Background: an optimization exercise with open tools, aiming at small area. Do not read the settings as production practice. RTL that was checked went through simulation tests only; none was proved equivalent to the original. Not every run is shown, and edits may drop behaviour that the tests do not exercise. For runs 7 and 8, only the layout was checked, not whether the RTL still works. Power and IR drop assume default switching activity.

===== flow/design.v =====
module register
	#(parameter data_size = 8)
(	input load, clock, reset,
	input [data_size-1:0] in,
	output reg [data_size-1:0] out);
	always@(posedge clock, posedge reset) begin
		if(reset) begin
			out <= 0;
		end
		else begin
			if(load) begin
				out <= in;
			end
			else begin
				out <= out;
			end
		end
	end
endmodule 
module multiplexer
#(parameter data_size = 8)
(input selector,
input[data_size-1:0] input1, input2,
output reg [data_size-1:0] Output);
always@(selector, input1, input2) begin
	if(selector)
		Output = input1;
	else
		Output = input2;
	end
endmodule 
module increment(
input[4:0] Input,
output reg [4:0] Output);
	always@(Input)
	Output = Input +1;
endmodule 
module sub(
	input Sub,
	input [7:0] in1, in2,
	output reg [7:0] Out);
	always@(in1,in2,Sub) begin
		if(!Sub) Out = in1 + in2;
		else 
			Out = in1 - in2;
	end 
endmodule 
module	memRAM(
	input	Clock, In,
	input 	[7:0] D,
	input 	[4:0] Address,
	input 	WE,
	output 	reg	[7:0] Q);
	reg [7:0] REGISTER [31:0];
	always @(posedge Clock)
	begin
		if(!In) begin
			REGISTER[5'b00000] <= 8'b10000000;
			REGISTER[5'b00001] <= 8'b00111110;
			REGISTER[5'b00010] <= 8'b10000000;
			REGISTER[5'b00011] <= 8'b00111111;
			REGISTER[5'b00100] <= 8'b00011110;
			REGISTER[5'b00101] <= 8'b01111111;
			REGISTER[5'b00110] <= 8'b10110000;
			REGISTER[5'b00111] <= 8'b11001100;
			REGISTER[5'b01000] <= 8'b00011111;
			REGISTER[5'b01001] <= 8'b01111110;
			REGISTER[5'b01010] <= 8'b00111111;
			REGISTER[5'b01011] <= 8'b11000100;
			REGISTER[5'b01100] <= 8'b00011110;
			REGISTER[5'b01101] <= 8'b01111111;
			REGISTER[5'b01110] <= 8'b00111110;
			REGISTER[5'b01111] <= 8'b11000100;
			REGISTER[5'b10000] <= 8'b00011110;
			REGISTER[5'b10001] <= 8'b11111111;
			REGISTER[5'b11110] <= 8'b00000000;
			REGISTER[5'b11111] <= 8'b00000000;
		end
		else begin
			if(!WE)	Q <= REGISTER[Address];
			else	REGISTER[Address] <= D;
		end
	end
endmodule
module instructionCycleOperation(
	input IRload,JMPmux,PCload,Meminst,Clock,Reset,
	input [7:0] D,
	output  [2:0] IR,
	output [4:0] Address);
	wire [7:0] IR1;
	wire [4:0] PC_in, PC, PC_increment;
	register #(.data_size(8)) eightBitsRegister(IRload, Clock, Reset, D, IR1);
	multiplexer #(.data_size(5)) JMP_mux(JMPmux,IR1[4:0],PC_increment,PC_in);
	register #(.data_size(5)) fiveBitsRegister(PCload, Clock, Reset, PC_in, PC);
	increment pc_increment(PC,PC_increment);
	multiplexer #(.data_size(5)) Meminst_mux(Meminst,IR1[4:0],PC,Address);
	assign IR = IR1[7:5];
endmodule 
module instructionSetOperation(
	input Aload, Reset, Clock, Sub,
	input [1:0] Asel,
	input [7:0] Input, Q,
	output reg Aeq0, Apos,
	output [7:0] Output);
	wire [7:0] muxOut1, muxOut2, subOut;
	multiplexer #(.data_size(8)) Asel_mux1(Asel[0:0],Input,subOut,muxOut1);
	multiplexer #(.data_size(8)) Asel_mux2(Asel[1:1],Q,muxOut1,muxOut2);
	sub add_sub(Sub, Output, Q, subOut);
	register #(.data_size(8)) ARegister(Aload, Clock, Reset, muxOut2, Output);
	always@(Output) begin
		if (Output == 0) Aeq0 = 1;
		else Aeq0 = 0;
		if (Output[7:7] == 1) Apos = 0;
		else Apos = 1;
	end 
endmodule 
module dataPath(
	input IRload,JMPmux, PCload, Meminst, MemWr, Aload, Reset, Clock, Sub,In,
	input [1:0] Asel,
	input [7:0] Input,
	output Aeq0, Apos,
	output [4:0] Address,
	output wire [2:0] IR,
	output [7:0] Output, RAM_Q);
	instructionCycleOperation 	part1(IRload,JMPmux,PCload,Meminst,Clock,Reset,RAM_Q,IR,Address);
	memRAM						part2(Clock,In,Output,Address,MemWr,RAM_Q);
	instructionSetOperation		part3(Aload, Reset, Clock, Sub,Asel,Input,RAM_Q,Aeq0,Apos,Output);
endmodule 

===== flow/run.sh =====
#!/bin/bash
# synth_recipe.tcl (not shown) runs the flow's synth.tcl, then flattens the netlist and writes it again
# the make line also repeats each setting of config.mk as NAME=value (left out here)
make -C /OpenROAD-flow-scripts/flow DESIGN_CONFIG=/design/flow/config.mk WORK_HOME=/design/flow/orfs CLKGATE_MAP_FILE= SYNTH_SCRIPT=/design/flow/synth_recipe.tcl finish

===== flow/config.mk =====
export PLATFORM = sky130hd
export DESIGN_NAME = dataPath
export DESIGN_NICKNAME = dataPath
export VERILOG_FILES = /design/flow/design.v
export SDC_FILE = /design/flow/constraint.sdc
export NUM_CORES = 4
export LEC_CHECK = 0
export CAP_MARGIN = 20
export CORE_MARGIN = 2
export CORE_UTILIZATION = 40
export SLEW_MARGIN = 20

===== flow/constraint.sdc =====
create_clock -name core_clock -period 4.0 [get_ports {Clock}]
set_input_delay 0.8000 -clock core_clock [delete_from_list [all_inputs] [get_ports {Clock}]]
set_output_delay 0.8000 -clock core_clock [all_outputs]
set_load 0.01 [all_outputs]

==> reports/qor.yml, run 1 <==
cts_resized: 0
crit_end: "Address[0]"
clkSinkCount: 285
die_y_microns: 187
synth_area_per_cell_sq_um: 11.0
multi_input_area_sq_mm: 0.00464
layout-drive-gt1-share: 0.115
insertion_delay_ps: 560
cts_setup_buffers: 0
flops_and_latches: 285
grt_start_max_net_pins: 71
final_common_cell: "nand2_1"
yosys.area_share.simple: 0.186
r2r_slack_ps: 1170
top_usage_layer: "met2"
r2r_end: "part3.ARegister.out[7]"
final_cell_mix: "nand2_1, edfxtp_1, nor2_1"
design_area_sq_mm: 0.0156
clkCellAreaFrac: 0.0628
routed-wl-met2_microns: 16900
reg2reg_depth: 10
holdBufCountCts: 0
synth-main-ff-cell: "edfxtp_1"
rsz0062_at_grt: "false"
die_width_microns: 187
clock_power_share: 0.322
drtIter0Drc: 810
drt_pass1_iterations: 5
regMostFlops: "part2.REGISTER"
gp_congestion: 0.880
cp_num_buf_inv: 4
dpl.cell_count: 1681
grt-ovfl-total: 0
status: "no timing/DRC/antenna violations"
wl_met1_microns: 16100
largestClassByArea: "flip-flops and latches"
nonClkBufAreaFrac: 0.0646
yosysSeqAreaShare: 0.620
synth.largest_area_cell: "edfxtp_1"
coreArea_sq_mm: 0.0327
cp.depth: 6
pwr-share-seq: 0.415
vdd_ir_drop_max_v: 0.000335
synth_edf_count: 248
required_ps: 3200
start_kind: "primary input"
dpl.hpwl_microns: 24600
fin_crit_sh: 0.883
fin_nets: 1301
io_pins: 46
met1_usage: 0.297
seq_share: 0.533
slowest_delay_ps: 680
setup_viol: 0
Figure 1. Wires after detailed routing (run 1).
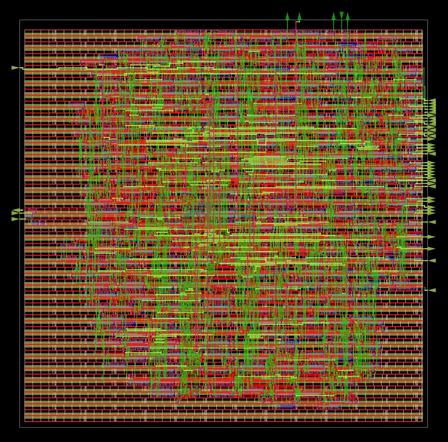
Total GRT Usage: 0.210
met3 wire length: 3120 microns
DR vias: 9650
final wirelength: 37000 microns

Figure 2. Where the registers sit (run 1).
The bar under the picture is 50 microns long. Other sequential cells in the stronger grey, the rest of the logic in the fainter grey.
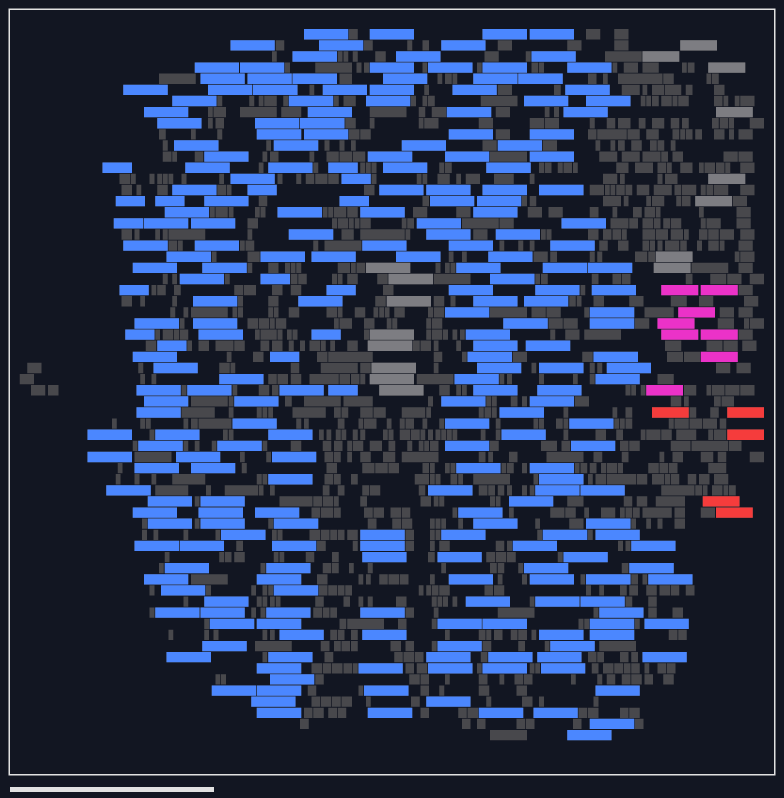
legend:
  red:
    name_in_the_netlist: part1.fiveBitsRegister.out
    flops: 5
    where: right middle
  magenta:
    name_in_the_netlist: part1.eightBitsRegister.out
    flops: 8
    where: right middle
  blue:
    name_in_the_netlist: part2.REGISTER
    flops: 256
not coloured: 16

Figure 3. Power grid (run 1).
Pins as bars on the die edge. Tap cells in grey.
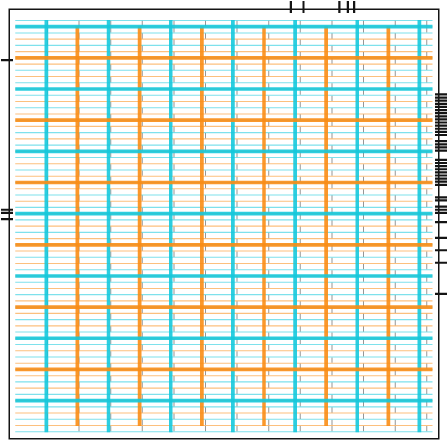
legend:
  orange:
    net: VDD
  cyan:
    net: VSS
met1 rails: 67
rows: 66
signal pins: 46
met5 straps: 13

Figure 4. Clock distribution (run 1).
The bar under the picture is 50 microns long.
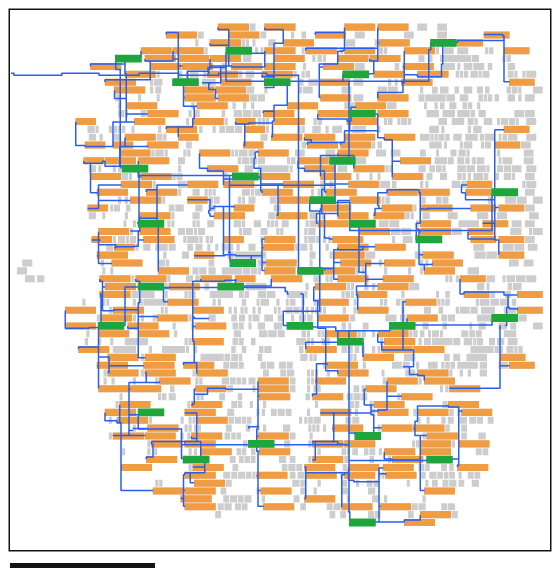
legend:
  green:
    item: clock-net drivers
    count: 30
  blue:
    item: clock wires
    length: 3390 microns
  orange:
    item: flip-flops
    count: 285
routed clock nets: 31

Figure 5. Routed metal, one colour a layer (run 1).
The bar under the picture is 50 microns long.
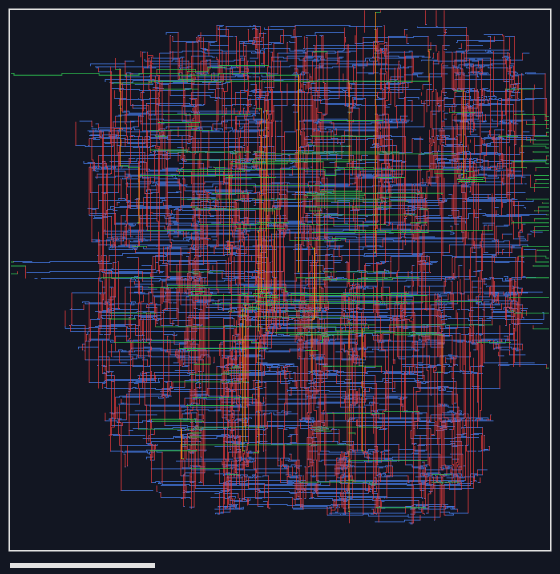

## Run 2: what changed since run 1
==> flow/design.v (replaced) <==
module dataPath(
	input IRload,JMPmux, PCload, Meminst, MemWr, Aload, Reset, Clock, Sub,In,
	input [1:0] Asel,
	input [7:0] Input,
	output Aeq0, Apos,
	output [4:0] Address,
	output wire [2:0] IR,
	output [7:0] Output, RAM_Q);
	reg [7:0] ir, a, q;
	reg [4:0] pc;
	reg [7:0] mem [0:31];
	function [7:0] init_val(input integer w);
		case (w)
			0: init_val = 8'b10000000;  1: init_val = 8'b00111110;
			2: init_val = 8'b10000000;  3: init_val = 8'b00111111;
			4: init_val = 8'b00011110;  5: init_val = 8'b01111111;
			6: init_val = 8'b10110000;  7: init_val = 8'b11001100;
			8: init_val = 8'b00011111;  9: init_val = 8'b01111110;
			10: init_val = 8'b00111111; 11: init_val = 8'b11000100;
			12: init_val = 8'b00011110; 13: init_val = 8'b01111111;
			14: init_val = 8'b00111110; 15: init_val = 8'b11000100;
			16: init_val = 8'b00011110; 17: init_val = 8'b11111111;
			default: init_val = 8'b00000000;
		endcase
	endfunction
	assign Address = Meminst ? ir[4:0] : pc;
	assign IR = ir[7:5];
	assign Output = a;
	assign Aeq0 = (a == 8'd0);
	assign Apos = ~a[7];
	assign RAM_Q = q;
	wire wr = In & MemWr;
	wire rd = In & ~MemWr;
	wire [31:0] dec;
	genvar g;
	generate for (g = 0; g < 32; g = g + 1) begin : word
		assign dec[g] = (Address == g);
		if (g <= 17 || g >= 30) begin : init
			always @(posedge Clock)
				if (~In | (MemWr & dec[g]))
					mem[g] <= In ? a : init_val(g);
		end else begin : plain
			always @(posedge Clock)
				if (wr & dec[g])
					mem[g] <= a;
		end
	end endgenerate
	wire [7:0] q_next;
	generate for (g = 0; g < 8; g = g + 1) begin : rbit
		wire [32:0] d;
		genvar k;
		for (k = 0; k < 32; k = k + 1) begin : t
			assign d[k] = mem[k][g];
		end
		assign d[32] = q[g];
		wire [32:0] s = {~rd, {32{rd}} & dec};
		wire [10:0] nt;
		for (k = 0; k < 11; k = k + 1) begin : a
			aoi222 u(.a1(s[3*k]), .b1(d[3*k]), .a2(s[3*k+1]), .b2(d[3*k+1]), .a3(s[3*k+2]), .b3(d[3*k+2]), .y(nt[k]));
		end
		nand11 n(.x(nt), .y(q_next[g]));
	end endgenerate
	always @(posedge Clock) q <= q_next;
	always @(posedge Clock, posedge Reset)
		if (Reset) ir <= 8'd0;
		else if (IRload) ir <= q;
	always @(posedge Clock, posedge Reset)
		if (Reset) pc <= 5'd0;
		else if (PCload) pc <= JMPmux ? ir[4:0] : pc + 5'd1;
	wire [7:0] alu = Sub ? a - q : a + q;
	always @(posedge Clock, posedge Reset)
		if (Reset) a <= 8'd0;
		else if (Aload) a <= Asel[1] ? q : (Asel[0] ? Input : alu);
endmodule
module aoi222(input a1, b1, a2, b2, a3, b3, output y);
	assign y = ~((a1 & b1) | (a2 & b2) | (a3 & b3));
endmodule
module nand11(input [10:0] x, output y);
	assign y = ~&x;
endmodule
--- a/flow/config.mk
+++ b/flow/config.mk
@@ -9,3 +9,4 @@
 export CORE_MARGIN = 2
 export CORE_UTILIZATION = 40
 export SLEW_MARGIN = 20
+export SYNTH_HIERARCHICAL = 1
Figure 6. Routed metal, one colour a layer (run 2).
The bar under the picture is 50 microns long.
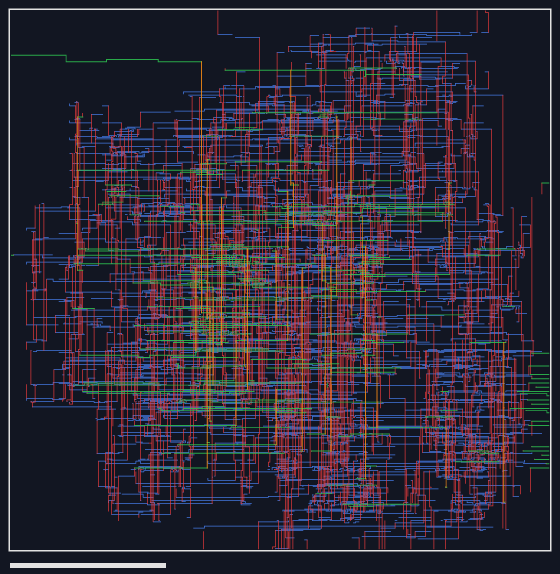
legend:
  blue:
    layer: M1
    wire_length: 13800 microns
  orange:
    layer: M4
    wire_length: 1130 microns
  red:
    layer: M2
    wire_length: 15100 microns
  green:
    layer: M3
    wire_length: 3200 microns

Figure 7. Wires after detailed routing (run 2).
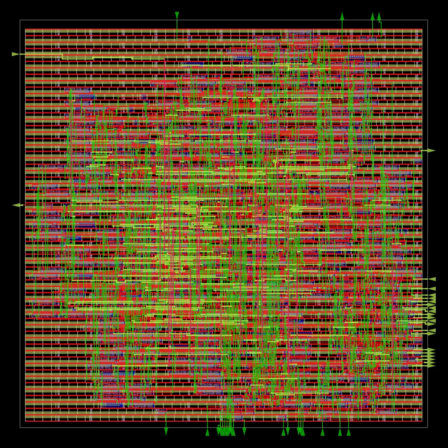
final wirelength: 33300 microns
DR vias: 7496
Avg WL per Cell: 26.5 microns
Total GRT Usage: 0.218
WL met1: 13800 microns

==> reports/qor.yml, run 2 <==
synth-main-ff-cell: "edfxtp_1"
clock_power_share: 0.277  # -0.045
yosys.area_share.simple: 0.0855  # -0.100
clkCellAreaFrac: 0.0659  # +0.00308
fin_crit_sh: 0.930  # +0.0474
dpl.cell_count: 1204  # -28%
top_usage_layer: "met2"
synth_edf_count: 256  # +3.2%
layout-drive-gt1-share: 0.197  # +0.0815
io_pins: 46  # unchanged
reg2reg_depth: 8  # -2
drtIter0Drc: 1347  # +66%
insertion_delay_ps: 560  # about the same
regMostFlops: "mem"
die_y_microns: 173  # -7.6%
clkSinkCount: 285  # unchanged
final_common_cell: "edfxtp_1"
required_ps: 4430  # +1230 ps
final_cell_mix: "edfxtp_1, buf_4, a222oi_1"
fin_nets: 888  # -32%
start_kind: "primary input"
flops_and_latches: 285  # unchanged
crit_end: "q[4]"
cts_resized: 0  # unchanged
status: "no timing/DRC/antenna violations"
dr_wl_met3_microns: 3200  # +2.8%
holdBufCountCts: 0  # unchanged
met1_usage: 0.309  # +0.0116
drt_pass1_iterations: 8  # +3
design_area_sq_mm: 0.0138  # -12%
synth_area_per_cell_sq_um: 15.9  # +44%
grt-ovfl-total: 0  # unchanged
coreArea_sq_mm: 0.0279  # -15%
die_width_microns: 173  # -7.6%
vdd_ir_drop_max_v: 0.000275  # -18%
r2r_slack_ps: 970  # -200 ps
Figure 8. Power grid (run 2).
Pins as bars on the die edge. Tap cells in grey.
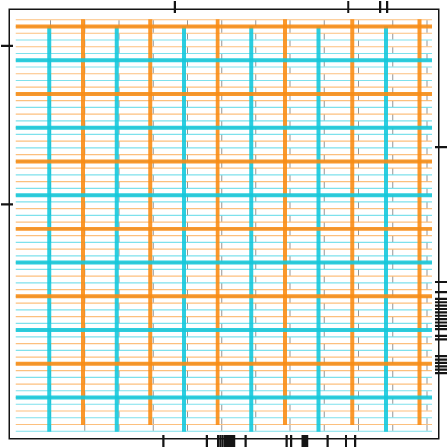
legend:
  cyan:
    net: VSS
  orange:
    net: VDD
met1 rails: 62
tap cells: 378
met4 straps: 12

Figure 9. Where the registers sit (run 2).
The bar under the picture is 50 microns long. Other sequential cells in the stronger grey, the rest of the logic in the fainter grey.
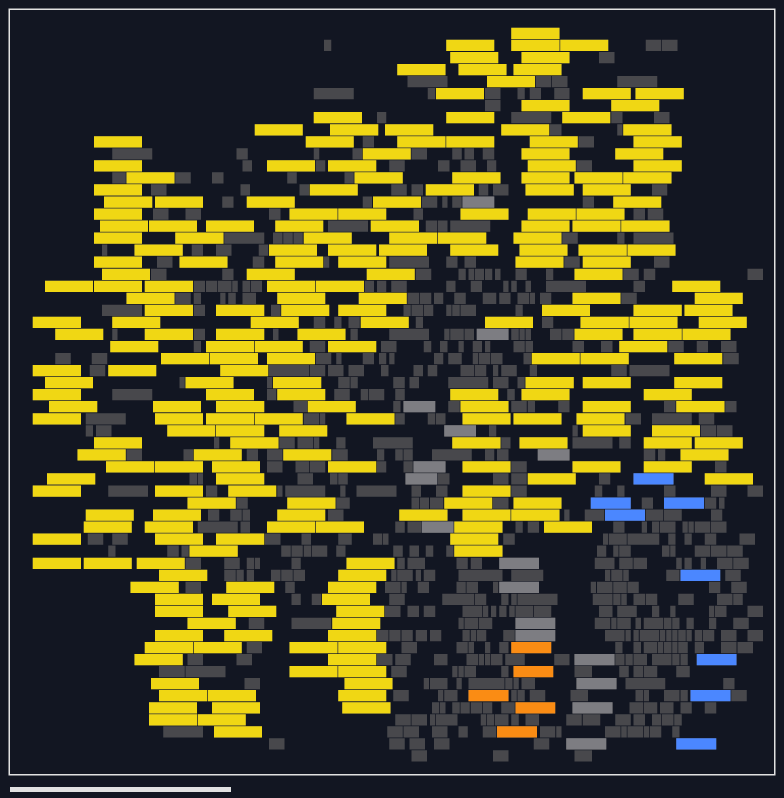
register area: 0.00837 sq mm
post-layout util: 0.495
share of cell area taken by flip-flops and latches: 0.608
seq pwr: 0.00432 W

Figure 10. Clock distribution (run 2).
The bar under the picture is 50 microns long.
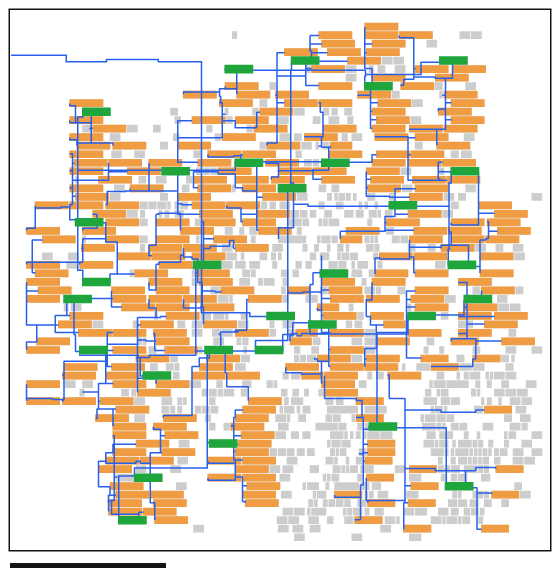

--- run 3 (changed files replaced; the others as in run 2) ---
==> flow/design.v <==
module dataPath(
	input IRload,JMPmux, PCload, Meminst, MemWr, Aload, Reset, Clock, Sub,In,
	input [1:0] Asel,
	input [7:0] Input,
	output Aeq0, Apos,
	output [4:0] Address,
	output wire [2:0] IR,
	output [7:0] Output, RAM_Q);
	reg [7:0] ir, a, q;
	reg [4:0] pc;
	reg [7:0] mem [0:31];
	function [7:0] init_val(input integer w);
		case (w)
			0: init_val = 8'b10000000;  1: init_val = 8'b00111110;
			2: init_val = 8'b10000000;  3: init_val = 8'b00111111;
			4: init_val = 8'b00011110;  5: init_val = 8'b01111111;
			6: init_val = 8'b10110000;  7: init_val = 8'b11001100;
			8: init_val = 8'b00011111;  9: init_val = 8'b01111110;
			10: init_val = 8'b00111111; 11: init_val = 8'b11000100;
			12: init_val = 8'b00011110; 13: init_val = 8'b01111111;
			14: init_val = 8'b00111110; 15: init_val = 8'b11000100;
			16: init_val = 8'b00011110; 17: init_val = 8'b11111111;
			default: init_val = 8'b00000000;
		endcase
	endfunction
	assign Address = Meminst ? ir[4:0] : pc;
	assign IR = ir[7:5];
	assign Output = a;
	assign Aeq0 = (a == 8'd0);
	assign Apos = ~a[7];
	assign RAM_Q = q;
	wire [31:0] rsel, wen;
	wire hold;
	dec u_dec(.a(Address), .In(In), .MemWr(MemWr), .rsel(rsel), .hold(hold), .wen(wen));
	wire [7:0] d0 = {8{In}} & a;
	wire [7:0] d1 = {8{~In}} | a;
	genvar g, k;
	generate for (g = 0; g < 32; g = g + 1) begin : word
		for (k = 0; k < 8; k = k + 1) begin : b
			always @(posedge Clock)
				if (wen[g])
					mem[g][k] <= (g <= 17 || g >= 30) ? (init_val(g) >> k & 1 ? d1[k] : d0[k]) : a[k];
		end
	end endgenerate
	wire [7:0] q_next;
	generate for (g = 0; g < 8; g = g + 1) begin : rbit
		wire [32:0] d, s;
		for (k = 0; k < 32; k = k + 1) begin : t
			assign d[k] = mem[k][g];
		end
		assign d[32] = q[g];
		assign s = {hold, rsel};
		wire [10:0] nt;
		for (k = 0; k < 11; k = k + 1) begin : a
			aoi222 u(.a1(s[3*k]), .b1(d[3*k]), .a2(s[3*k+1]), .b2(d[3*k+1]), .a3(s[3*k+2]), .b3(d[3*k+2]), .y(nt[k]));
		end
		nand11 n(.x(nt), .y(q_next[g]));
	end endgenerate
	always @(posedge Clock) q <= q_next;
	always @(posedge Clock, posedge Reset)
		if (Reset) ir <= 8'd0;
		else if (IRload) ir <= q;
	always @(posedge Clock, posedge Reset)
		if (Reset) pc <= 5'd0;
		else if (PCload) pc <= JMPmux ? ir[4:0] : pc + 5'd1;
	wire [7:0] a_next;
	alu u_alu(.a(a), .q(q), .in(Input), .Asel(Asel), .Sub(Sub), .Aload(Aload), .y(a_next));
	always @(posedge Clock, posedge Reset)
		if (Reset) a <= 8'd0;
		else a <= a_next;
endmodule
module dec(input [4:0] a, input In, MemWr, output [31:0] rsel, output hold, output [31:0] wen);
	wire [7:0] nhi;
	wire [3:0] nlo_r, nlo_w;
	predec u_pre(.a(a), .In(In), .MemWr(MemWr), .nhi(nhi), .nlo_r(nlo_r), .nlo_w(nlo_w), .hold(hold));
	genvar w;
	generate for (w = 0; w < 32; w = w + 1) begin : d
		nor2 u_r(.a(nlo_r[w % 4]), .b(nhi[w / 4]), .y(rsel[w]));
		if (w <= 17 || w >= 30) begin : init
			o21ai u_w(.a1(nlo_w[w % 4]), .a2(nhi[w / 4]), .b1(In), .y(wen[w]));
		end else begin : plain
			nor2 u_w(.a(nlo_w[w % 4]), .b(nhi[w / 4]), .y(wen[w]));
		end
	end endgenerate
endmodule
module predec(input [4:0] a, input In, MemWr, output [7:0] nhi, output [3:0] nlo_r, nlo_w, output hold);
	wire rd = In & ~MemWr;
	wire wr = In & MemWr;
	assign hold = ~rd;
	genvar j;
	generate for (j = 0; j < 8; j = j + 1) begin : h
		assign nhi[j] = ~(a[4:2] == j);
	end
	for (j = 0; j < 4; j = j + 1) begin : l
		assign nlo_r[j] = ~(rd & (a[1:0] == j));
		assign nlo_w[j] = ~(wr & (a[1:0] == j));
	end endgenerate
endmodule
module nor2(input a, b, output y);
	assign y = ~(a | b);
endmodule
module o21ai(input a1, a2, b1, output y);
	assign y = ~((a1 | a2) & b1);
endmodule
module alu(input [7:0] a, q, in, input [1:0] Asel, input Sub, Aload, output [7:0] y);
	wire [7:0] sum;
	wire [7:0] c;
	addbit0 u0(.a(a[0]), .q(q[0]), .sub(Sub), .s(sum[0]), .co(c[1]));
	genvar i;
	generate for (i = 1; i < 8; i = i + 1) begin : b
		wire qx;
		xor2 u_x(.a(q[i]), .b(Sub), .y(qx));
		if (i < 7) begin : f
			fadd u_f(.a(a[i]), .b(qx), .ci(c[i]), .s(sum[i]), .co(c[i+1]));
		end else begin : l
			xor3 u_f(.a(a[i]), .b(qx), .c(c[i]), .y(sum[i]));
		end
	end endgenerate
	wire s1, s0;
	alusel u_sel(.Asel(Asel), .Aload(Aload), .s1(s1), .s0(s0));
	generate for (i = 0; i < 8; i = i + 1) begin : m
		mux4 u_m(.d0(a[i]), .d1(q[i]), .d2(in[i]), .d3(sum[i]), .s0(s0), .s1(s1), .y(y[i]));
	end endgenerate
endmodule
module alusel(input [1:0] Asel, input Aload, output s1, s0);
	assign s1 = Aload & ~Asel[1];
	assign s0 = Aload & (Asel[1] | ~Asel[0]);
endmodule
module addbit0(input a, q, sub, output s, co);
	assign s = a ^ q;
	assign co = sub ? (a | ~q) : (a & q);
endmodule
module xor2(input a, b, output y);
	assign y = a ^ b;
endmodule
module xor3(input a, b, c, output y);
	assign y = a ^ b ^ c;
endmodule
module fadd(input a, b, ci, output s, co);
	assign {co, s} = a + b + ci;
endmodule
module mux4(input d0, d1, d2, d3, s0, s1, output y);
	assign y = s1 ? (s0 ? d3 : d2) : (s0 ? d1 : d0);
endmodule
module aoi222(input a1, b1, a2, b2, a3, b3, output y);
	assign y = ~((a1 & b1) | (a2 & b2) | (a3 & b3));
endmodule
module nand11(input [10:0] x, output y);
	assign y = ~&x;
endmodule
Figure 11. Clock distribution (run 3).
The bar under the picture is 50 microns long.
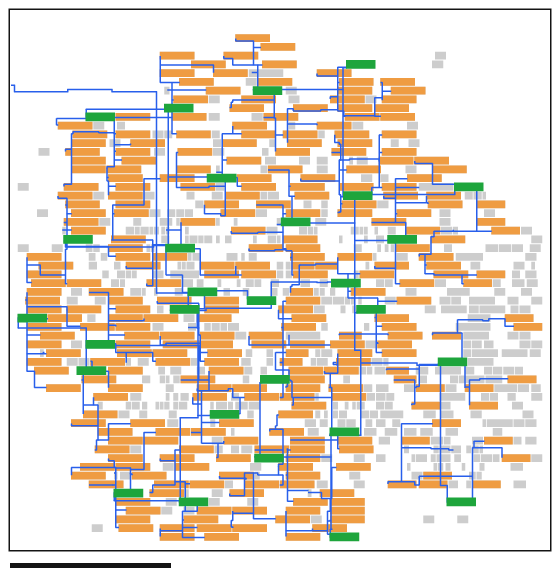
legend:
  blue:
    item: clock wires
    length: 3140 microns
  green:
    item: clock-net drivers
    count: 28
  orange:
    item: flip-flops
    count: 285
routed clock nets: 29

Figure 12. Routed metal, one colour a layer (run 3).
The bar under the picture is 50 microns long.
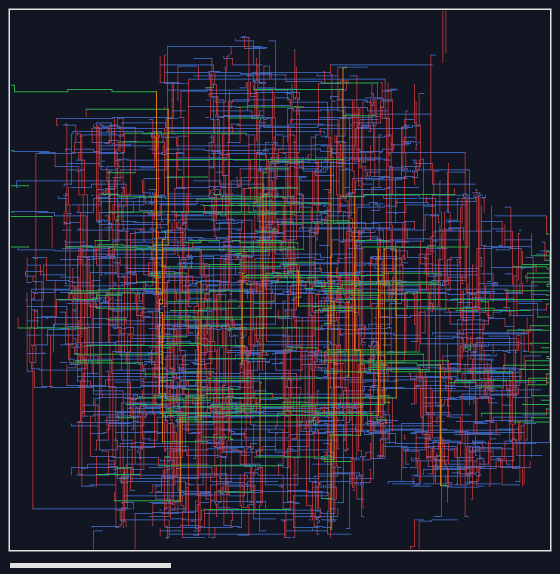
Avg WL per Cell: 28.0 microns
final wirelength: 30200 microns
Total GRT Usage: 0.212

Figure 13. Wires after detailed routing (run 3).
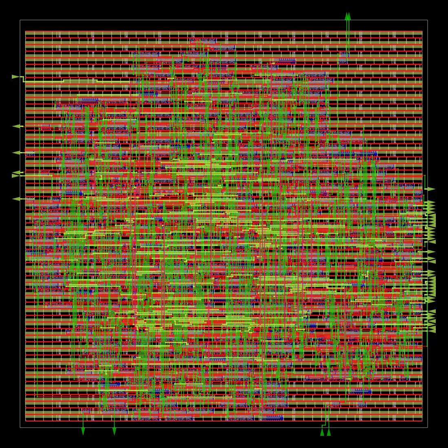
DR vias: 6717
WL met1: 11900 microns

Figure 14. Where the registers sit (run 3).
The bar under the picture is 50 microns long. Other sequential cells in the stronger grey, the rest of the logic in the fainter grey.
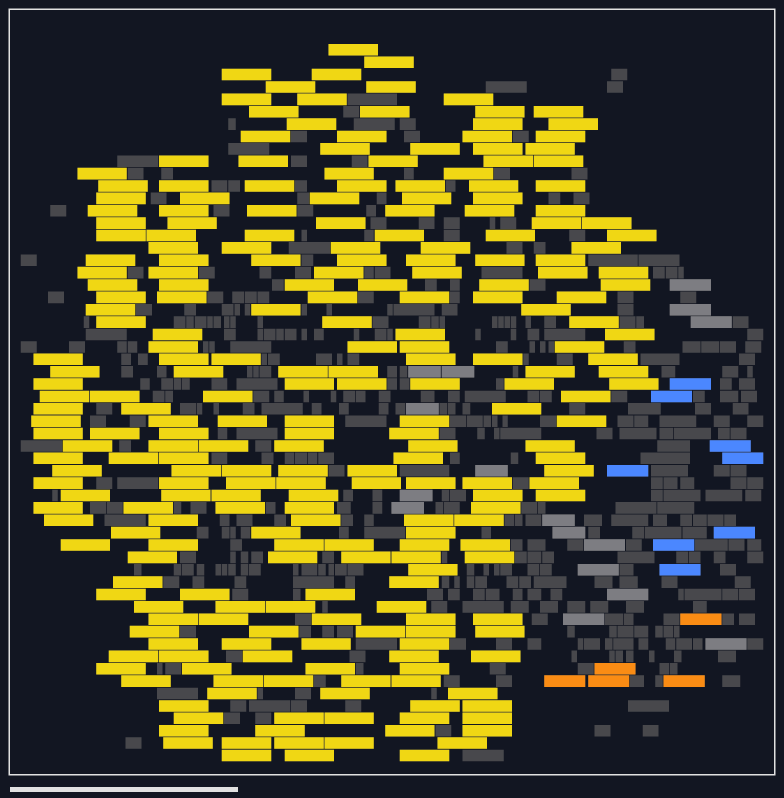
seq pwr: 0.00426 W
share of cell area taken by flip-flops and latches: 0.640

==> reports/qor.yml, run 3 <==
crit_arrival_ps: 4250
met1_usage: 0.288  # -0.0210
grt-ovfl-total: 0  # unchanged
min_period_ps: 3830
regMostFlops: "mem"
synth_area_per_cell_sq_um: 18.6  # +17%
clock_power_share: 0.295  # +0.018
crit_end: "a[7]"
seq_area_sq_mm: 0.00837  # unchanged
ctsRootBufferMaster: "clkbuf_16"
top_usage_layer: "met2"
synth_edf_count: 256  # unchanged
layout-drive-gt1-share: 0.184  # -0.0122
clkCellAreaFrac: 0.0713  # +0.00543
yosys.area_share.simple: 0.0620  # -0.0236
grt.met2_usage: 0.344
fin_crit_sh: 0.958  # +0.0276
comb_power_share: 0.231
hold_viol: 0
reg2reg_depth: 9  # +1
design_area_sq_mm: 0.0131  # -5.1%
final_common_cell: "edfxtp_1"
synth-main-ff-cell: "edfxtp_1"
cts_resized: 1  # +1
die_y_microns: 168  # -2.7%
holdBufCountCts: 0  # unchanged
start_kind: "primary input"
slew_viol_final: 0
postLayoutCoreUtil: 0.499  # +0.00453
fmax_mhz: 261
p_comb_w: 0.00207
fin_nets: 748  # -16%
synth.largest_area_cell: "edfxtp_1"
drt_pass1_iterations: 6  # -2
drtIter0Drc: 1027  # -24%
holdPathEnd: "ir[6]"
coreArea_sq_mm: 0.0262  # -5.9%
r2r_slack_ps: 280  # -690 ps
flops_and_latches: 285  # unchanged
insertion_delay_ps: 540  # -20 ps
status: "no timing/DRC/antenna violations"
dr_wl_met3_microns: 3060  # -4.5%
synth_common_cells: "edfxtp_1, a222oi_1, nor2_1, dfrtp_1, o21ai_1"
die_width_microns: 168  # -2.7%
clkSinkCount: 285  # unchanged
vdd_ir_drop_max_v: 0.000461  # +68%
io_pins: 46  # unchanged
required_ps: 4420  # about the same
final_cell_mix: "edfxtp_1, a222oi_1, buf_4"
Figure 15. Power grid (run 3).
Pins as bars on the die edge. Tap cells in grey.
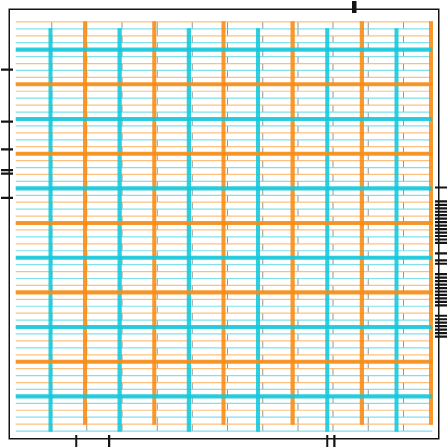

## Run 4: what changed since run 3
==> flow/flow/run.sh (new file) <==
#!/bin/bash
# The standard layout, with two changes: the port buffers are buf_1 cells instead of the
# clkdlybuf4s50_1 that buffer_ports picks by default, and CTS adds no dummy loads.
set -euo pipefail
export BUFFER_PORTS_ARGS="-buffer_cell sky130_fd_sc_hd__buf_1"
export CTS_ARGS="-sink_clustering_enable -repair_clock_nets -buf_list sky130_fd_sc_hd__clkbuf_8 -sink_clustering_size 18 -sink_clustering_max_diameter 50 -dont_use_dummy_load"
bash standard.sh > standard.log 2>&1
==> flow/standard.sh (new file) <==
#!/bin/bash
# synth_recipe.tcl (not shown) runs the flow's synth.tcl, then flattens the netlist and writes it again
# the make line also repeats each setting of config.mk as NAME=value (left out here)
make -C /OpenROAD-flow-scripts/flow DESIGN_CONFIG=/design/flow/config.mk WORK_HOME=/design/flow/orfs CLKGATE_MAP_FILE= SYNTH_SCRIPT=/design/flow/synth_recipe.tcl "${@:-finish}"
==> flow/config.mk (replaced) <==
export PLATFORM = sky130hd
export DESIGN_NAME = dataPath
export DESIGN_NICKNAME = dataPath
export VERILOG_FILES = /design/flow/design.v
export SDC_FILE = /design/flow/constraint.sdc
export NUM_CORES = 4
export LEC_CHECK = 0
export CAP_MARGIN = 0
export CORE_MARGIN = 2
export CORE_UTILIZATION = 60
export GPL_TIMING_DRIVEN = 0
export SETUP_SLACK_MARGIN = 0.2
export SLEW_MARGIN = 0
export SYNTH_HIERARCHICAL = 1
removed: flow/run.sh
Figure 16. Power grid (run 4).
Pins as bars on the die edge. Tap cells in grey.
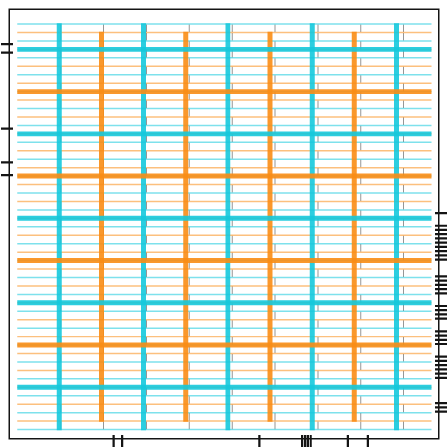
legend:
  cyan:
    net: VSS
  orange:
    net: VDD
tap cells: 225
met1 rails: 49

Figure 17. Where the registers sit (run 4).
The bar under the picture is 50 microns long. Other sequential cells in the stronger grey, the rest of the logic in the fainter grey.
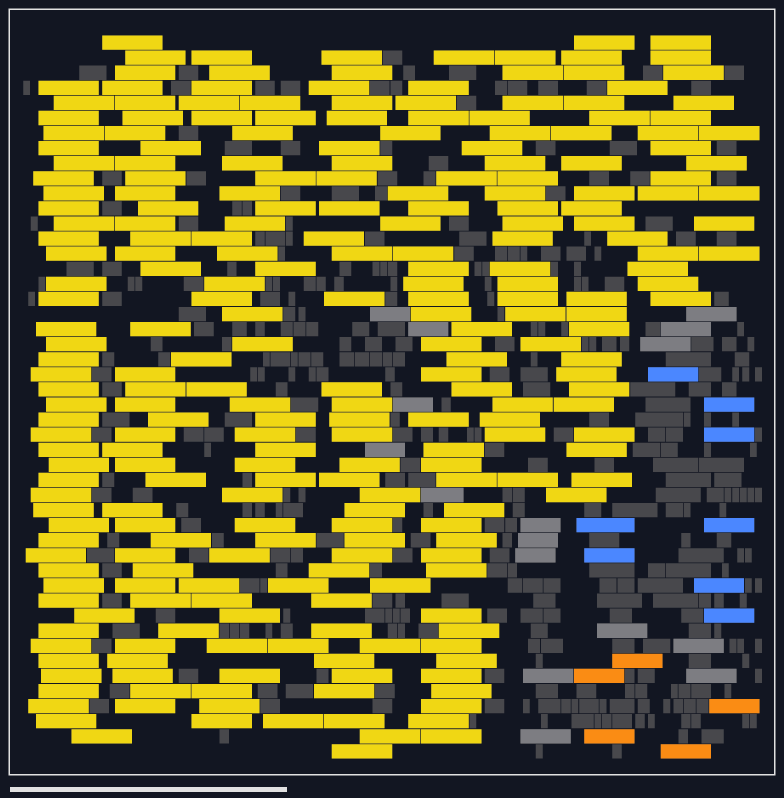
seq pwr: 0.00453 W
register area: 0.00838 sq mm
post-layout util: 0.662
share of cell area taken by flip-flops and latches: 0.726

==> reports/qor.yml, run 4 <==
fmax_mhz: 270  # +3.4%
synth_edf_count: 256  # unchanged
insertion_delay_ps: 570  # +30 ps
met1_usage: 0.406  # +0.118
crit_end: "a[7]"
fin_crit_sh: 0.927  # -0.0311
multi_input_area_share: 0.202
io_pins: 46  # unchanged
start_kind: "flip-flop"
coreArea_sq_mm: 0.0174  # -34%
regMostFlops: "mem"
synth-main-ff-cell: "edfxtp_1"
cts_resized: 1  # unchanged
die_width_microns: 138  # -18%
required_ps: 4430  # about the same
vdd_ir_drop_max_v: 0.000415  # -10%
holdBufCountCts: 0  # unchanged
p_int_w: 0.00505
multi_input_gates: 282
status: "no timing/DRC/antenna violations"
flops_and_latches: 285  # unchanged
drt_pass1_iterations: 9  # +3
clkSinkCount: 285  # unchanged
synth-xor-area-share: 0.00874
r2r_slack_ps: 290  # about the same
instances_no_fill: 870
min_period_ps: 3710  # -124 ps
final_common_cell: "edfxtp_1"
synth_area_per_cell_sq_um: 18.6  # unchanged
ctsRootBufferMaster: "clkbuf_8"
comb_power_share: 0.191  # -0.040
reg2reg_depth: 9  # unchanged
synth_common_cells: "edfxtp_1, a222oi_1, nor2_1, dfrtp_1, o21ai_1"
power_switching_w: 0.00226
p_comb_w: 0.00140  # -32%
grt-ovfl-total: 0  # unchanged
layout-drive-gt1-share: 0.0899  # -0.0945
grt_pass1_vias: 6072
clkCellAreaFrac: 0.0286  # -0.0427
top_usage_layer: "met2"
synth.largest_area_cell: "edfxtp_1"
final_cell_mix: "edfxtp_1, a222oi_1, nor2_1"
largestClassByArea: "flip-flops and latches"
setup_viol: 0
crit_arrival_ps: 4140  # -110 ps
design_area_sq_mm: 0.0115  # -12%
drtIter0Drc: 1133  # +10%
slew_viol_final: 0  # unchanged
power-top-group: "registers"
clock_power_share: 0.189  # -0.106
synth_adder_area_share: 0.0123
synth_top_family_by_area: "compound AO/OA/AOI/OAI gates"
die_y_microns: 138  # -18%
fin_nets: 674  # -9.9%
grt.met2_usage: 0.470  # +0.125
yosys.area_share.simple: 0.0620  # unchanged
Figure 18. Routed metal, one colour a layer (run 4).
The bar under the picture is 50 microns long.
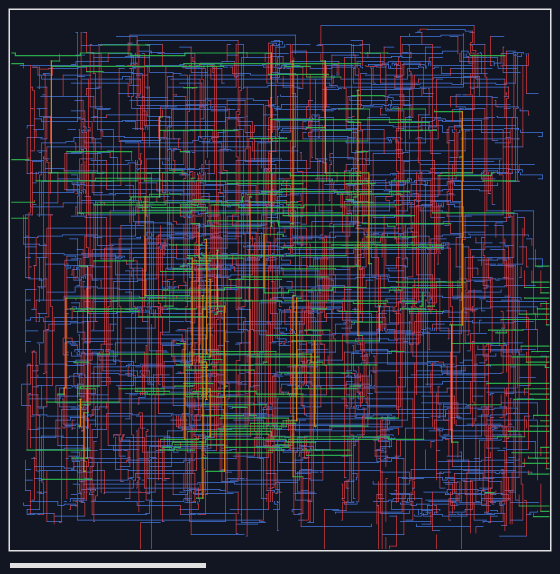
DR vias: 6354
Avg WL per Cell: 31.1 microns
Total GRT Usage: 0.290

Figure 19. Wires after detailed routing (run 4).
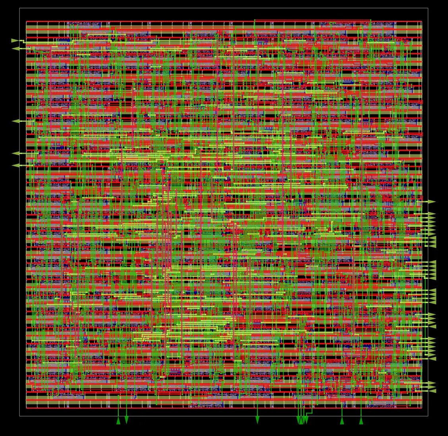
final wirelength: 27100 microns
met3 wire length: 2810 microns
WL met1: 10300 microns
Met2 Wirelength: 13100 microns
Top Layer Used: met4

Figure 20. Clock distribution (run 4).
The bar under the picture is 50 microns long.
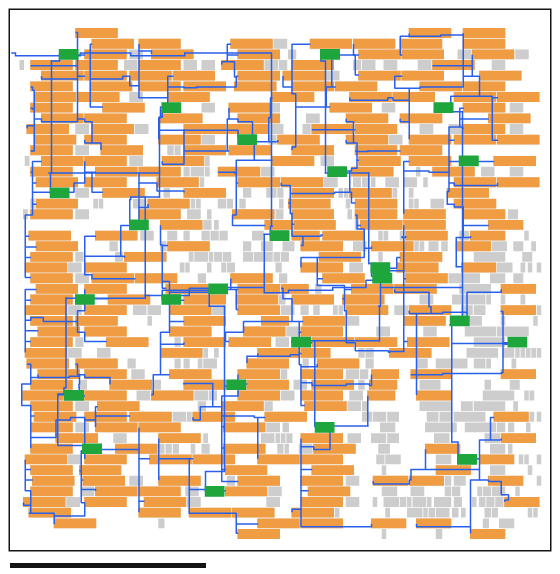

## Run 5: what changed since run 4
--- a/flow/design.v
+++ b/flow/design.v
@@ -84,17 +84,33 @@
 	end endgenerate
 endmodule
 module predec(input [4:0] a, input In, MemWr, output [7:0] nhi, output [3:0] nlo_r, nlo_w, output hold);
-	wire rd = In & ~MemWr;
-	wire wr = In & MemWr;
-	assign hold = ~rd;
+	wire [4:0] an;
+	wire mwn;
 	genvar j;
+	generate for (j = 0; j < 5; j = j + 1) begin : i
+		inv u(.a(a[j]), .y(an[j]));
+	end endgenerate
+	inv u_mw(.a(MemWr), .y(mwn));
+	nand2 u_hold(.a(In), .b(mwn), .y(hold));
 	generate for (j = 0; j < 8; j = j + 1) begin : h
-		assign nhi[j] = ~(a[4:2] == j);
+		nand3 u(.a(j & 1 ? a[2] : an[2]), .b(j & 2 ? a[3] : an[3]), .c(j & 4 ? a[4] : an[4]), .y(nhi[j]));
 	end
 	for (j = 0; j < 4; j = j + 1) begin : l
-		assign nlo_r[j] = ~(rd & (a[1:0] == j));
-		assign nlo_w[j] = ~(wr & (a[1:0] == j));
+		nand4 u_r(.a(In), .b(mwn), .c(j & 1 ? a[0] : an[0]), .d(j & 2 ? a[1] : an[1]), .y(nlo_r[j]));
+		nand4 u_w(.a(In), .b(MemWr), .c(j & 1 ? a[0] : an[0]), .d(j & 2 ? a[1] : an[1]), .y(nlo_w[j]));
 	end endgenerate
+endmodule
+module inv(input a, output y);
+	assign y = ~a;
+endmodule
+module nand2(input a, b, output y);
+	assign y = ~(a & b);
+endmodule
+module nand3(input a, b, c, output y);
+	assign y = ~(a & b & c);
+endmodule
+module nand4(input a, b, c, d, output y);
+	assign y = ~(a & b & c & d);
 endmodule
 module nor2(input a, b, output y);
 	assign y = ~(a | b);
@@ -113,7 +129,7 @@
 		if (i < 7) begin : f
 			fadd u_f(.a(a[i]), .b(qx), .ci(c[i]), .s(sum[i]), .co(c[i+1]));
 		end else begin : l
-			xor3 u_f(.a(a[i]), .b(qx), .c(c[i]), .y(sum[i]));
+			fadd u_f(.a(a[i]), .b(qx), .ci(c[i]), .s(sum[i]), .co());
 		end
 	end endgenerate
 	wire s1, s0;
@@ -133,9 +149,6 @@
 module xor2(input a, b, output y);
 	assign y = a ^ b;
 endmodule
-module xor3(input a, b, c, output y);
-	assign y = a ^ b ^ c;
-endmodule
 module fadd(input a, b, ci, output s, co);
 	assign {co, s} = a + b + ci;
 endmodule
Figure 21. Clock distribution (run 5).
The bar under the picture is 50 microns long.
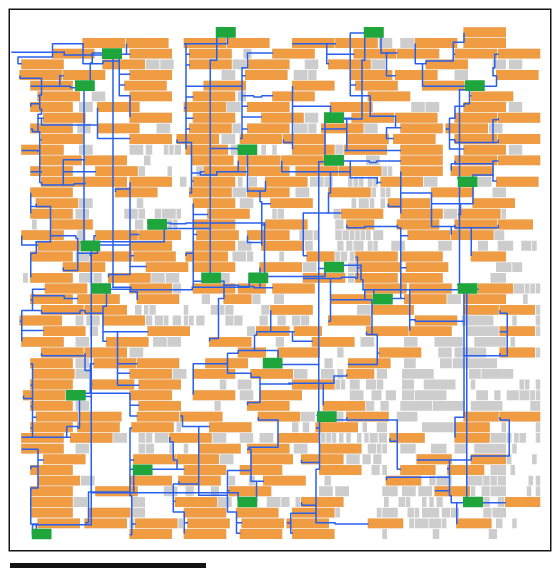
legend:
  orange:
    item: flip-flops
    count: 285
  green:
    item: clock-net drivers
    count: 24
  blue:
    item: clock wires
    length: 2800 microns
routed clock nets: 25
flops lie: all over the die

Figure 22. Power grid (run 5).
Pins as bars on the die edge. Tap cells in grey.
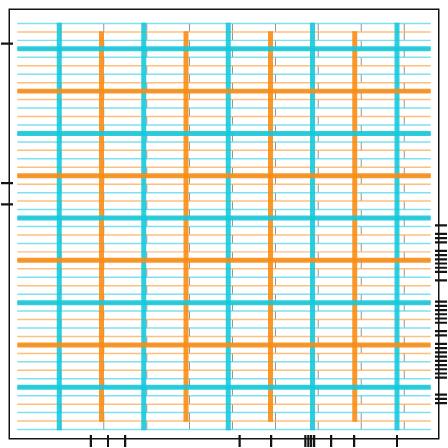
legend:
  cyan:
    net: VSS
  orange:
    net: VDD
signal pins: 46
tap cells: 225
met4 straps: 9
met1 rails: 49
met5 straps: 9

==> reports/qor.yml, run 5 <==
status: "no timing/DRC/antenna violations"
layout-drive-gt1-share: 0.0997  # +0.00978
grt.met2_usage: 0.473  # +0.00387
fmax_mhz: 259  # -4.1%
synth_top_family_by_area: "compound AO/OA/AOI/OAI gates"
synth-main-ff-cell: "edfxtp_1"
setup_viol: 0  # unchanged
synth_edf_count: 256  # unchanged
clkSinkCount: 285  # unchanged
seq_power_w: 0.00451  # about the same
crit_arrival_ps: 4270  # +130 ps
instances_no_fill: 887  # +2.0%
required_ps: 4410  # -20 ps
design_area_sq_mm: 0.0116  # +0.52%
grt_pass1_vias: 6178  # +1.7%
vdd_ir_drop_max_v: 0.000390  # -5.9%
insertion_delay_ps: 570  # about the same
largestClassByArea: "flip-flops and latches"
crit_end: "a[7]"
synth-xor-area-share: 0.00654  # -0.00219
r2r_slack_ps: 130  # -160 ps
drt_pass1_iterations: 7  # -2
seq_area_sq_mm: 0.00838  # about the same
cts_resized: 7  # +6
wl_microns: 27400  # +1.3%
die_width_microns: 138  # -0.14%
power_switching_w: 0.00230  # +1.5%
ctsRootBufferMaster: "clkbuf_8"
regMostFlops: "mem"
routed-wl-met2_microns: 13100  # -0.15%
p_int_w: 0.00504  # -0.18%
flops_and_latches: 285  # unchanged
top_usage_layer: "met2"
grt-ovfl-total: 0  # unchanged
die_y_microns: 138  # -0.14%
fin_nets: 692  # +2.7%
slew_viol_final: 0  # unchanged
power-top-group: "registers"
synth_adder_area_share: 0.0143  # +0.00191
holdBufCountCts: 0  # unchanged
reg2reg_depth: 9  # unchanged
wl_per_cell_microns: 30.9  # -0.62%
coreArea_sq_mm: 0.0174  # -0.35%
start_kind: "flip-flop"
met1_usage: 0.424  # +0.0177
dr.max_layer_used: "met4"
final_cell_mix: "edfxtp_1, a222oi_1, nor2_1"
drtIter0Drc: 1050  # -7.3%
yosys.area_share.simple: 0.0575  # -0.00449
num_vias: 6421  # +1.1%
comb_power_share: 0.196  # +0.005
postLayoutCoreUtil: 0.668  # +0.00575
Figure 23. Wires after detailed routing (run 5).
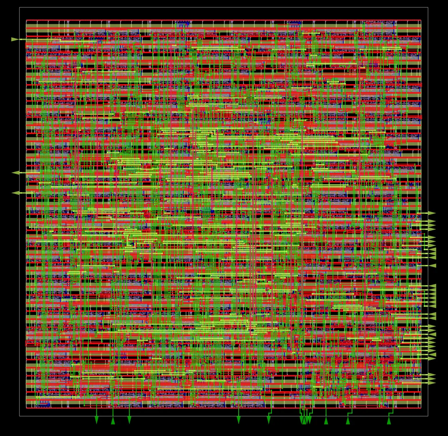
met3 wire length: 2850 microns
WL met1: 10600 microns

Figure 24. Routed metal, one colour a layer (run 5).
The bar under the picture is 50 microns long.
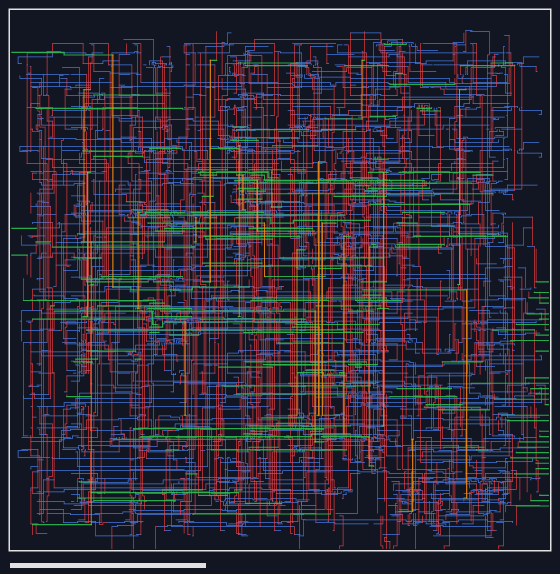
legend:
  green:
    layer: M3
    wire_length: 2850 microns
  red:
    layer: M2
    wire_length: 13100 microns
  orange:
    layer: M4
    wire_length: 901 microns
  blue:
    layer: M1
    wire_length: 10600 microns

Figure 25. Where the registers sit (run 5).
The bar under the picture is 50 microns long. Other sequential cells in the stronger grey, the rest of the logic in the fainter grey.
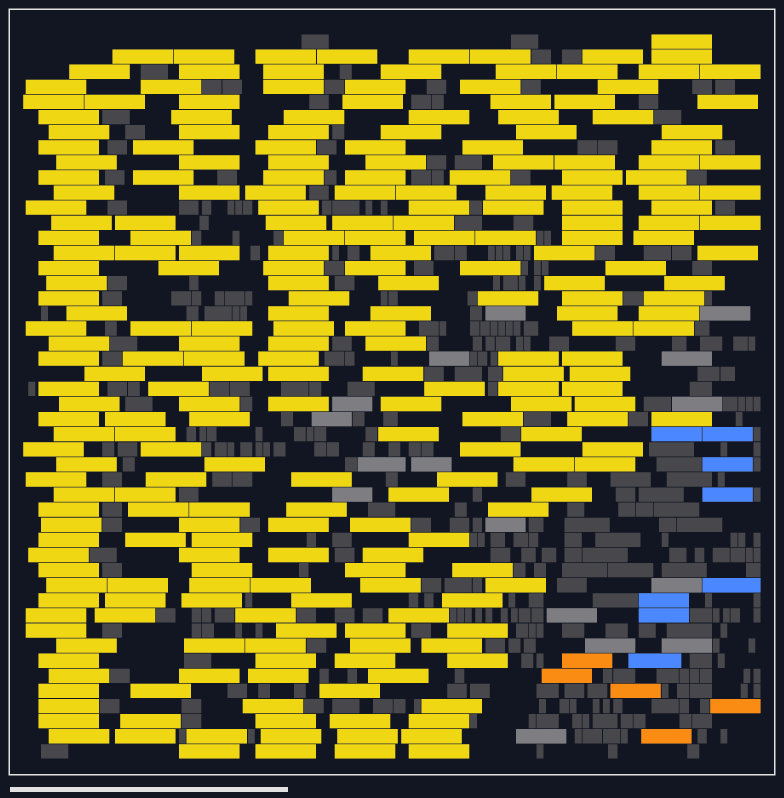

## Run 6: what changed since run 5
==> flow/flow/run.sh (replaced) <==
#!/bin/bash
# The standard layout, with two changes: the port buffers are buf_1 cells instead of the
# clkdlybuf4s50_1 that buffer_ports picks by default, and CTS adds no dummy loads.
set -euo pipefail
export BUFFER_PORTS_ARGS="-buffer_cell sky130_fd_sc_hd__buf_1"
export CTS_ARGS="-sink_clustering_enable -repair_clock_nets -buf_list sky130_fd_sc_hd__clkbuf_8 -sink_clustering_size 24 -sink_clustering_max_diameter 45 -dont_use_dummy_load"
bash standard.sh > standard.log 2>&1
--- a/flow/config.mk
+++ b/flow/config.mk
@@ -9,6 +9,6 @@
 export CORE_MARGIN = 2
 export CORE_UTILIZATION = 60
 export GPL_TIMING_DRIVEN = 0
-export SETUP_SLACK_MARGIN = 0.2
+export SETUP_SLACK_MARGIN = 0.1
 export SLEW_MARGIN = 0
 export SYNTH_HIERARCHICAL = 1
Figure 26. Where the registers sit (run 6).
The bar under the picture is 50 microns long. Other sequential cells in the stronger grey, the rest of the logic in the fainter grey.
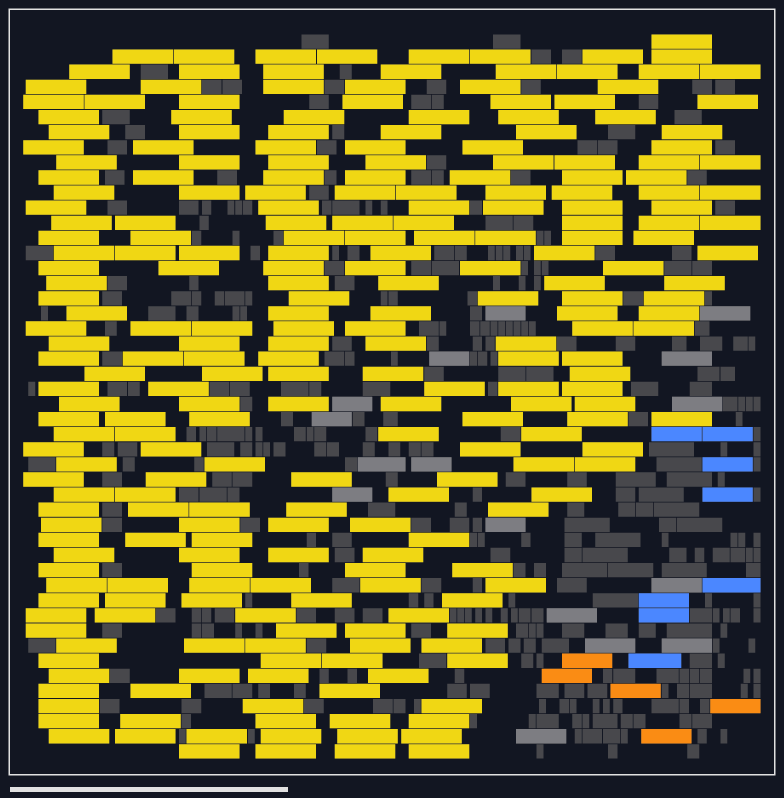
post-layout util: 0.667
share of cell area taken by flip-flops and latches: 0.724
seq pwr: 0.00451 W
register area: 0.00838 sq mm

Figure 27. Clock distribution (run 6).
The bar under the picture is 50 microns long.
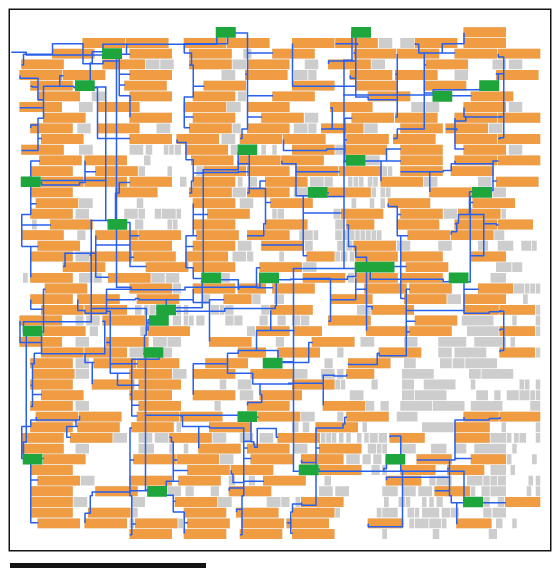
Clock Skew: 66.4 ps
Worst-Skew Late Latency: 580 ps
Clock power frac: 0.200

==> reports/qor.yml, run 6 <==
crit_arrival_ps: 4300  # +30 ps
setup_viol: 0  # unchanged
power-top-group: "registers"
grt_pass1_vias: 6187  # +0.15%
fin_nets: 686  # -0.87%
final_cell_mix: "edfxtp_1, a222oi_1, nor2_1"
fmax_mhz: 258  # -0.31%
largestClassByArea: "flip-flops and latches"
grt.met2_usage: 0.474  # +0.000553
synth_adder_area_share: 0.0143  # unchanged
dr.max_layer_used: "met4"
crit_end: "a[7]"
slew_viol_final: 0  # unchanged
regMostFlops: "mem"
flops_and_latches: 285  # unchanged
required_ps: 4430  # +20 ps
clkSinkCount: 285  # unchanged
vdd_ir_drop_max_v: 0.000408  # +4.6%
yosys.area_share.simple: 0.0575  # unchanged
ctsRootBufferMaster: "clkbuf_8"
met1_usage: 0.422  # -0.00190
layout-drive-gt1-share: 0.0930  # -0.00671
power_switching_w: 0.00231  # +0.57%
status: "no timing/DRC/antenna violations"
drt_pass1_iterations: 6  # -1
die_width_microns: 138  # unchanged
design_area_sq_mm: 0.0116  # -0.22%
die_y_microns: 138  # unchanged
synth_top_family_by_area: "compound AO/OA/AOI/OAI gates"
top_usage_layer: "met2"
cts_resized: 5  # -2
Figure 28. Routed metal, one colour a layer (run 6).
The bar under the picture is 50 microns long.
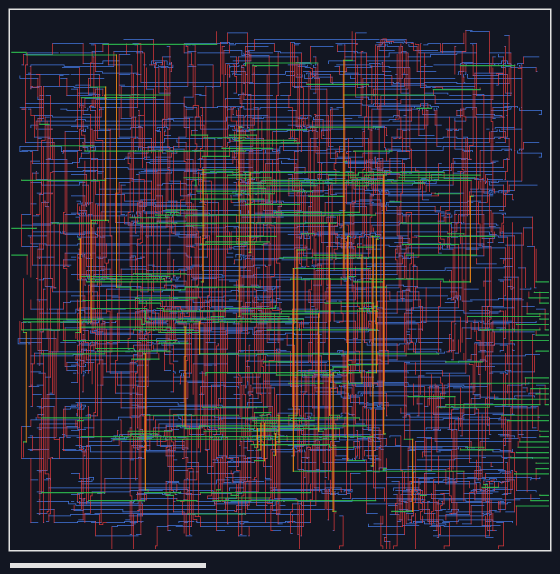
Avg WL per Cell: 31.1 microns
Total GRT Usage: 0.296
final wirelength: 27400 microns

Figure 29. Wires after detailed routing (run 6).
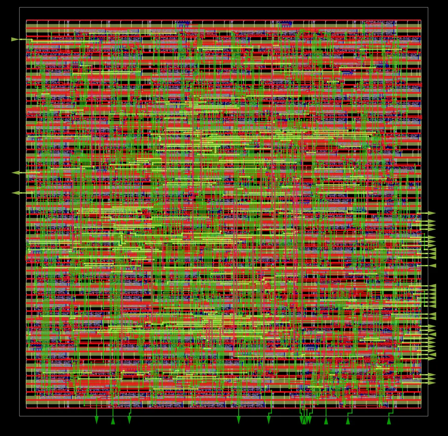
met3 wire length: 2810 microns
WL met1: 10600 microns
Met2 Wirelength: 13100 microns
DR vias: 6392

## Run 7: what changed since run 6
--- a/flow/design.v
+++ b/flow/design.v
@@ -23,7 +23,12 @@
 			default: init_val = 8'b00000000;
 		endcase
 	endfunction
-	assign Address = Meminst ? ir[4:0] : pc;
+	wire [4:0] addr_n;
+	genvar g, k;
+	generate for (g = 0; g < 5; g = g + 1) begin : am
+		mux2i u_m(.a0(pc[g]), .a1(ir[g]), .s(Meminst), .y(addr_n[g]));
+		inv u_i(.a(addr_n[g]), .y(Address[g]));
+	end endgenerate
 	assign IR = ir[7:5];
 	assign Output = a;
 	assign Aeq0 = (a == 8'd0);
@@ -31,10 +36,9 @@
 	assign RAM_Q = q;
 	wire [31:0] rsel, wen;
 	wire hold;
-	dec u_dec(.a(Address), .In(In), .MemWr(MemWr), .rsel(rsel), .hold(hold), .wen(wen));
+	dec u_dec(.a(Address), .an(addr_n), .In(In), .MemWr(MemWr), .rsel(rsel), .hold(hold), .wen(wen));
 	wire [7:0] d0 = {8{In}} & a;
 	wire [7:0] d1 = {8{~In}} | a;
-	genvar g, k;
 	generate for (g = 0; g < 32; g = g + 1) begin : word
 		for (k = 0; k < 8; k = k + 1) begin : b
 			always @(posedge Clock)
@@ -69,10 +73,10 @@
 		if (Reset) a <= 8'd0;
 		else a <= a_next;
 endmodule
-module dec(input [4:0] a, input In, MemWr, output [31:0] rsel, output hold, output [31:0] wen);
+module dec(input [4:0] a, an, input In, MemWr, output [31:0] rsel, output hold, output [31:0] wen);
 	wire [7:0] nhi;
 	wire [3:0] nlo_r, nlo_w;
-	predec u_pre(.a(a), .In(In), .MemWr(MemWr), .nhi(nhi), .nlo_r(nlo_r), .nlo_w(nlo_w), .hold(hold));
+	predec u_pre(.a(a), .an(an), .In(In), .MemWr(MemWr), .nhi(nhi), .nlo_r(nlo_r), .nlo_w(nlo_w), .hold(hold));
 	genvar w;
 	generate for (w = 0; w < 32; w = w + 1) begin : d
 		nor2 u_r(.a(nlo_r[w % 4]), .b(nhi[w / 4]), .y(rsel[w]));
@@ -83,13 +87,9 @@
 		end
 	end endgenerate
 endmodule
-module predec(input [4:0] a, input In, MemWr, output [7:0] nhi, output [3:0] nlo_r, nlo_w, output hold);
-	wire [4:0] an;
+module predec(input [4:0] a, an, input In, MemWr, output [7:0] nhi, output [3:0] nlo_r, nlo_w, output hold);
 	wire mwn;
 	genvar j;
-	generate for (j = 0; j < 5; j = j + 1) begin : i
-		inv u(.a(a[j]), .y(an[j]));
-	end endgenerate
 	inv u_mw(.a(MemWr), .y(mwn));
 	nand2 u_hold(.a(In), .b(mwn), .y(hold));
 	generate for (j = 0; j < 8; j = j + 1) begin : h
@@ -99,6 +99,9 @@
 		nand4 u_r(.a(In), .b(mwn), .c(j & 1 ? a[0] : an[0]), .d(j & 2 ? a[1] : an[1]), .y(nlo_r[j]));
 		nand4 u_w(.a(In), .b(MemWr), .c(j & 1 ? a[0] : an[0]), .d(j & 2 ? a[1] : an[1]), .y(nlo_w[j]));
 	end endgenerate
+endmodule
+module mux2i(input a0, a1, s, output y);
+	assign y = ~(s ? a1 : a0);
 endmodule
 module inv(input a, output y);
 	assign y = ~a;
==> flow/flow/run.sh (replaced) <==
#!/bin/bash
# The standard layout, with these changes: the port buffers are buf_1 cells instead of the
# clkdlybuf4s50_1 that buffer_ports picks by default, the buffers that abc left in the netlist
# are removed before placement, and CTS builds the tree from small clock buffers and adds no
# dummy loads.
set -euo pipefail
export REMOVE_ABC_BUFFERS=1
export BUFFER_PORTS_ARGS="-buffer_cell sky130_fd_sc_hd__buf_1"
export CTS_ARGS="-sink_clustering_enable -repair_clock_nets -buf_list sky130_fd_sc_hd__clkbuf_4 -sink_clustering_size 10 -sink_clustering_max_diameter 40 -dont_use_dummy_load"
bash standard.sh > standard.log 2>&1
Figure 30. Routed metal, one colour a layer (run 7).
The bar under the picture is 50 microns long.
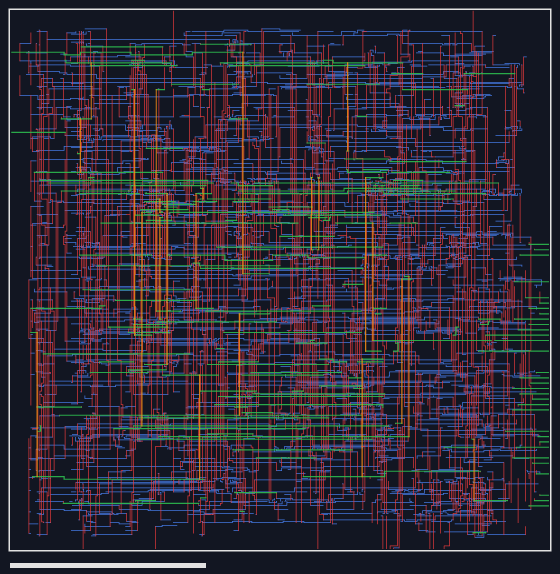
Avg WL per Cell: 30.6 microns
Total GRT Usage: 0.294
final wirelength: 27200 microns

Figure 31. Where the registers sit (run 7).
The bar under the picture is 50 microns long. Other sequential cells in the stronger grey, the rest of the logic in the fainter grey.
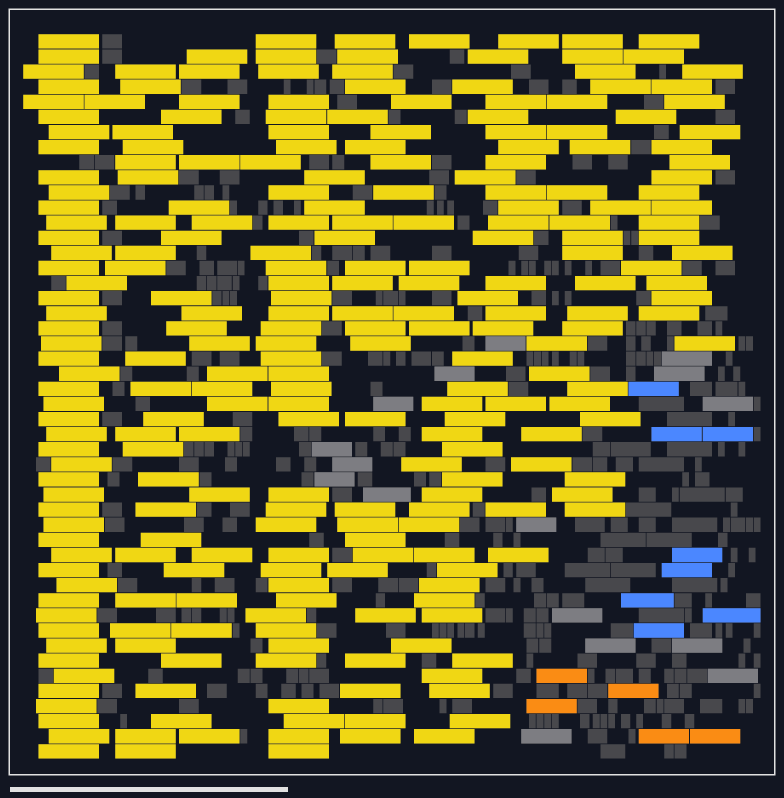
legend:
  orange:
    name_in_the_netlist: pc
    flops: 5
    where: bottom right
  yellow:
    name_in_the_netlist: mem
    flops: 256
    where: all over the die
  blue:
    name_in_the_netlist: a
    flops: 8
not coloured: 16

Figure 32. Wires after detailed routing (run 7).
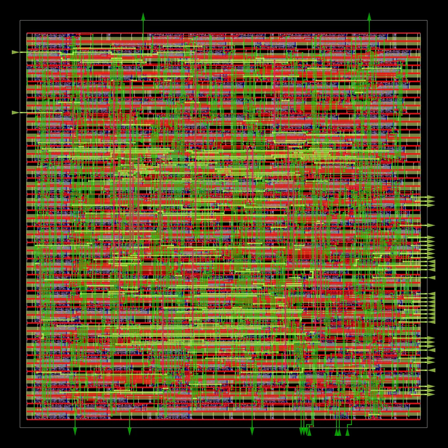
DR vias: 6318
WL met1: 10500 microns
met3 wire length: 2790 microns
Met2 Wirelength: 13200 microns

Figure 33. Power grid (run 7).
Pins as bars on the die edge. Tap cells in grey.
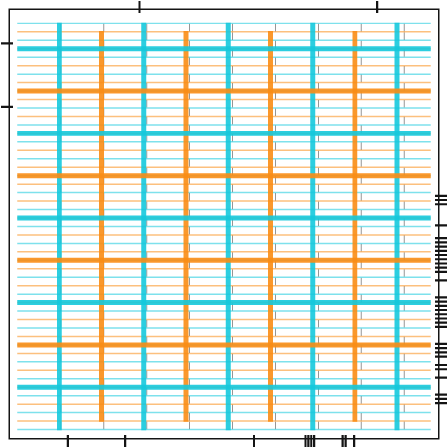
legend:
  cyan:
    net: VSS
  orange:
    net: VDD
rows: 48
signal pins: 46

==> reports/qor.yml, run 7 <==
seq_power_w: 0.00450  # about the same
final_cell_mix: "edfxtp_1, a222oi_1, nor2_1"
die_width_microns: 138  # about the same
fmax_mhz: 253  # -1.7%
met1_usage: 0.401  # -0.0210
slew_viol_final: 0  # unchanged
power_switching_w: 0.00229  # -0.82%
cts_resized: 10  # +5
synth_adder_area_share: 0.0143  # about the same
layout-drive-gt1-share: 0.0938  # +0.000809
dr.max_layer_used: "met4"
power-top-group: "registers"
clkSinkCount: 285  # unchanged
drt_pass1_iterations: 6  # unchanged
largestClassByArea: "flip-flops and latches"
grt_pass1_vias: 5980  # -3.3%
flops_and_latches: 285  # unchanged
insertion_delay_ps: 650  # +70 ps
crit_end: "a[7]"
clock_power_share: 0.179  # -0.021
die_y_microns: 138  # about the same
regMostFlops: "mem"
yosys.area_share.simple: 0.0571  # -0.000330
grt.met2_usage: 0.472  # -0.00221
top_usage_layer: "met2"
required_ps: 4480  # +50 ps
ctsRootBufferMaster: "clkbuf_4"
postLayoutCoreUtil: 0.659  # -0.00750
status: "no timing/DRC/antenna violations"
crit_arrival_ps: 4420  # +120 ps
seq_area_sq_mm: 0.00838  # unchanged
Figure 34. Clock distribution (run 7).
The bar under the picture is 50 microns long.
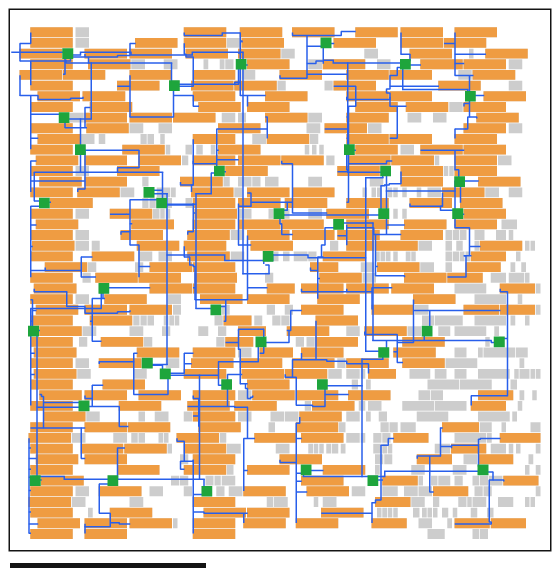

## Run 8: what changed since run 7
--- a/flow/config.mk
+++ b/flow/config.mk
@@ -7,7 +7,7 @@
 export LEC_CHECK = 0
 export CAP_MARGIN = 0
 export CORE_MARGIN = 2
-export CORE_UTILIZATION = 60
+export CORE_UTILIZATION = 70
 export GPL_TIMING_DRIVEN = 0
 export SETUP_SLACK_MARGIN = 0.1
 export SLEW_MARGIN = 0
Figure 35. Clock distribution (run 8).
The bar under the picture is 50 microns long.
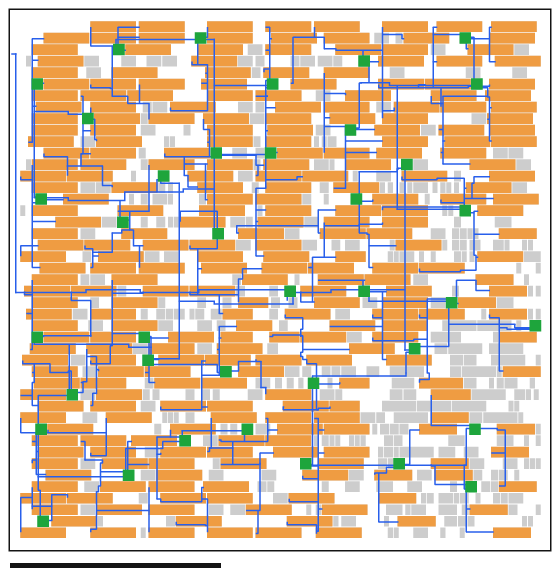
Clock group: 0.00129 W
Clock power frac: 0.180

Figure 36. Wires after detailed routing (run 8).
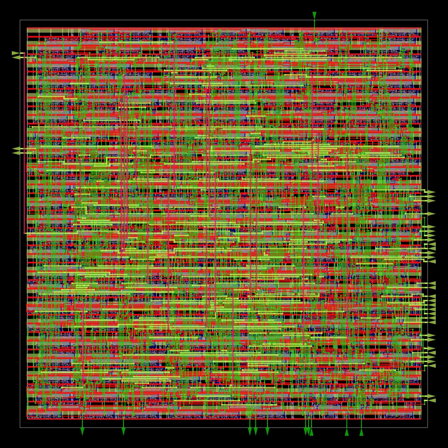
Total GRT Usage: 0.331
WL met1: 9700 microns
Avg WL per Cell: 31.0 microns
final wirelength: 26400 microns

==> reports/qor.yml, run 8 <==
status: "no timing/DRC/antenna violations"
slowest_delay_ps: 480
r2r_slack_ps: 130
yosys.area_share.simple: 0.0571  # unchanged
drt_pass1_iterations: 6  # unchanged
grt_pass1_vias: 6226  # +4.1%
max_cap_viol_count: 0
cts_resized: 12  # +2
routed-wl-met2_microns: 12400  # -5.7%
rsz0062_at_grt: "true"
synth.largest_area_cell: "edfxtp_1"
layout-drive-gt1-share: 0.0967  # +0.00288
dieArea_sq_mm: 0.0163
seq_power_w: 0.00450  # about the same
top_usage_layer: "met2"
multi_input_area_sq_mm: 0.00227
met1_usage: 0.473  # +0.0721
met3_usage: 0.0856
io_pins: 46
flops_and_latches: 285  # unchanged
dr_wl_met3_microns: 3470  # +24%
place.port_buffers: 45
insertion_delay_ps: 650  # about the same
grt_pass1_wl_microns: 38100
skew_ps: 71.9
yosysSeqAreaShare: 0.782
largestClassByArea: "flip-flops and latches"
syn_inst: 583
ctsRootBufferMaster: "clkbuf_4"
seq_area_sq_mm: 0.00838  # about the same
die_width_microns: 128  # -7.2%
fmax_mhz: 258  # +1.9%
slew_headroom: 0.235
fin_tns_setup_ps: 0
cts_setup_buffers: 2
crit_end: "a[7]"
clkSinkCount: 285  # unchanged
slew_viol_final: 0  # unchanged
dr.max_layer_used: "met4"
grt.met2_usage: 0.508  # +0.0359
die_y_microns: 128  # -7.2%
worstMarginPinSlew_ps: 1140
crit_arrival_ps: 4360  # -60 ps
synth.cell_area_sq_mm: 0.0107
initial_core_util: 0.710
vdd_ir_drop_max_v: 0.000374
postLayoutCoreUtil: 0.756  # +0.0966
num_vias: 6487  # +2.7%
endpoint_kind: "flip-flop"
setup_viol: 0
final_cell_mix: "edfxtp_1, a222oi_1, nor2_1"
yosys-top-cells-area: "edfxtp_1, a222oi_1, dfrtp_1"
power_switching_w: 0.00229  # about the same
n_all_inverters: 11
regMostFlops: "mem"
required_ps: 4480  # about the same
synth_adder_area_share: 0.0143  # unchanged
power-top-group: "registers"
cts_tree: "built"
Figure 37. Power grid (run 8).
Pins as bars on the die edge. Tap cells in grey.
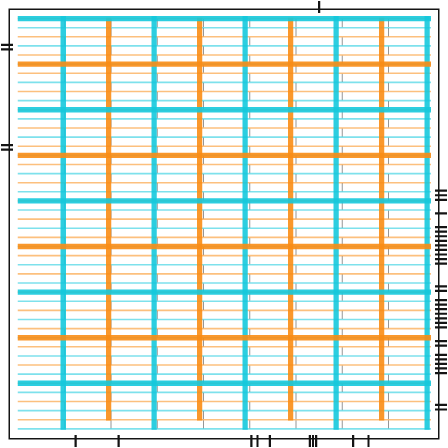
legend:
  cyan:
    net: VSS
  orange:
    net: VDD
met5 straps: 9
met4 straps: 9
tap cells: 188

Figure 38. Where the registers sit (run 8).
The bar under the picture is 50 microns long. Other sequential cells in the stronger grey, the rest of the logic in the fainter grey.
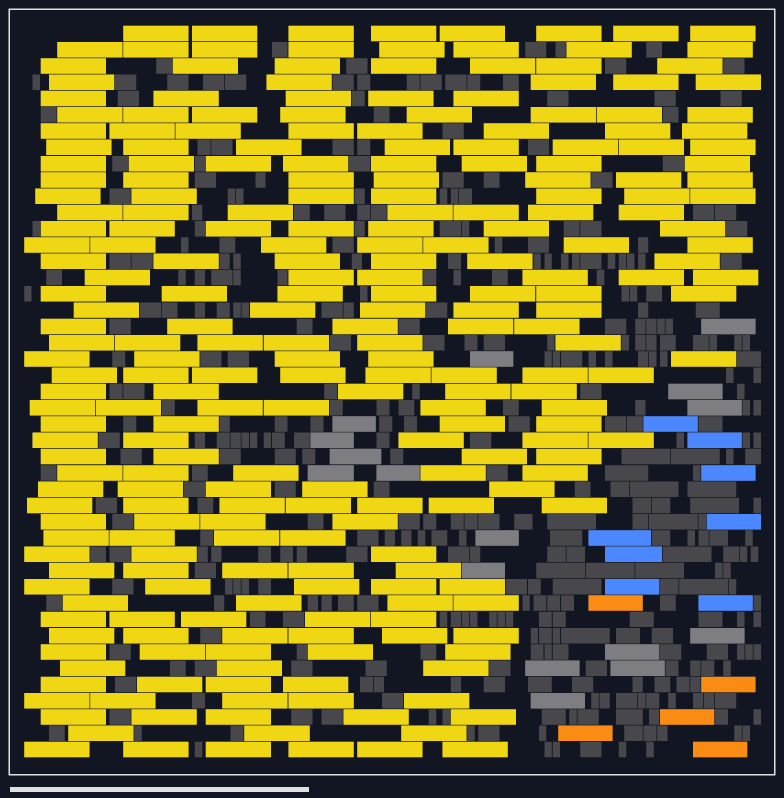
legend:
  yellow:
    name_in_the_netlist: mem
    flops: 256
    where: all over the die
  orange:
    name_in_the_netlist: pc
    flops: 5
    where: bottom right
  blue:
    name_in_the_netlist: a
    flops: 8

Figure 39. Routed metal, one colour a layer (run 8).
The bar under the picture is 50 microns long.
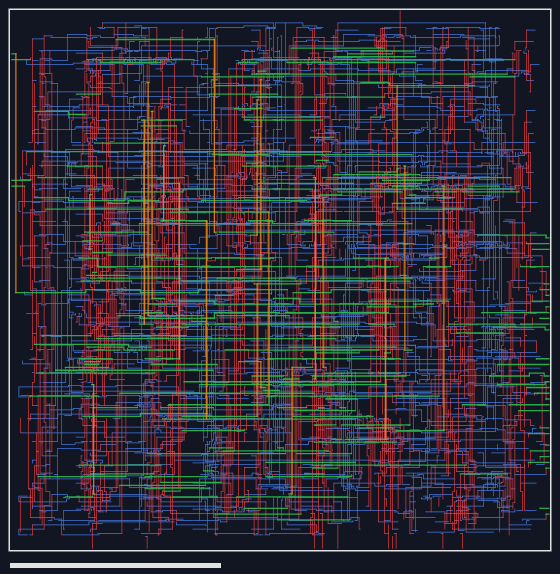

## Run 9: what changed since run 8
--- a/flow/design.v
+++ b/flow/design.v
@@ -132,7 +132,9 @@
 		if (i < 7) begin : f
 			fadd u_f(.a(a[i]), .b(qx), .ci(c[i]), .s(sum[i]), .co(c[i+1]));
 		end else begin : l
-			fadd u_f(.a(a[i]), .b(qx), .ci(c[i]), .s(sum[i]), .co());
+			wire p;
+			xor2 u_p(.a(a[i]), .b(qx), .y(p));
+			xor2 u_s(.a(p), .b(c[i]), .y(sum[i]));
 		end
 	end endgenerate
 	wire s1, s0;
--- a/flow/config.mk
+++ b/flow/config.mk
@@ -7,7 +7,7 @@
 export LEC_CHECK = 0
 export CAP_MARGIN = 0
 export CORE_MARGIN = 2
-export CORE_UTILIZATION = 70
+export CORE_UTILIZATION = 60
 export GPL_TIMING_DRIVEN = 0
 export SETUP_SLACK_MARGIN = 0.1
 export SLEW_MARGIN = 0
Figure 40. Routed metal, one colour a layer (run 9).
The bar under the picture is 50 microns long.
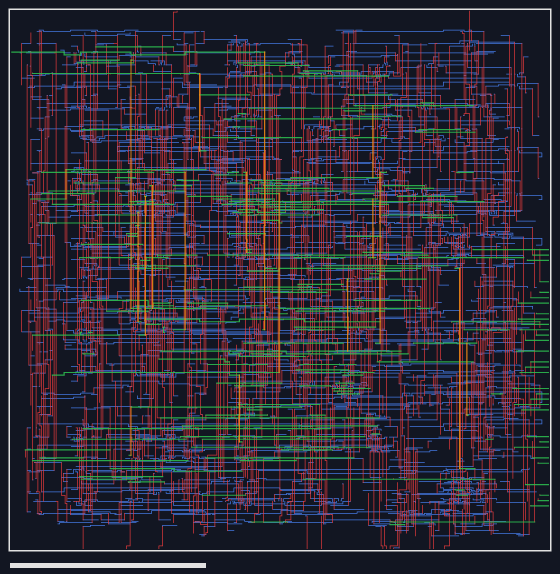
legend:
  orange:
    layer: M4
    wire_length: 556 microns
  blue:
    layer: M1
    wire_length: 10200 microns
  green:
    layer: M3
    wire_length: 3160 microns
  red:
    layer: M2
    wire_length: 13200 microns

Figure 41. Where the registers sit (run 9).
The bar under the picture is 50 microns long. Other sequential cells in the stronger grey, the rest of the logic in the fainter grey.
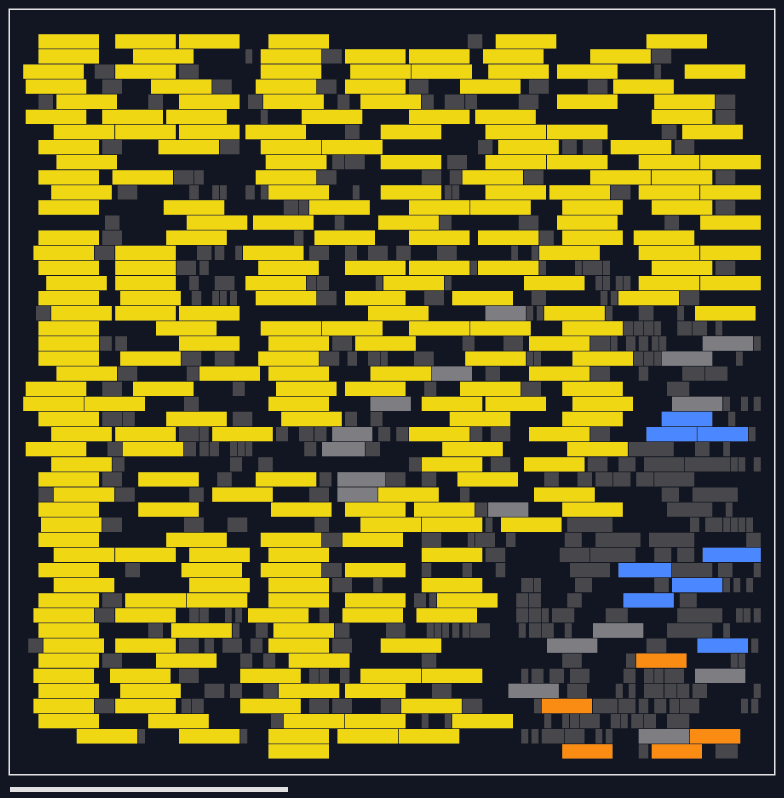
legend:
  orange:
    name_in_the_netlist: pc
    flops: 5
    where: bottom right
  yellow:
    name_in_the_netlist: mem
    flops: 256
    where: all over the die
  blue:
    name_in_the_netlist: a
    flops: 8
    where: bottom right
not coloured: 16

==> reports/qor.yml, run 9 <==
status: "no timing/DRC/antenna violations"
dr_wl_met3_microns: 3160  # -8.8%
final_cell_mix: "edfxtp_1, a222oi_1, nor2_1"
track_usage: 0.293  # -0.0375
cts_tree: "built"
layout-drive-gt1-share: 0.0919  # -0.00481
met1_usage: 0.411  # -0.0618
initial_core_util: 0.617  # -0.0928
ctsRootBufferMaster: "clkbuf_4"
setup_viol: 0  # unchanged
n_all_inverters: 11  # unchanged
dr.max_layer_used: "met4"
slew_headroom: 0.242  # +0.00682
num_vias: 6352  # -2.1%
insertion_delay_ps: 660  # about the same
pwr-share-seq: 0.623
synth.cell_area_sq_mm: 0.0107  # about the same
synth_adder_area_share: 0.0124  # -0.00187
largestClassByArea: "flip-flops and latches"
required_ps: 4480  # about the same
flops_and_latches: 285  # unchanged
wl_met1_microns: 10200  # +5.3%
fin_tns_setup_ps: 0  # unchanged
yosys-top-cells-area: "edfxtp_1, a222oi_1, dfrtp_1"
grt_pass1_wl_microns: 38000  # -0.18%
seq_area_sq_mm: 0.00838  # unchanged
skew_ps: 66.7  # -5.27 ps
endpoint_kind: "flip-flop"
met3_usage: 0.0625  # -0.0230
r2r_slack_ps: 200  # +70 ps
fmax_mhz: 263  # +1.9%
synth_edf_count: 256
io_pins: 46  # unchanged
slew_viol_final: 0  # unchanged
place.port_buffers: 45  # unchanged
grt_pass1_vias: 5990  # -3.8%
pg_clk_w: 0.00131  # about the same
slowest_delay_ps: 490  # about the same
rsz0062_at_grt: "false"
worstMarginPinSlew_ps: 1130  # -10.2 ps
seq_power_w: 0.00450  # about the same
cts_resized: 5  # -7
power-top-group: "registers"
top_usage_layer: "met2"
power_switching_w: 0.00231  # +0.82%
routed-wl-met2_microns: 13200  # +6.7%
dieArea_sq_mm: 0.0189  # +16%
syn_inst: 584  # +0.17%
max_cap_viol_count: 0  # unchanged
synth.largest_area_cell: "edfxtp_1"
Figure 42. Clock distribution (run 9).
The bar under the picture is 50 microns long.
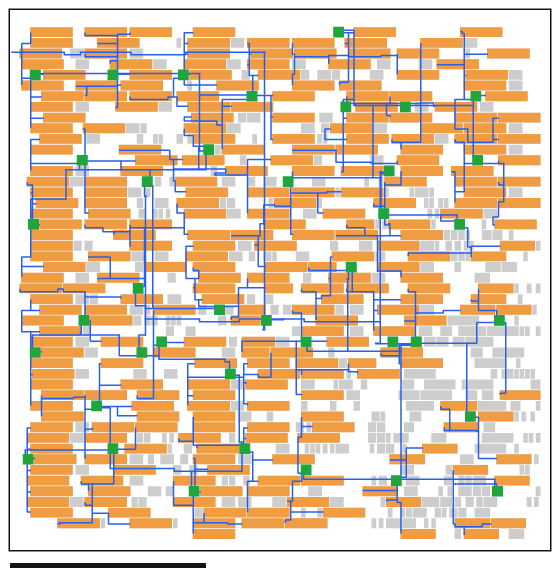
legend:
  orange:
    item: flip-flops
    count: 285
  blue:
    item: clock wires
    length: 2890 microns
  green:
    item: clock-net drivers
    count: 39
flops lie: all over the die

Figure 43. Power grid (run 9).
Pins as bars on the die edge. Tap cells in grey.
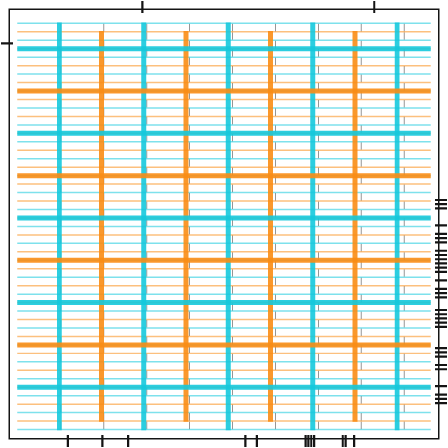
Peak VDD IR: 0.000461 V
Die W: 138 microns

Figure 44. Wires after detailed routing (run 9).
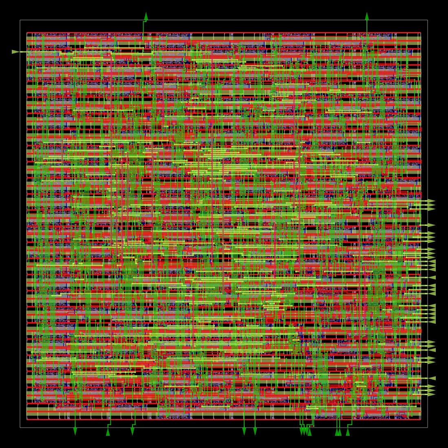

## Run 10: what changed since run 9
--- a/flow/flow/run.sh
+++ b/flow/flow/run.sh
@@ -6,5 +6,5 @@
 set -euo pipefail
 export REMOVE_ABC_BUFFERS=1
 export BUFFER_PORTS_ARGS="-buffer_cell sky130_fd_sc_hd__buf_1"
-export CTS_ARGS="-sink_clustering_enable -repair_clock_nets -buf_list sky130_fd_sc_hd__clkbuf_4 -sink_clustering_size 10 -sink_clustering_max_diameter 40 -dont_use_dummy_load"
+export CTS_ARGS="-sink_clustering_enable -repair_clock_nets -buf_list sky130_fd_sc_hd__clkbuf_4 -sink_clustering_size 10 -sink_clustering_max_diameter 60 -dont_use_dummy_load"
 bash standard.sh > standard.log 2>&1
--- a/flow/config.mk
+++ b/flow/config.mk
@@ -7,7 +7,7 @@
 export LEC_CHECK = 0
 export CAP_MARGIN = 0
 export CORE_MARGIN = 2
-export CORE_UTILIZATION = 60
+export CORE_UTILIZATION = 70
 export GPL_TIMING_DRIVEN = 0
 export SETUP_SLACK_MARGIN = 0.1
 export SLEW_MARGIN = 0
Figure 45. Wires after detailed routing (run 10).
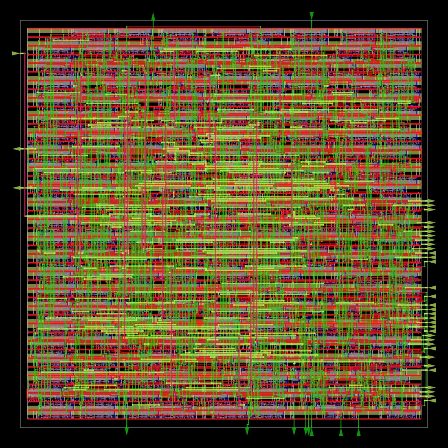
Avg WL per Cell: 31.1 microns
final wirelength: 26300 microns
Total GRT Usage: 0.334
WL met1: 9450 microns

Figure 46. Where the registers sit (run 10).
The bar under the picture is 50 microns long. Other sequential cells in the stronger grey, the rest of the logic in the fainter grey.
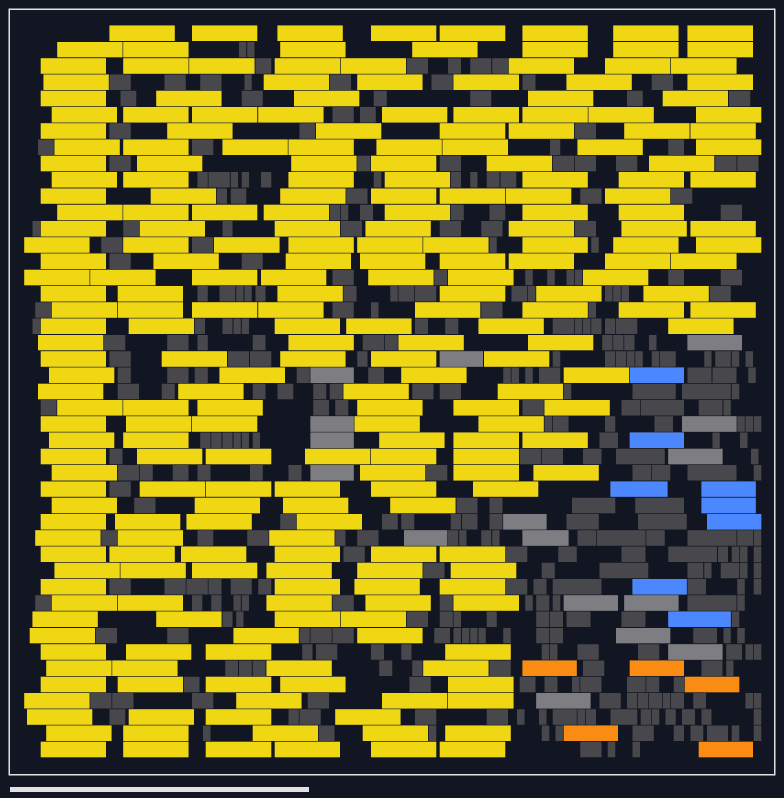
legend:
  blue:
    name_in_the_netlist: a
    flops: 8
  yellow:
    name_in_the_netlist: mem
    flops: 256
    where: all over the die
  orange:
    name_in_the_netlist: pc
    flops: 5
    where: bottom right
not coloured: 16

==> reports/qor.yml, run 10 <==
dr_wl_met3_microns: 3270  # +3.4%
num_vias: 6367  # +0.24%
vdd_ir_drop_max_v: 0.000358  # -22%
final_cell_mix: "edfxtp_1, a222oi_1, nor2_1"
slowest_delay_ps: 500  # about the same
io_pins: 46  # unchanged
synth.largest_area_cell: "edfxtp_1"
routed-wl-met2_microns: 12700  # -3.9%
dpl.cell_count: 811
synth_edf_count: 256  # unchanged
synth_adder_area_share: 0.0124  # unchanged
max_cap_viol_count: 0  # unchanged
top_usage_layer: "met2"
endpoint_kind: "flip-flop"
ctsRootBufferMaster: "clkbuf_4"
met3_usage: 0.0622  # -0.000359
status: "no timing/DRC/antenna violations"
met1_usage: 0.476  # +0.0654
fmax_mhz: 265  # +0.70%
grt_start_max_net_pins: 46
place.port_buffers: 45  # unchanged
layout-drive-gt1-share: 0.0836  # -0.00828
grt_pass1_vias: 6210  # +3.7%
flops_and_latches: 285  # unchanged
largestClassByArea: "flip-flops and latches"
seq_area_sq_mm: 0.00838  # about the same
n_all_inverters: 11  # unchanged
pwr-share-seq: 0.632  # +0.009
power-top-group: "registers"
worstMarginPinSlew_ps: 1090  # -45.2 ps
syn_inst: 584  # unchanged
grt_pass1_wl_microns: 38300  # +0.71%
dieArea_sq_mm: 0.0163  # -14%
required_ps: 4500  # +20 ps
yosys-top-cells-area: "edfxtp_1, a222oi_1, dfrtp_1"
setup_viol: 0  # unchanged
die_width_microns: 128  # -7.2%
dr.max_layer_used: "met4"
cts_resized: 6  # +1
rsz0062_at_grt: "false"
die_y_microns: 128
synth.cell_area_sq_mm: 0.0107  # unchanged
seq_power_w: 0.00450  # about the same
min_path_type: "in2async"
Figure 47. Routed metal, one colour a layer (run 10).
The bar under the picture is 50 microns long.
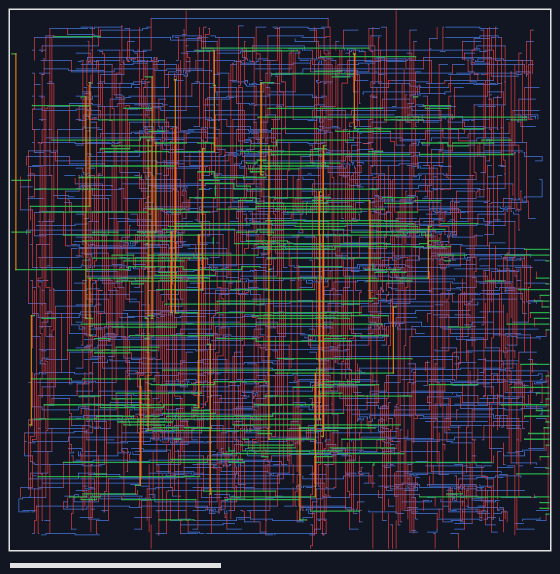
legend:
  red:
    layer: M2
    wire_length: 12700 microns
  orange:
    layer: M4
    wire_length: 884 microns
  green:
    layer: M3
    wire_length: 3270 microns
  blue:
    layer: M1
    wire_length: 9450 microns

Figure 48. Clock distribution (run 10).
The bar under the picture is 50 microns long.
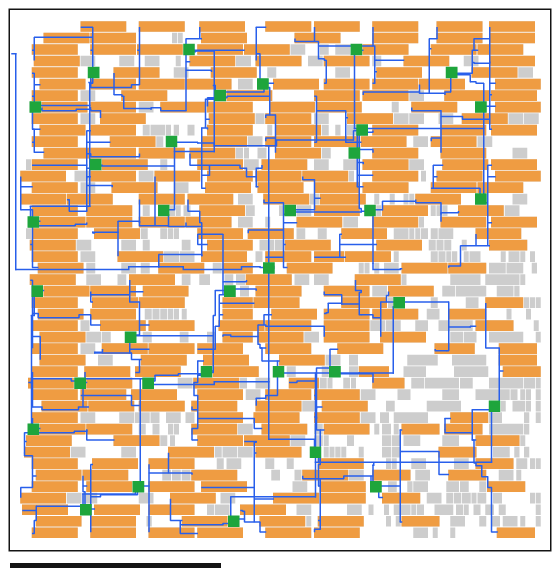
Clock Skew: 31.9 ps
Clock power frac: 0.172
Worst-Skew Late Latency: 630 ps
Clock group: 0.00122 W

## Run 11: what changed since run 10
--- a/flow/flow/run.sh
+++ b/flow/flow/run.sh
@@ -6,5 +6,5 @@
 set -euo pipefail
 export REMOVE_ABC_BUFFERS=1
 export BUFFER_PORTS_ARGS="-buffer_cell sky130_fd_sc_hd__buf_1"
-export CTS_ARGS="-sink_clustering_enable -repair_clock_nets -buf_list sky130_fd_sc_hd__clkbuf_4 -sink_clustering_size 10 -sink_clustering_max_diameter 60 -dont_use_dummy_load"
+export CTS_ARGS="-sink_clustering_enable -repair_clock_nets -buf_list sky130_fd_sc_hd__clkbuf_4 -sink_clustering_size 9 -sink_clustering_max_diameter 80 -dont_use_dummy_load"
 bash standard.sh > standard.log 2>&1
Figure 49. Power grid (run 11).
Pins as bars on the die edge. Tap cells in grey.
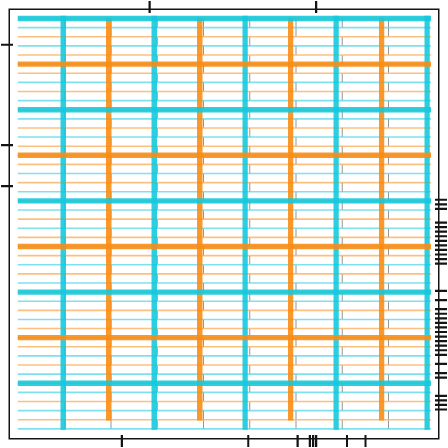
Die W: 128 microns
Peak VDD IR: 0.000347 V
die height: 128 microns
CORE AREA: 0.0151 sq mm

Figure 50. Where the registers sit (run 11).
The bar under the picture is 50 microns long. Other sequential cells in the stronger grey, the rest of the logic in the fainter grey.
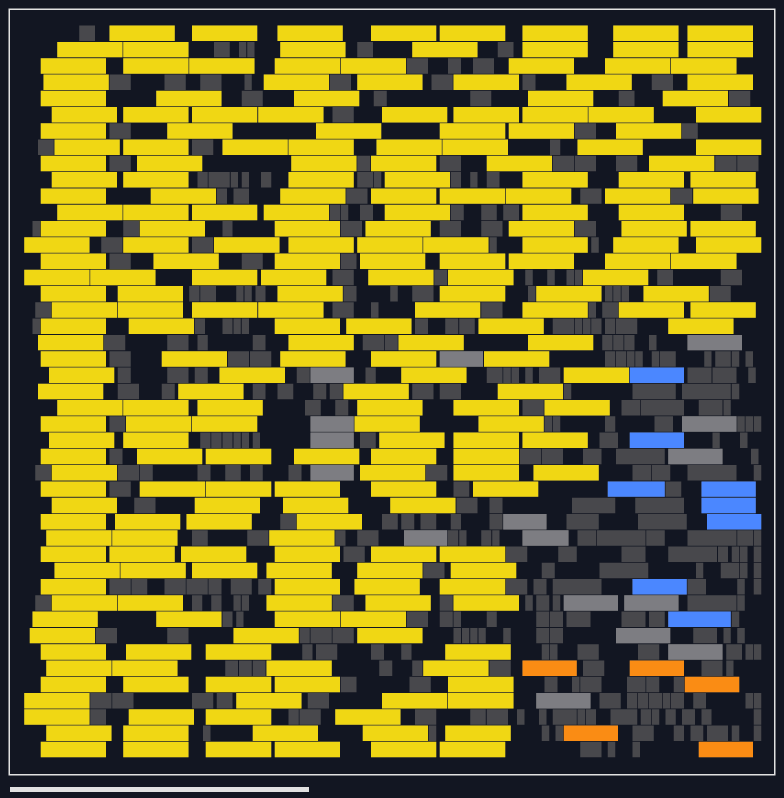
legend:
  orange:
    name_in_the_netlist: pc
    flops: 5
    where: bottom right
  blue:
    name_in_the_netlist: a
    flops: 8
  yellow:
    name_in_the_netlist: mem
    flops: 256
    where: all over the die

==> reports/qor.yml, run 11 <==
status: "no timing/DRC/antenna violations"
seq_area_sq_mm: 0.00838  # unchanged
n_all_inverters: 11  # unchanged
largestClassByArea: "flip-flops and latches"
fmax_mhz: 267  # +0.55%
top_usage_layer: "met2"
grt_pass1_vias: 6269  # +0.95%
clock_power_share: 0.177  # +0.005
place.port_buffers: 45  # unchanged
grt_pass1_wl_microns: 38300  # -0.16%
max_cap_viol_count: 0  # unchanged
wl_met1_microns: 9320  # -1.4%
dr.max_layer_used: "met4"
dieArea_sq_mm: 0.0163  # unchanged
flops_and_latches: 285  # unchanged
routed-wl-met2_microns: 12400  # -2.7%
insertion_delay_ps: 640  # about the same
required_ps: 4470  # -30 ps
syn_inst: 584  # unchanged
wl_per_cell_microns: 30.9  # -0.63%
setup_viol: 0  # unchanged
synth_edf_count: 256  # unchanged
cts_resized: 6  # unchanged
io_pins: 46  # unchanged
met3_usage: 0.0743  # +0.0121
synth.cell_area_sq_mm: 0.0107  # unchanged
dr_wl_met3_microns: 3460  # +5.8%
endpoint_kind: "flip-flop"
synth_adder_area_share: 0.0124  # unchanged
met1_usage: 0.468  # -0.00866
Figure 51. Clock distribution (run 11).
The bar under the picture is 50 microns long.
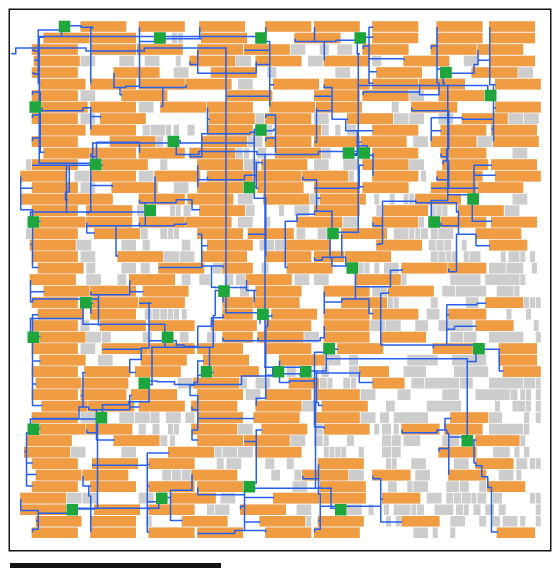
legend:
  green:
    item: clock-net drivers
    count: 37
  orange:
    item: flip-flops
    count: 285
  blue:
    item: clock wires
    length: 2680 microns
routed clock nets: 38
flops lie: all over the die

Figure 52. Routed metal, one colour a layer (run 11).
The bar under the picture is 50 microns long.
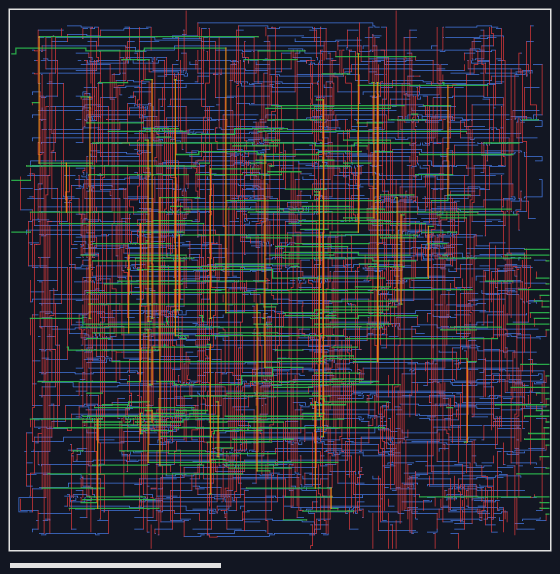
final wirelength: 26300 microns
Total GRT Usage: 0.333
DR vias: 6415

Figure 53. Wires after detailed routing (run 11).
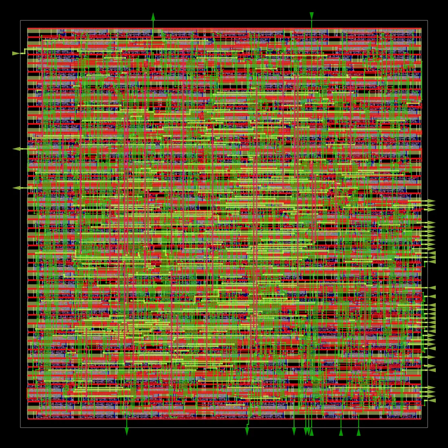

## Run 12: what changed since run 11
--- a/flow/design.v
+++ b/flow/design.v
@@ -64,9 +64,11 @@
 	always @(posedge Clock, posedge Reset)
 		if (Reset) ir <= 8'd0;
 		else if (IRload) ir <= q;
+	wire [4:0] pc_next;
+	pcnext u_pc(.pc(pc), .ir(ir[4:0]), .PCload(PCload), .JMPmux(JMPmux), .y(pc_next));
 	always @(posedge Clock, posedge Reset)
 		if (Reset) pc <= 5'd0;
-		else if (PCload) pc <= JMPmux ? ir[4:0] : pc + 5'd1;
+		else pc <= pc_next;
 	wire [7:0] a_next;
 	alu u_alu(.a(a), .q(q), .in(Input), .Asel(Asel), .Sub(Sub), .Aload(Aload), .y(a_next));
 	always @(posedge Clock, posedge Reset)
@@ -140,12 +142,38 @@
 	wire s1, s0;
 	alusel u_sel(.Asel(Asel), .Aload(Aload), .s1(s1), .s0(s0));
 	generate for (i = 0; i < 8; i = i + 1) begin : m
-		mux4 u_m(.d0(a[i]), .d1(q[i]), .d2(in[i]), .d3(sum[i]), .s0(s0), .s1(s1), .y(y[i]));
+		mux4 u_m(.d0(a[i]), .d1(q[i]), .d2(sum[i]), .d3(in[i]), .s0(s0), .s1(s1), .y(y[i]));
 	end endgenerate
 endmodule
 module alusel(input [1:0] Asel, input Aload, output s1, s0);
 	assign s1 = Aload & ~Asel[1];
-	assign s0 = Aload & (Asel[1] | ~Asel[0]);
+	assign s0 = Aload & (Asel[1] | Asel[0]);
+endmodule
+module pcnext(input [4:0] pc, ir, input PCload, JMPmux, output [4:0] y);
+	wire jmp, inc;
+	pcsel u_sel(.PCload(PCload), .JMPmux(JMPmux), .jmp(jmp), .inc(inc));
+	wire [5:0] c;
+	wire [4:0] s;
+	assign c[0] = inc;
+	genvar i;
+	generate for (i = 0; i < 5; i = i + 1) begin : b
+		if (i < 4) begin : h
+			hadd u_h(.a(pc[i]), .b(c[i]), .s(s[i]), .co(c[i+1]));
+		end else begin : x
+			xor2 u_x(.a(pc[i]), .b(c[i]), .y(s[i]));
+		end
+		mux2 u_m(.a0(s[i]), .a1(ir[i]), .s(jmp), .y(y[i]));
+	end endgenerate
+endmodule
+module pcsel(input PCload, JMPmux, output jmp, inc);
+	assign jmp = PCload & JMPmux;
+	assign inc = PCload & ~JMPmux;
+endmodule
+module hadd(input a, b, output s, co);
+	assign {co, s} = a + b;
+endmodule
+module mux2(input a0, a1, s, output y);
+	assign y = s ? a1 : a0;
 endmodule
 module addbit0(input a, q, sub, output s, co);
 	assign s = a ^ q;
--- a/flow/flow/run.sh
+++ b/flow/flow/run.sh
@@ -6,5 +6,5 @@
 set -euo pipefail
 export REMOVE_ABC_BUFFERS=1
 export BUFFER_PORTS_ARGS="-buffer_cell sky130_fd_sc_hd__buf_1"
-export CTS_ARGS="-sink_clustering_enable -repair_clock_nets -buf_list sky130_fd_sc_hd__clkbuf_4 -sink_clustering_size 9 -sink_clustering_max_diameter 80 -dont_use_dummy_load"
+export CTS_ARGS="-sink_clustering_enable -repair_clock_nets -buf_list sky130_fd_sc_hd__clkbuf_4 -sink_clustering_size 11 -sink_clustering_max_diameter 60 -dont_use_dummy_load"
 bash standard.sh > standard.log 2>&1
Figure 54. Wires after detailed routing (run 12).
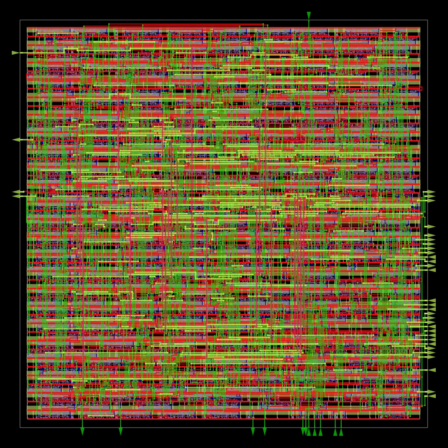
final wirelength: 25700 microns
DR vias: 6319
Total GRT Usage: 0.319
Avg WL per Cell: 31.0 microns
Met2 Wirelength: 12300 microns

Figure 55. Power grid (run 12).
Pins as bars on the die edge. Tap cells in grey.
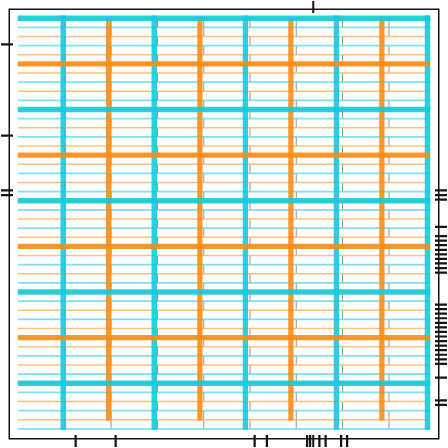
legend:
  cyan:
    net: VSS
  orange:
    net: VDD
signal pins: 46
met4 straps: 9
tap cells: 188
rows: 45
met1 rails: 46

==> reports/qor.yml, run 12 <==
endpoint_kind: "flip-flop"
synth.cell_area_sq_mm: 0.0107  # -0.14%
dieArea_sq_mm: 0.0163  # -0.14%
leakagePower_nw: 3.70
die_y_microns: 128  # about the same
min_period_ps: 3760
nonClkBufAreaFrac: 0.0158
syn_inst: 570  # -2.4%
max_cap_viol_count: 0  # unchanged
io_pins: 46  # unchanged
flops_and_latches: 285  # unchanged
coreArea_sq_mm: 0.0150  # -0.37%
cts_tree: "built"
rsz0062_at_grt: "false"
whs_ps: 274
top_usage_layer: "met2"
vdd_ir_drop_max_v: 0.000446  # +28%
met1_usage: 0.471  # +0.00273
synth_top_family_by_area: "compound AO/OA/AOI/OAI gates"
layout-drive-gt1-share: 0.0844
synth_compound_area_frac: 0.0925
required_ps: 4520  # +50 ps
dr_wl_met3_microns: 3060  # -11%
insertion_delay_ps: 690  # +50 ps
synth_adder_area_share: 0.0159  # +0.00353
wl_met1_microns: 9550  # +2.5%
place.port_buffers: 45  # unchanged
p_int_w: 0.00485
fmax_mhz: 266  # -0.23%
clock_power_share: 0.163  # -0.014
largestClassByArea: "flip-flops and latches"
drtIter0Drc: 1208
yosys.area_share.simple: 0.0551
met3_usage: 0.0440  # -0.0303
die_width_microns: 128  # about the same
crit_top_cell: "fa_1"
dpl.hpwl_microns: 16700
cts_resized: 4  # -2
setup_viol: 0  # unchanged
dr.max_layer_used: "met4"
grt_pass1_vias: 6056  # -3.4%
status: "no timing/DRC/antenna violations"
grt_pass1_wl_microns: 37100  # -3.0%
synth-main-ff-cell: "edfxtp_1"
slowest_delay_ps: 450
n_all_inverters: 8  # -3
seq_area_sq_mm: 0.00838  # about the same
synth_edf_count: 256  # unchanged
cts_buffer_depth: 3
final_common_cell: "edfxtp_1"
Figure 56. Where the registers sit (run 12).
The bar under the picture is 50 microns long. Other sequential cells in the stronger grey, the rest of the logic in the fainter grey.
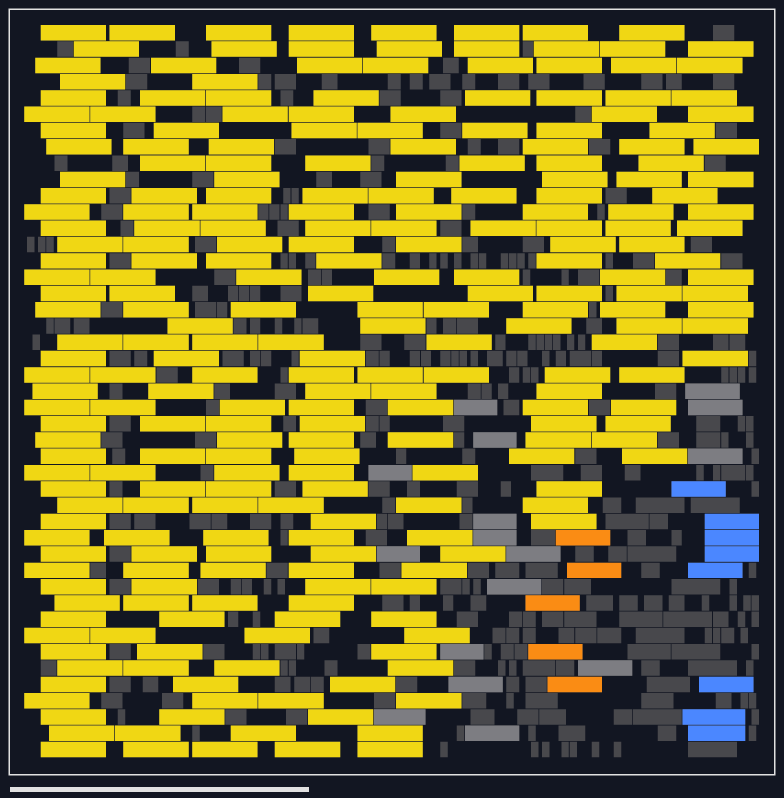
seq pwr: 0.00450 W
post-layout util: 0.752

Figure 57. Routed metal, one colour a layer (run 12).
The bar under the picture is 50 microns long.
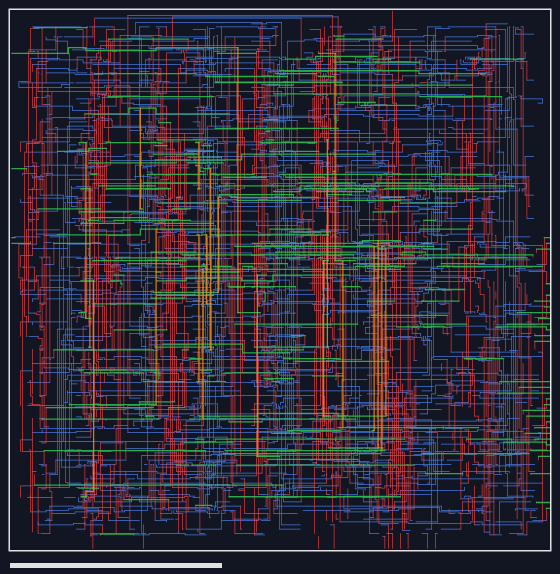
legend:
  green:
    layer: M3
    wire_length: 3060 microns
  orange:
    layer: M4
    wire_length: 819 microns
  blue:
    layer: M1
    wire_length: 9550 microns
  red:
    layer: M2
    wire_length: 12300 microns

Figure 58. Clock distribution (run 12).
The bar under the picture is 50 microns long.
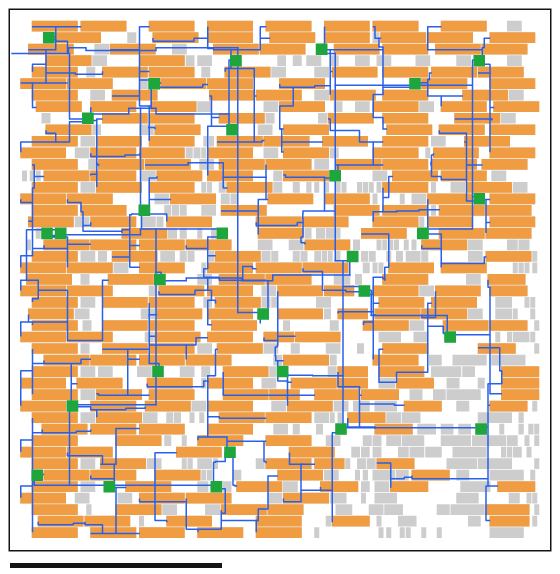

## Run 13: what changed since run 12
--- a/flow/config.mk
+++ b/flow/config.mk
@@ -9,6 +9,6 @@
 export CORE_MARGIN = 2
 export CORE_UTILIZATION = 70
 export GPL_TIMING_DRIVEN = 0
-export SETUP_SLACK_MARGIN = 0.1
+export SETUP_SLACK_MARGIN = 0
 export SLEW_MARGIN = 0
 export SYNTH_HIERARCHICAL = 1
Figure 59. Clock distribution (run 13).
The bar under the picture is 50 microns long.
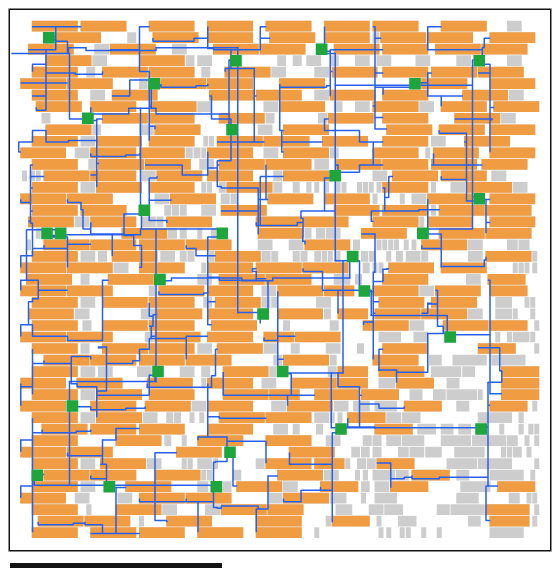
legend:
  blue:
    item: clock wires
    length: 2730 microns
  orange:
    item: flip-flops
    count: 285
  green:
    item: clock-net drivers
    count: 29
routed clock nets: 30

Figure 60. Where the registers sit (run 13).
The bar under the picture is 50 microns long. Other sequential cells in the stronger grey, the rest of the logic in the fainter grey.
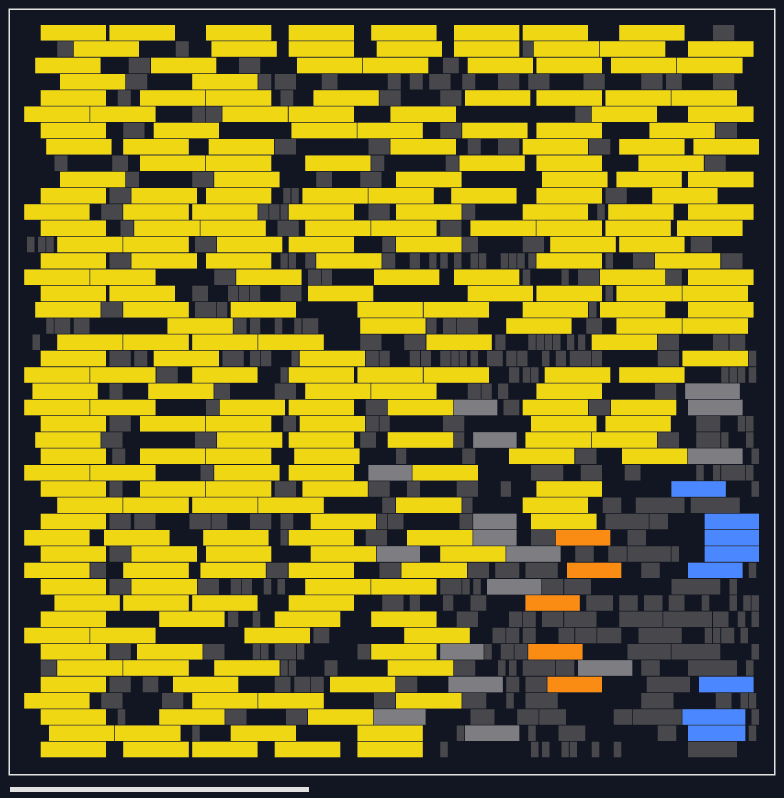
legend:
  orange:
    name_in_the_netlist: pc
    flops: 5
    where: bottom right
  blue:
    name_in_the_netlist: a
    flops: 8
  yellow:
    name_in_the_netlist: mem
    flops: 256
    where: all over the die

==> reports/qor.yml, run 13 <==
seq_area_sq_mm: 0.00838  # unchanged
min_period_ps: 3860  # +100 ps
cts_buffer_depth: 3  # unchanged
syn_inst: 570  # unchanged
synth_adder_area_share: 0.0159  # unchanged
io_pins: 46  # unchanged
endpoint_kind: "flip-flop"
synth_edf_count: 256  # unchanged
dr.max_layer_used: "met4"
leakagePower_nw: 3.70  # about the same
met3_usage: 0.0440  # unchanged
synth_top_family_by_area: "compound AO/OA/AOI/OAI gates"
nonClkBufAreaFrac: 0.0157  # -0.000102
fmax_mhz: 259  # -2.6%
met1_usage: 0.471  # unchanged
n_all_inverters: 8  # unchanged
top_usage_layer: "met2"
p_int_w: 0.00484  # about the same
cts_resized: 3  # -1
whs_ps: 277  # +2.96 ps
postLayoutCoreUtil: 0.752  # about the same
place.port_buffers: 45  # unchanged
power-top-group: "registers"
dpl.hpwl_microns: 16700  # unchanged
start_kind: "primary input"
coreArea_sq_mm: 0.0150  # unchanged
grt_pass1_wl_microns: 37100  # unchanged
yosys.area_share.simple: 0.0551  # unchanged
synth.cell_area_sq_mm: 0.0107  # unchanged
r2r-start: "q[0]"
clock_power_share: 0.163  # about the same
setup_viol: 0  # unchanged
seq_power_w: 0.00449  # about the same
max_cap_viol_count: 0  # unchanged
die_width_microns: 128  # unchanged
core.rowCount: 45
die_y_microns: 128  # unchanged
final_common_cell: "edfxtp_1"
rsz0062_at_grt: "false"
largestClassByArea: "flip-flops and latches"
clk_pin_slew_worst_paths_ps: 120
clkCellAreaFrac: 0.0193
required_ps: 4520  # about the same
insertion_delay_ps: 690  # about the same
synth_compound_area_frac: 0.0925  # unchanged
track_usage: 0.319  # unchanged
dieArea_sq_mm: 0.0163  # unchanged
status: "no timing/DRC/antenna violations"
crit_top_cell: "fa_1"
cts_tree: "built"
drtIter0Drc: 1218  # +0.83%
routed-wl-met2_microns: 12400  # +0.54%
cp_num_buf_inv: 1
layout-drive-gt1-share: 0.0797  # -0.00469
synth-main-ff-cell: "edfxtp_1"
Figure 61. Routed metal, one colour a layer (run 13).
The bar under the picture is 50 microns long.
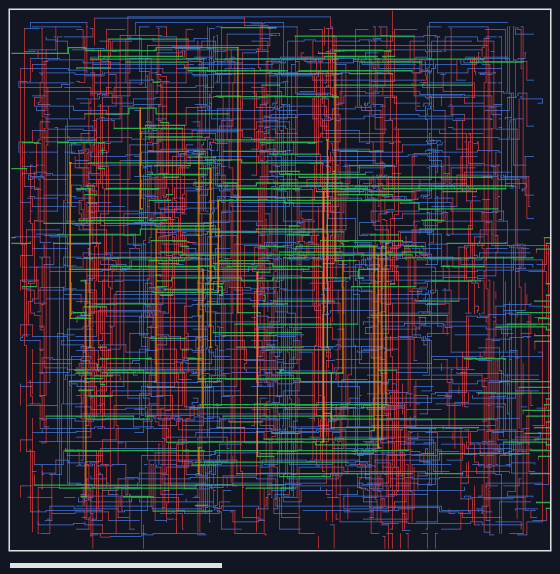
DR vias: 6273
Avg WL per Cell: 31.0 microns
final wirelength: 25700 microns

Figure 62. Wires after detailed routing (run 13).
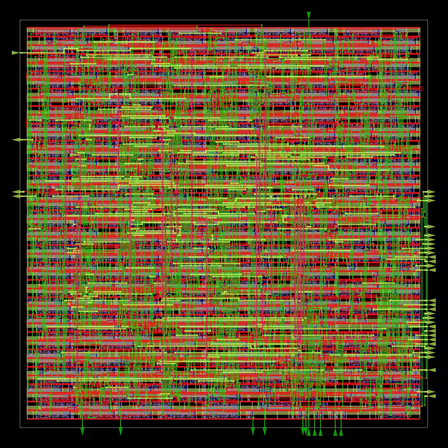
met3 wire length: 3110 microns
WL met1: 9420 microns

[static timing again, ports no longer ideal]
Ports are ideal in the flow. The routed layouts listed here were re-timed in OpenROAD.
Step 1 sets driving cells, clkbuf_16 on the clock port and buf_2 on the other inputs (assumed; they add their load-dependent delay and slew).
Step 2 adds t to the input delays and takes it off the output delays; t is the mean of the earliest and latest rising clock arrival at the registers after step 1. Input paths then give back, and output paths get back, about the clock's delay inside the block.
Three values: ideal, step 1, step 2; two values: the first two.
run	shift t [ns]	setup WS [ns]	worst hold slack (ns)	worst setup path after step 2	worst register clock-pin slew, ns
run 1	0.606	0.469 / 0.437 / 0.109	0.503 / 0.503 / 0.503	input to register	0.06 / 0.06
run 2	0.601	0.280 / 0.298 / -0.303	0.528 / 0.528 / 0.528	input to register	0.07 / 0.07
run 3	0.581	0.169 / 0.196 / -0.385	0.504 / 0.504 / 0.504	input to register	0.06 / 0.06
run 4	0.572	0.294 / 0.294 / -0.167	0.374 / 0.356 / 0.498	input to register	0.11 / 0.11
run 5	0.584	0.134 / 0.134 / -0.423	0.386 / 0.367 / 0.492	input to register	0.11 / 0.11
run 6	0.590	0.122 / 0.122 / -0.404	0.379 / 0.361 / 0.491	input to register	0.10 / 0.10
run 7	0.657	0.055 / 0.055 / -0.510	0.300 / 0.278 / 0.487	input to register	0.10 / 0.10
run 8	0.654	0.128 / 0.128 / -0.428	0.301 / 0.286 / 0.497	input to register	0.12 / 0.12
run 9	0.666	0.201 / 0.201 / -0.404	0.317 / 0.297 / 0.494	input to register	0.12 / 0.12
run 10	0.653	0.227 / 0.227 / -0.292	0.289 / 0.275 / 0.514	input to register	0.12 / 0.12
run 11	0.650	0.248 / 0.248 / -0.303	0.304 / 0.285 / 0.514	input to register	0.10 / 0.10
run 12	0.698	0.240 / 0.240 / -0.346	0.274 / 0.256 / 0.497	input to register	0.12 / 0.12
run 13	0.699	0.139 / 0.142 / -0.556	0.277 / 0.259 / 0.497	input to register	0.12 / 0.12
Met with ideal ports but missed after step 2: setup timing in 12 of these runs. For run 13, which loses most, drivers alone change the setup slack by +0.003 ns; drivers and shift together by -0.695 ns.
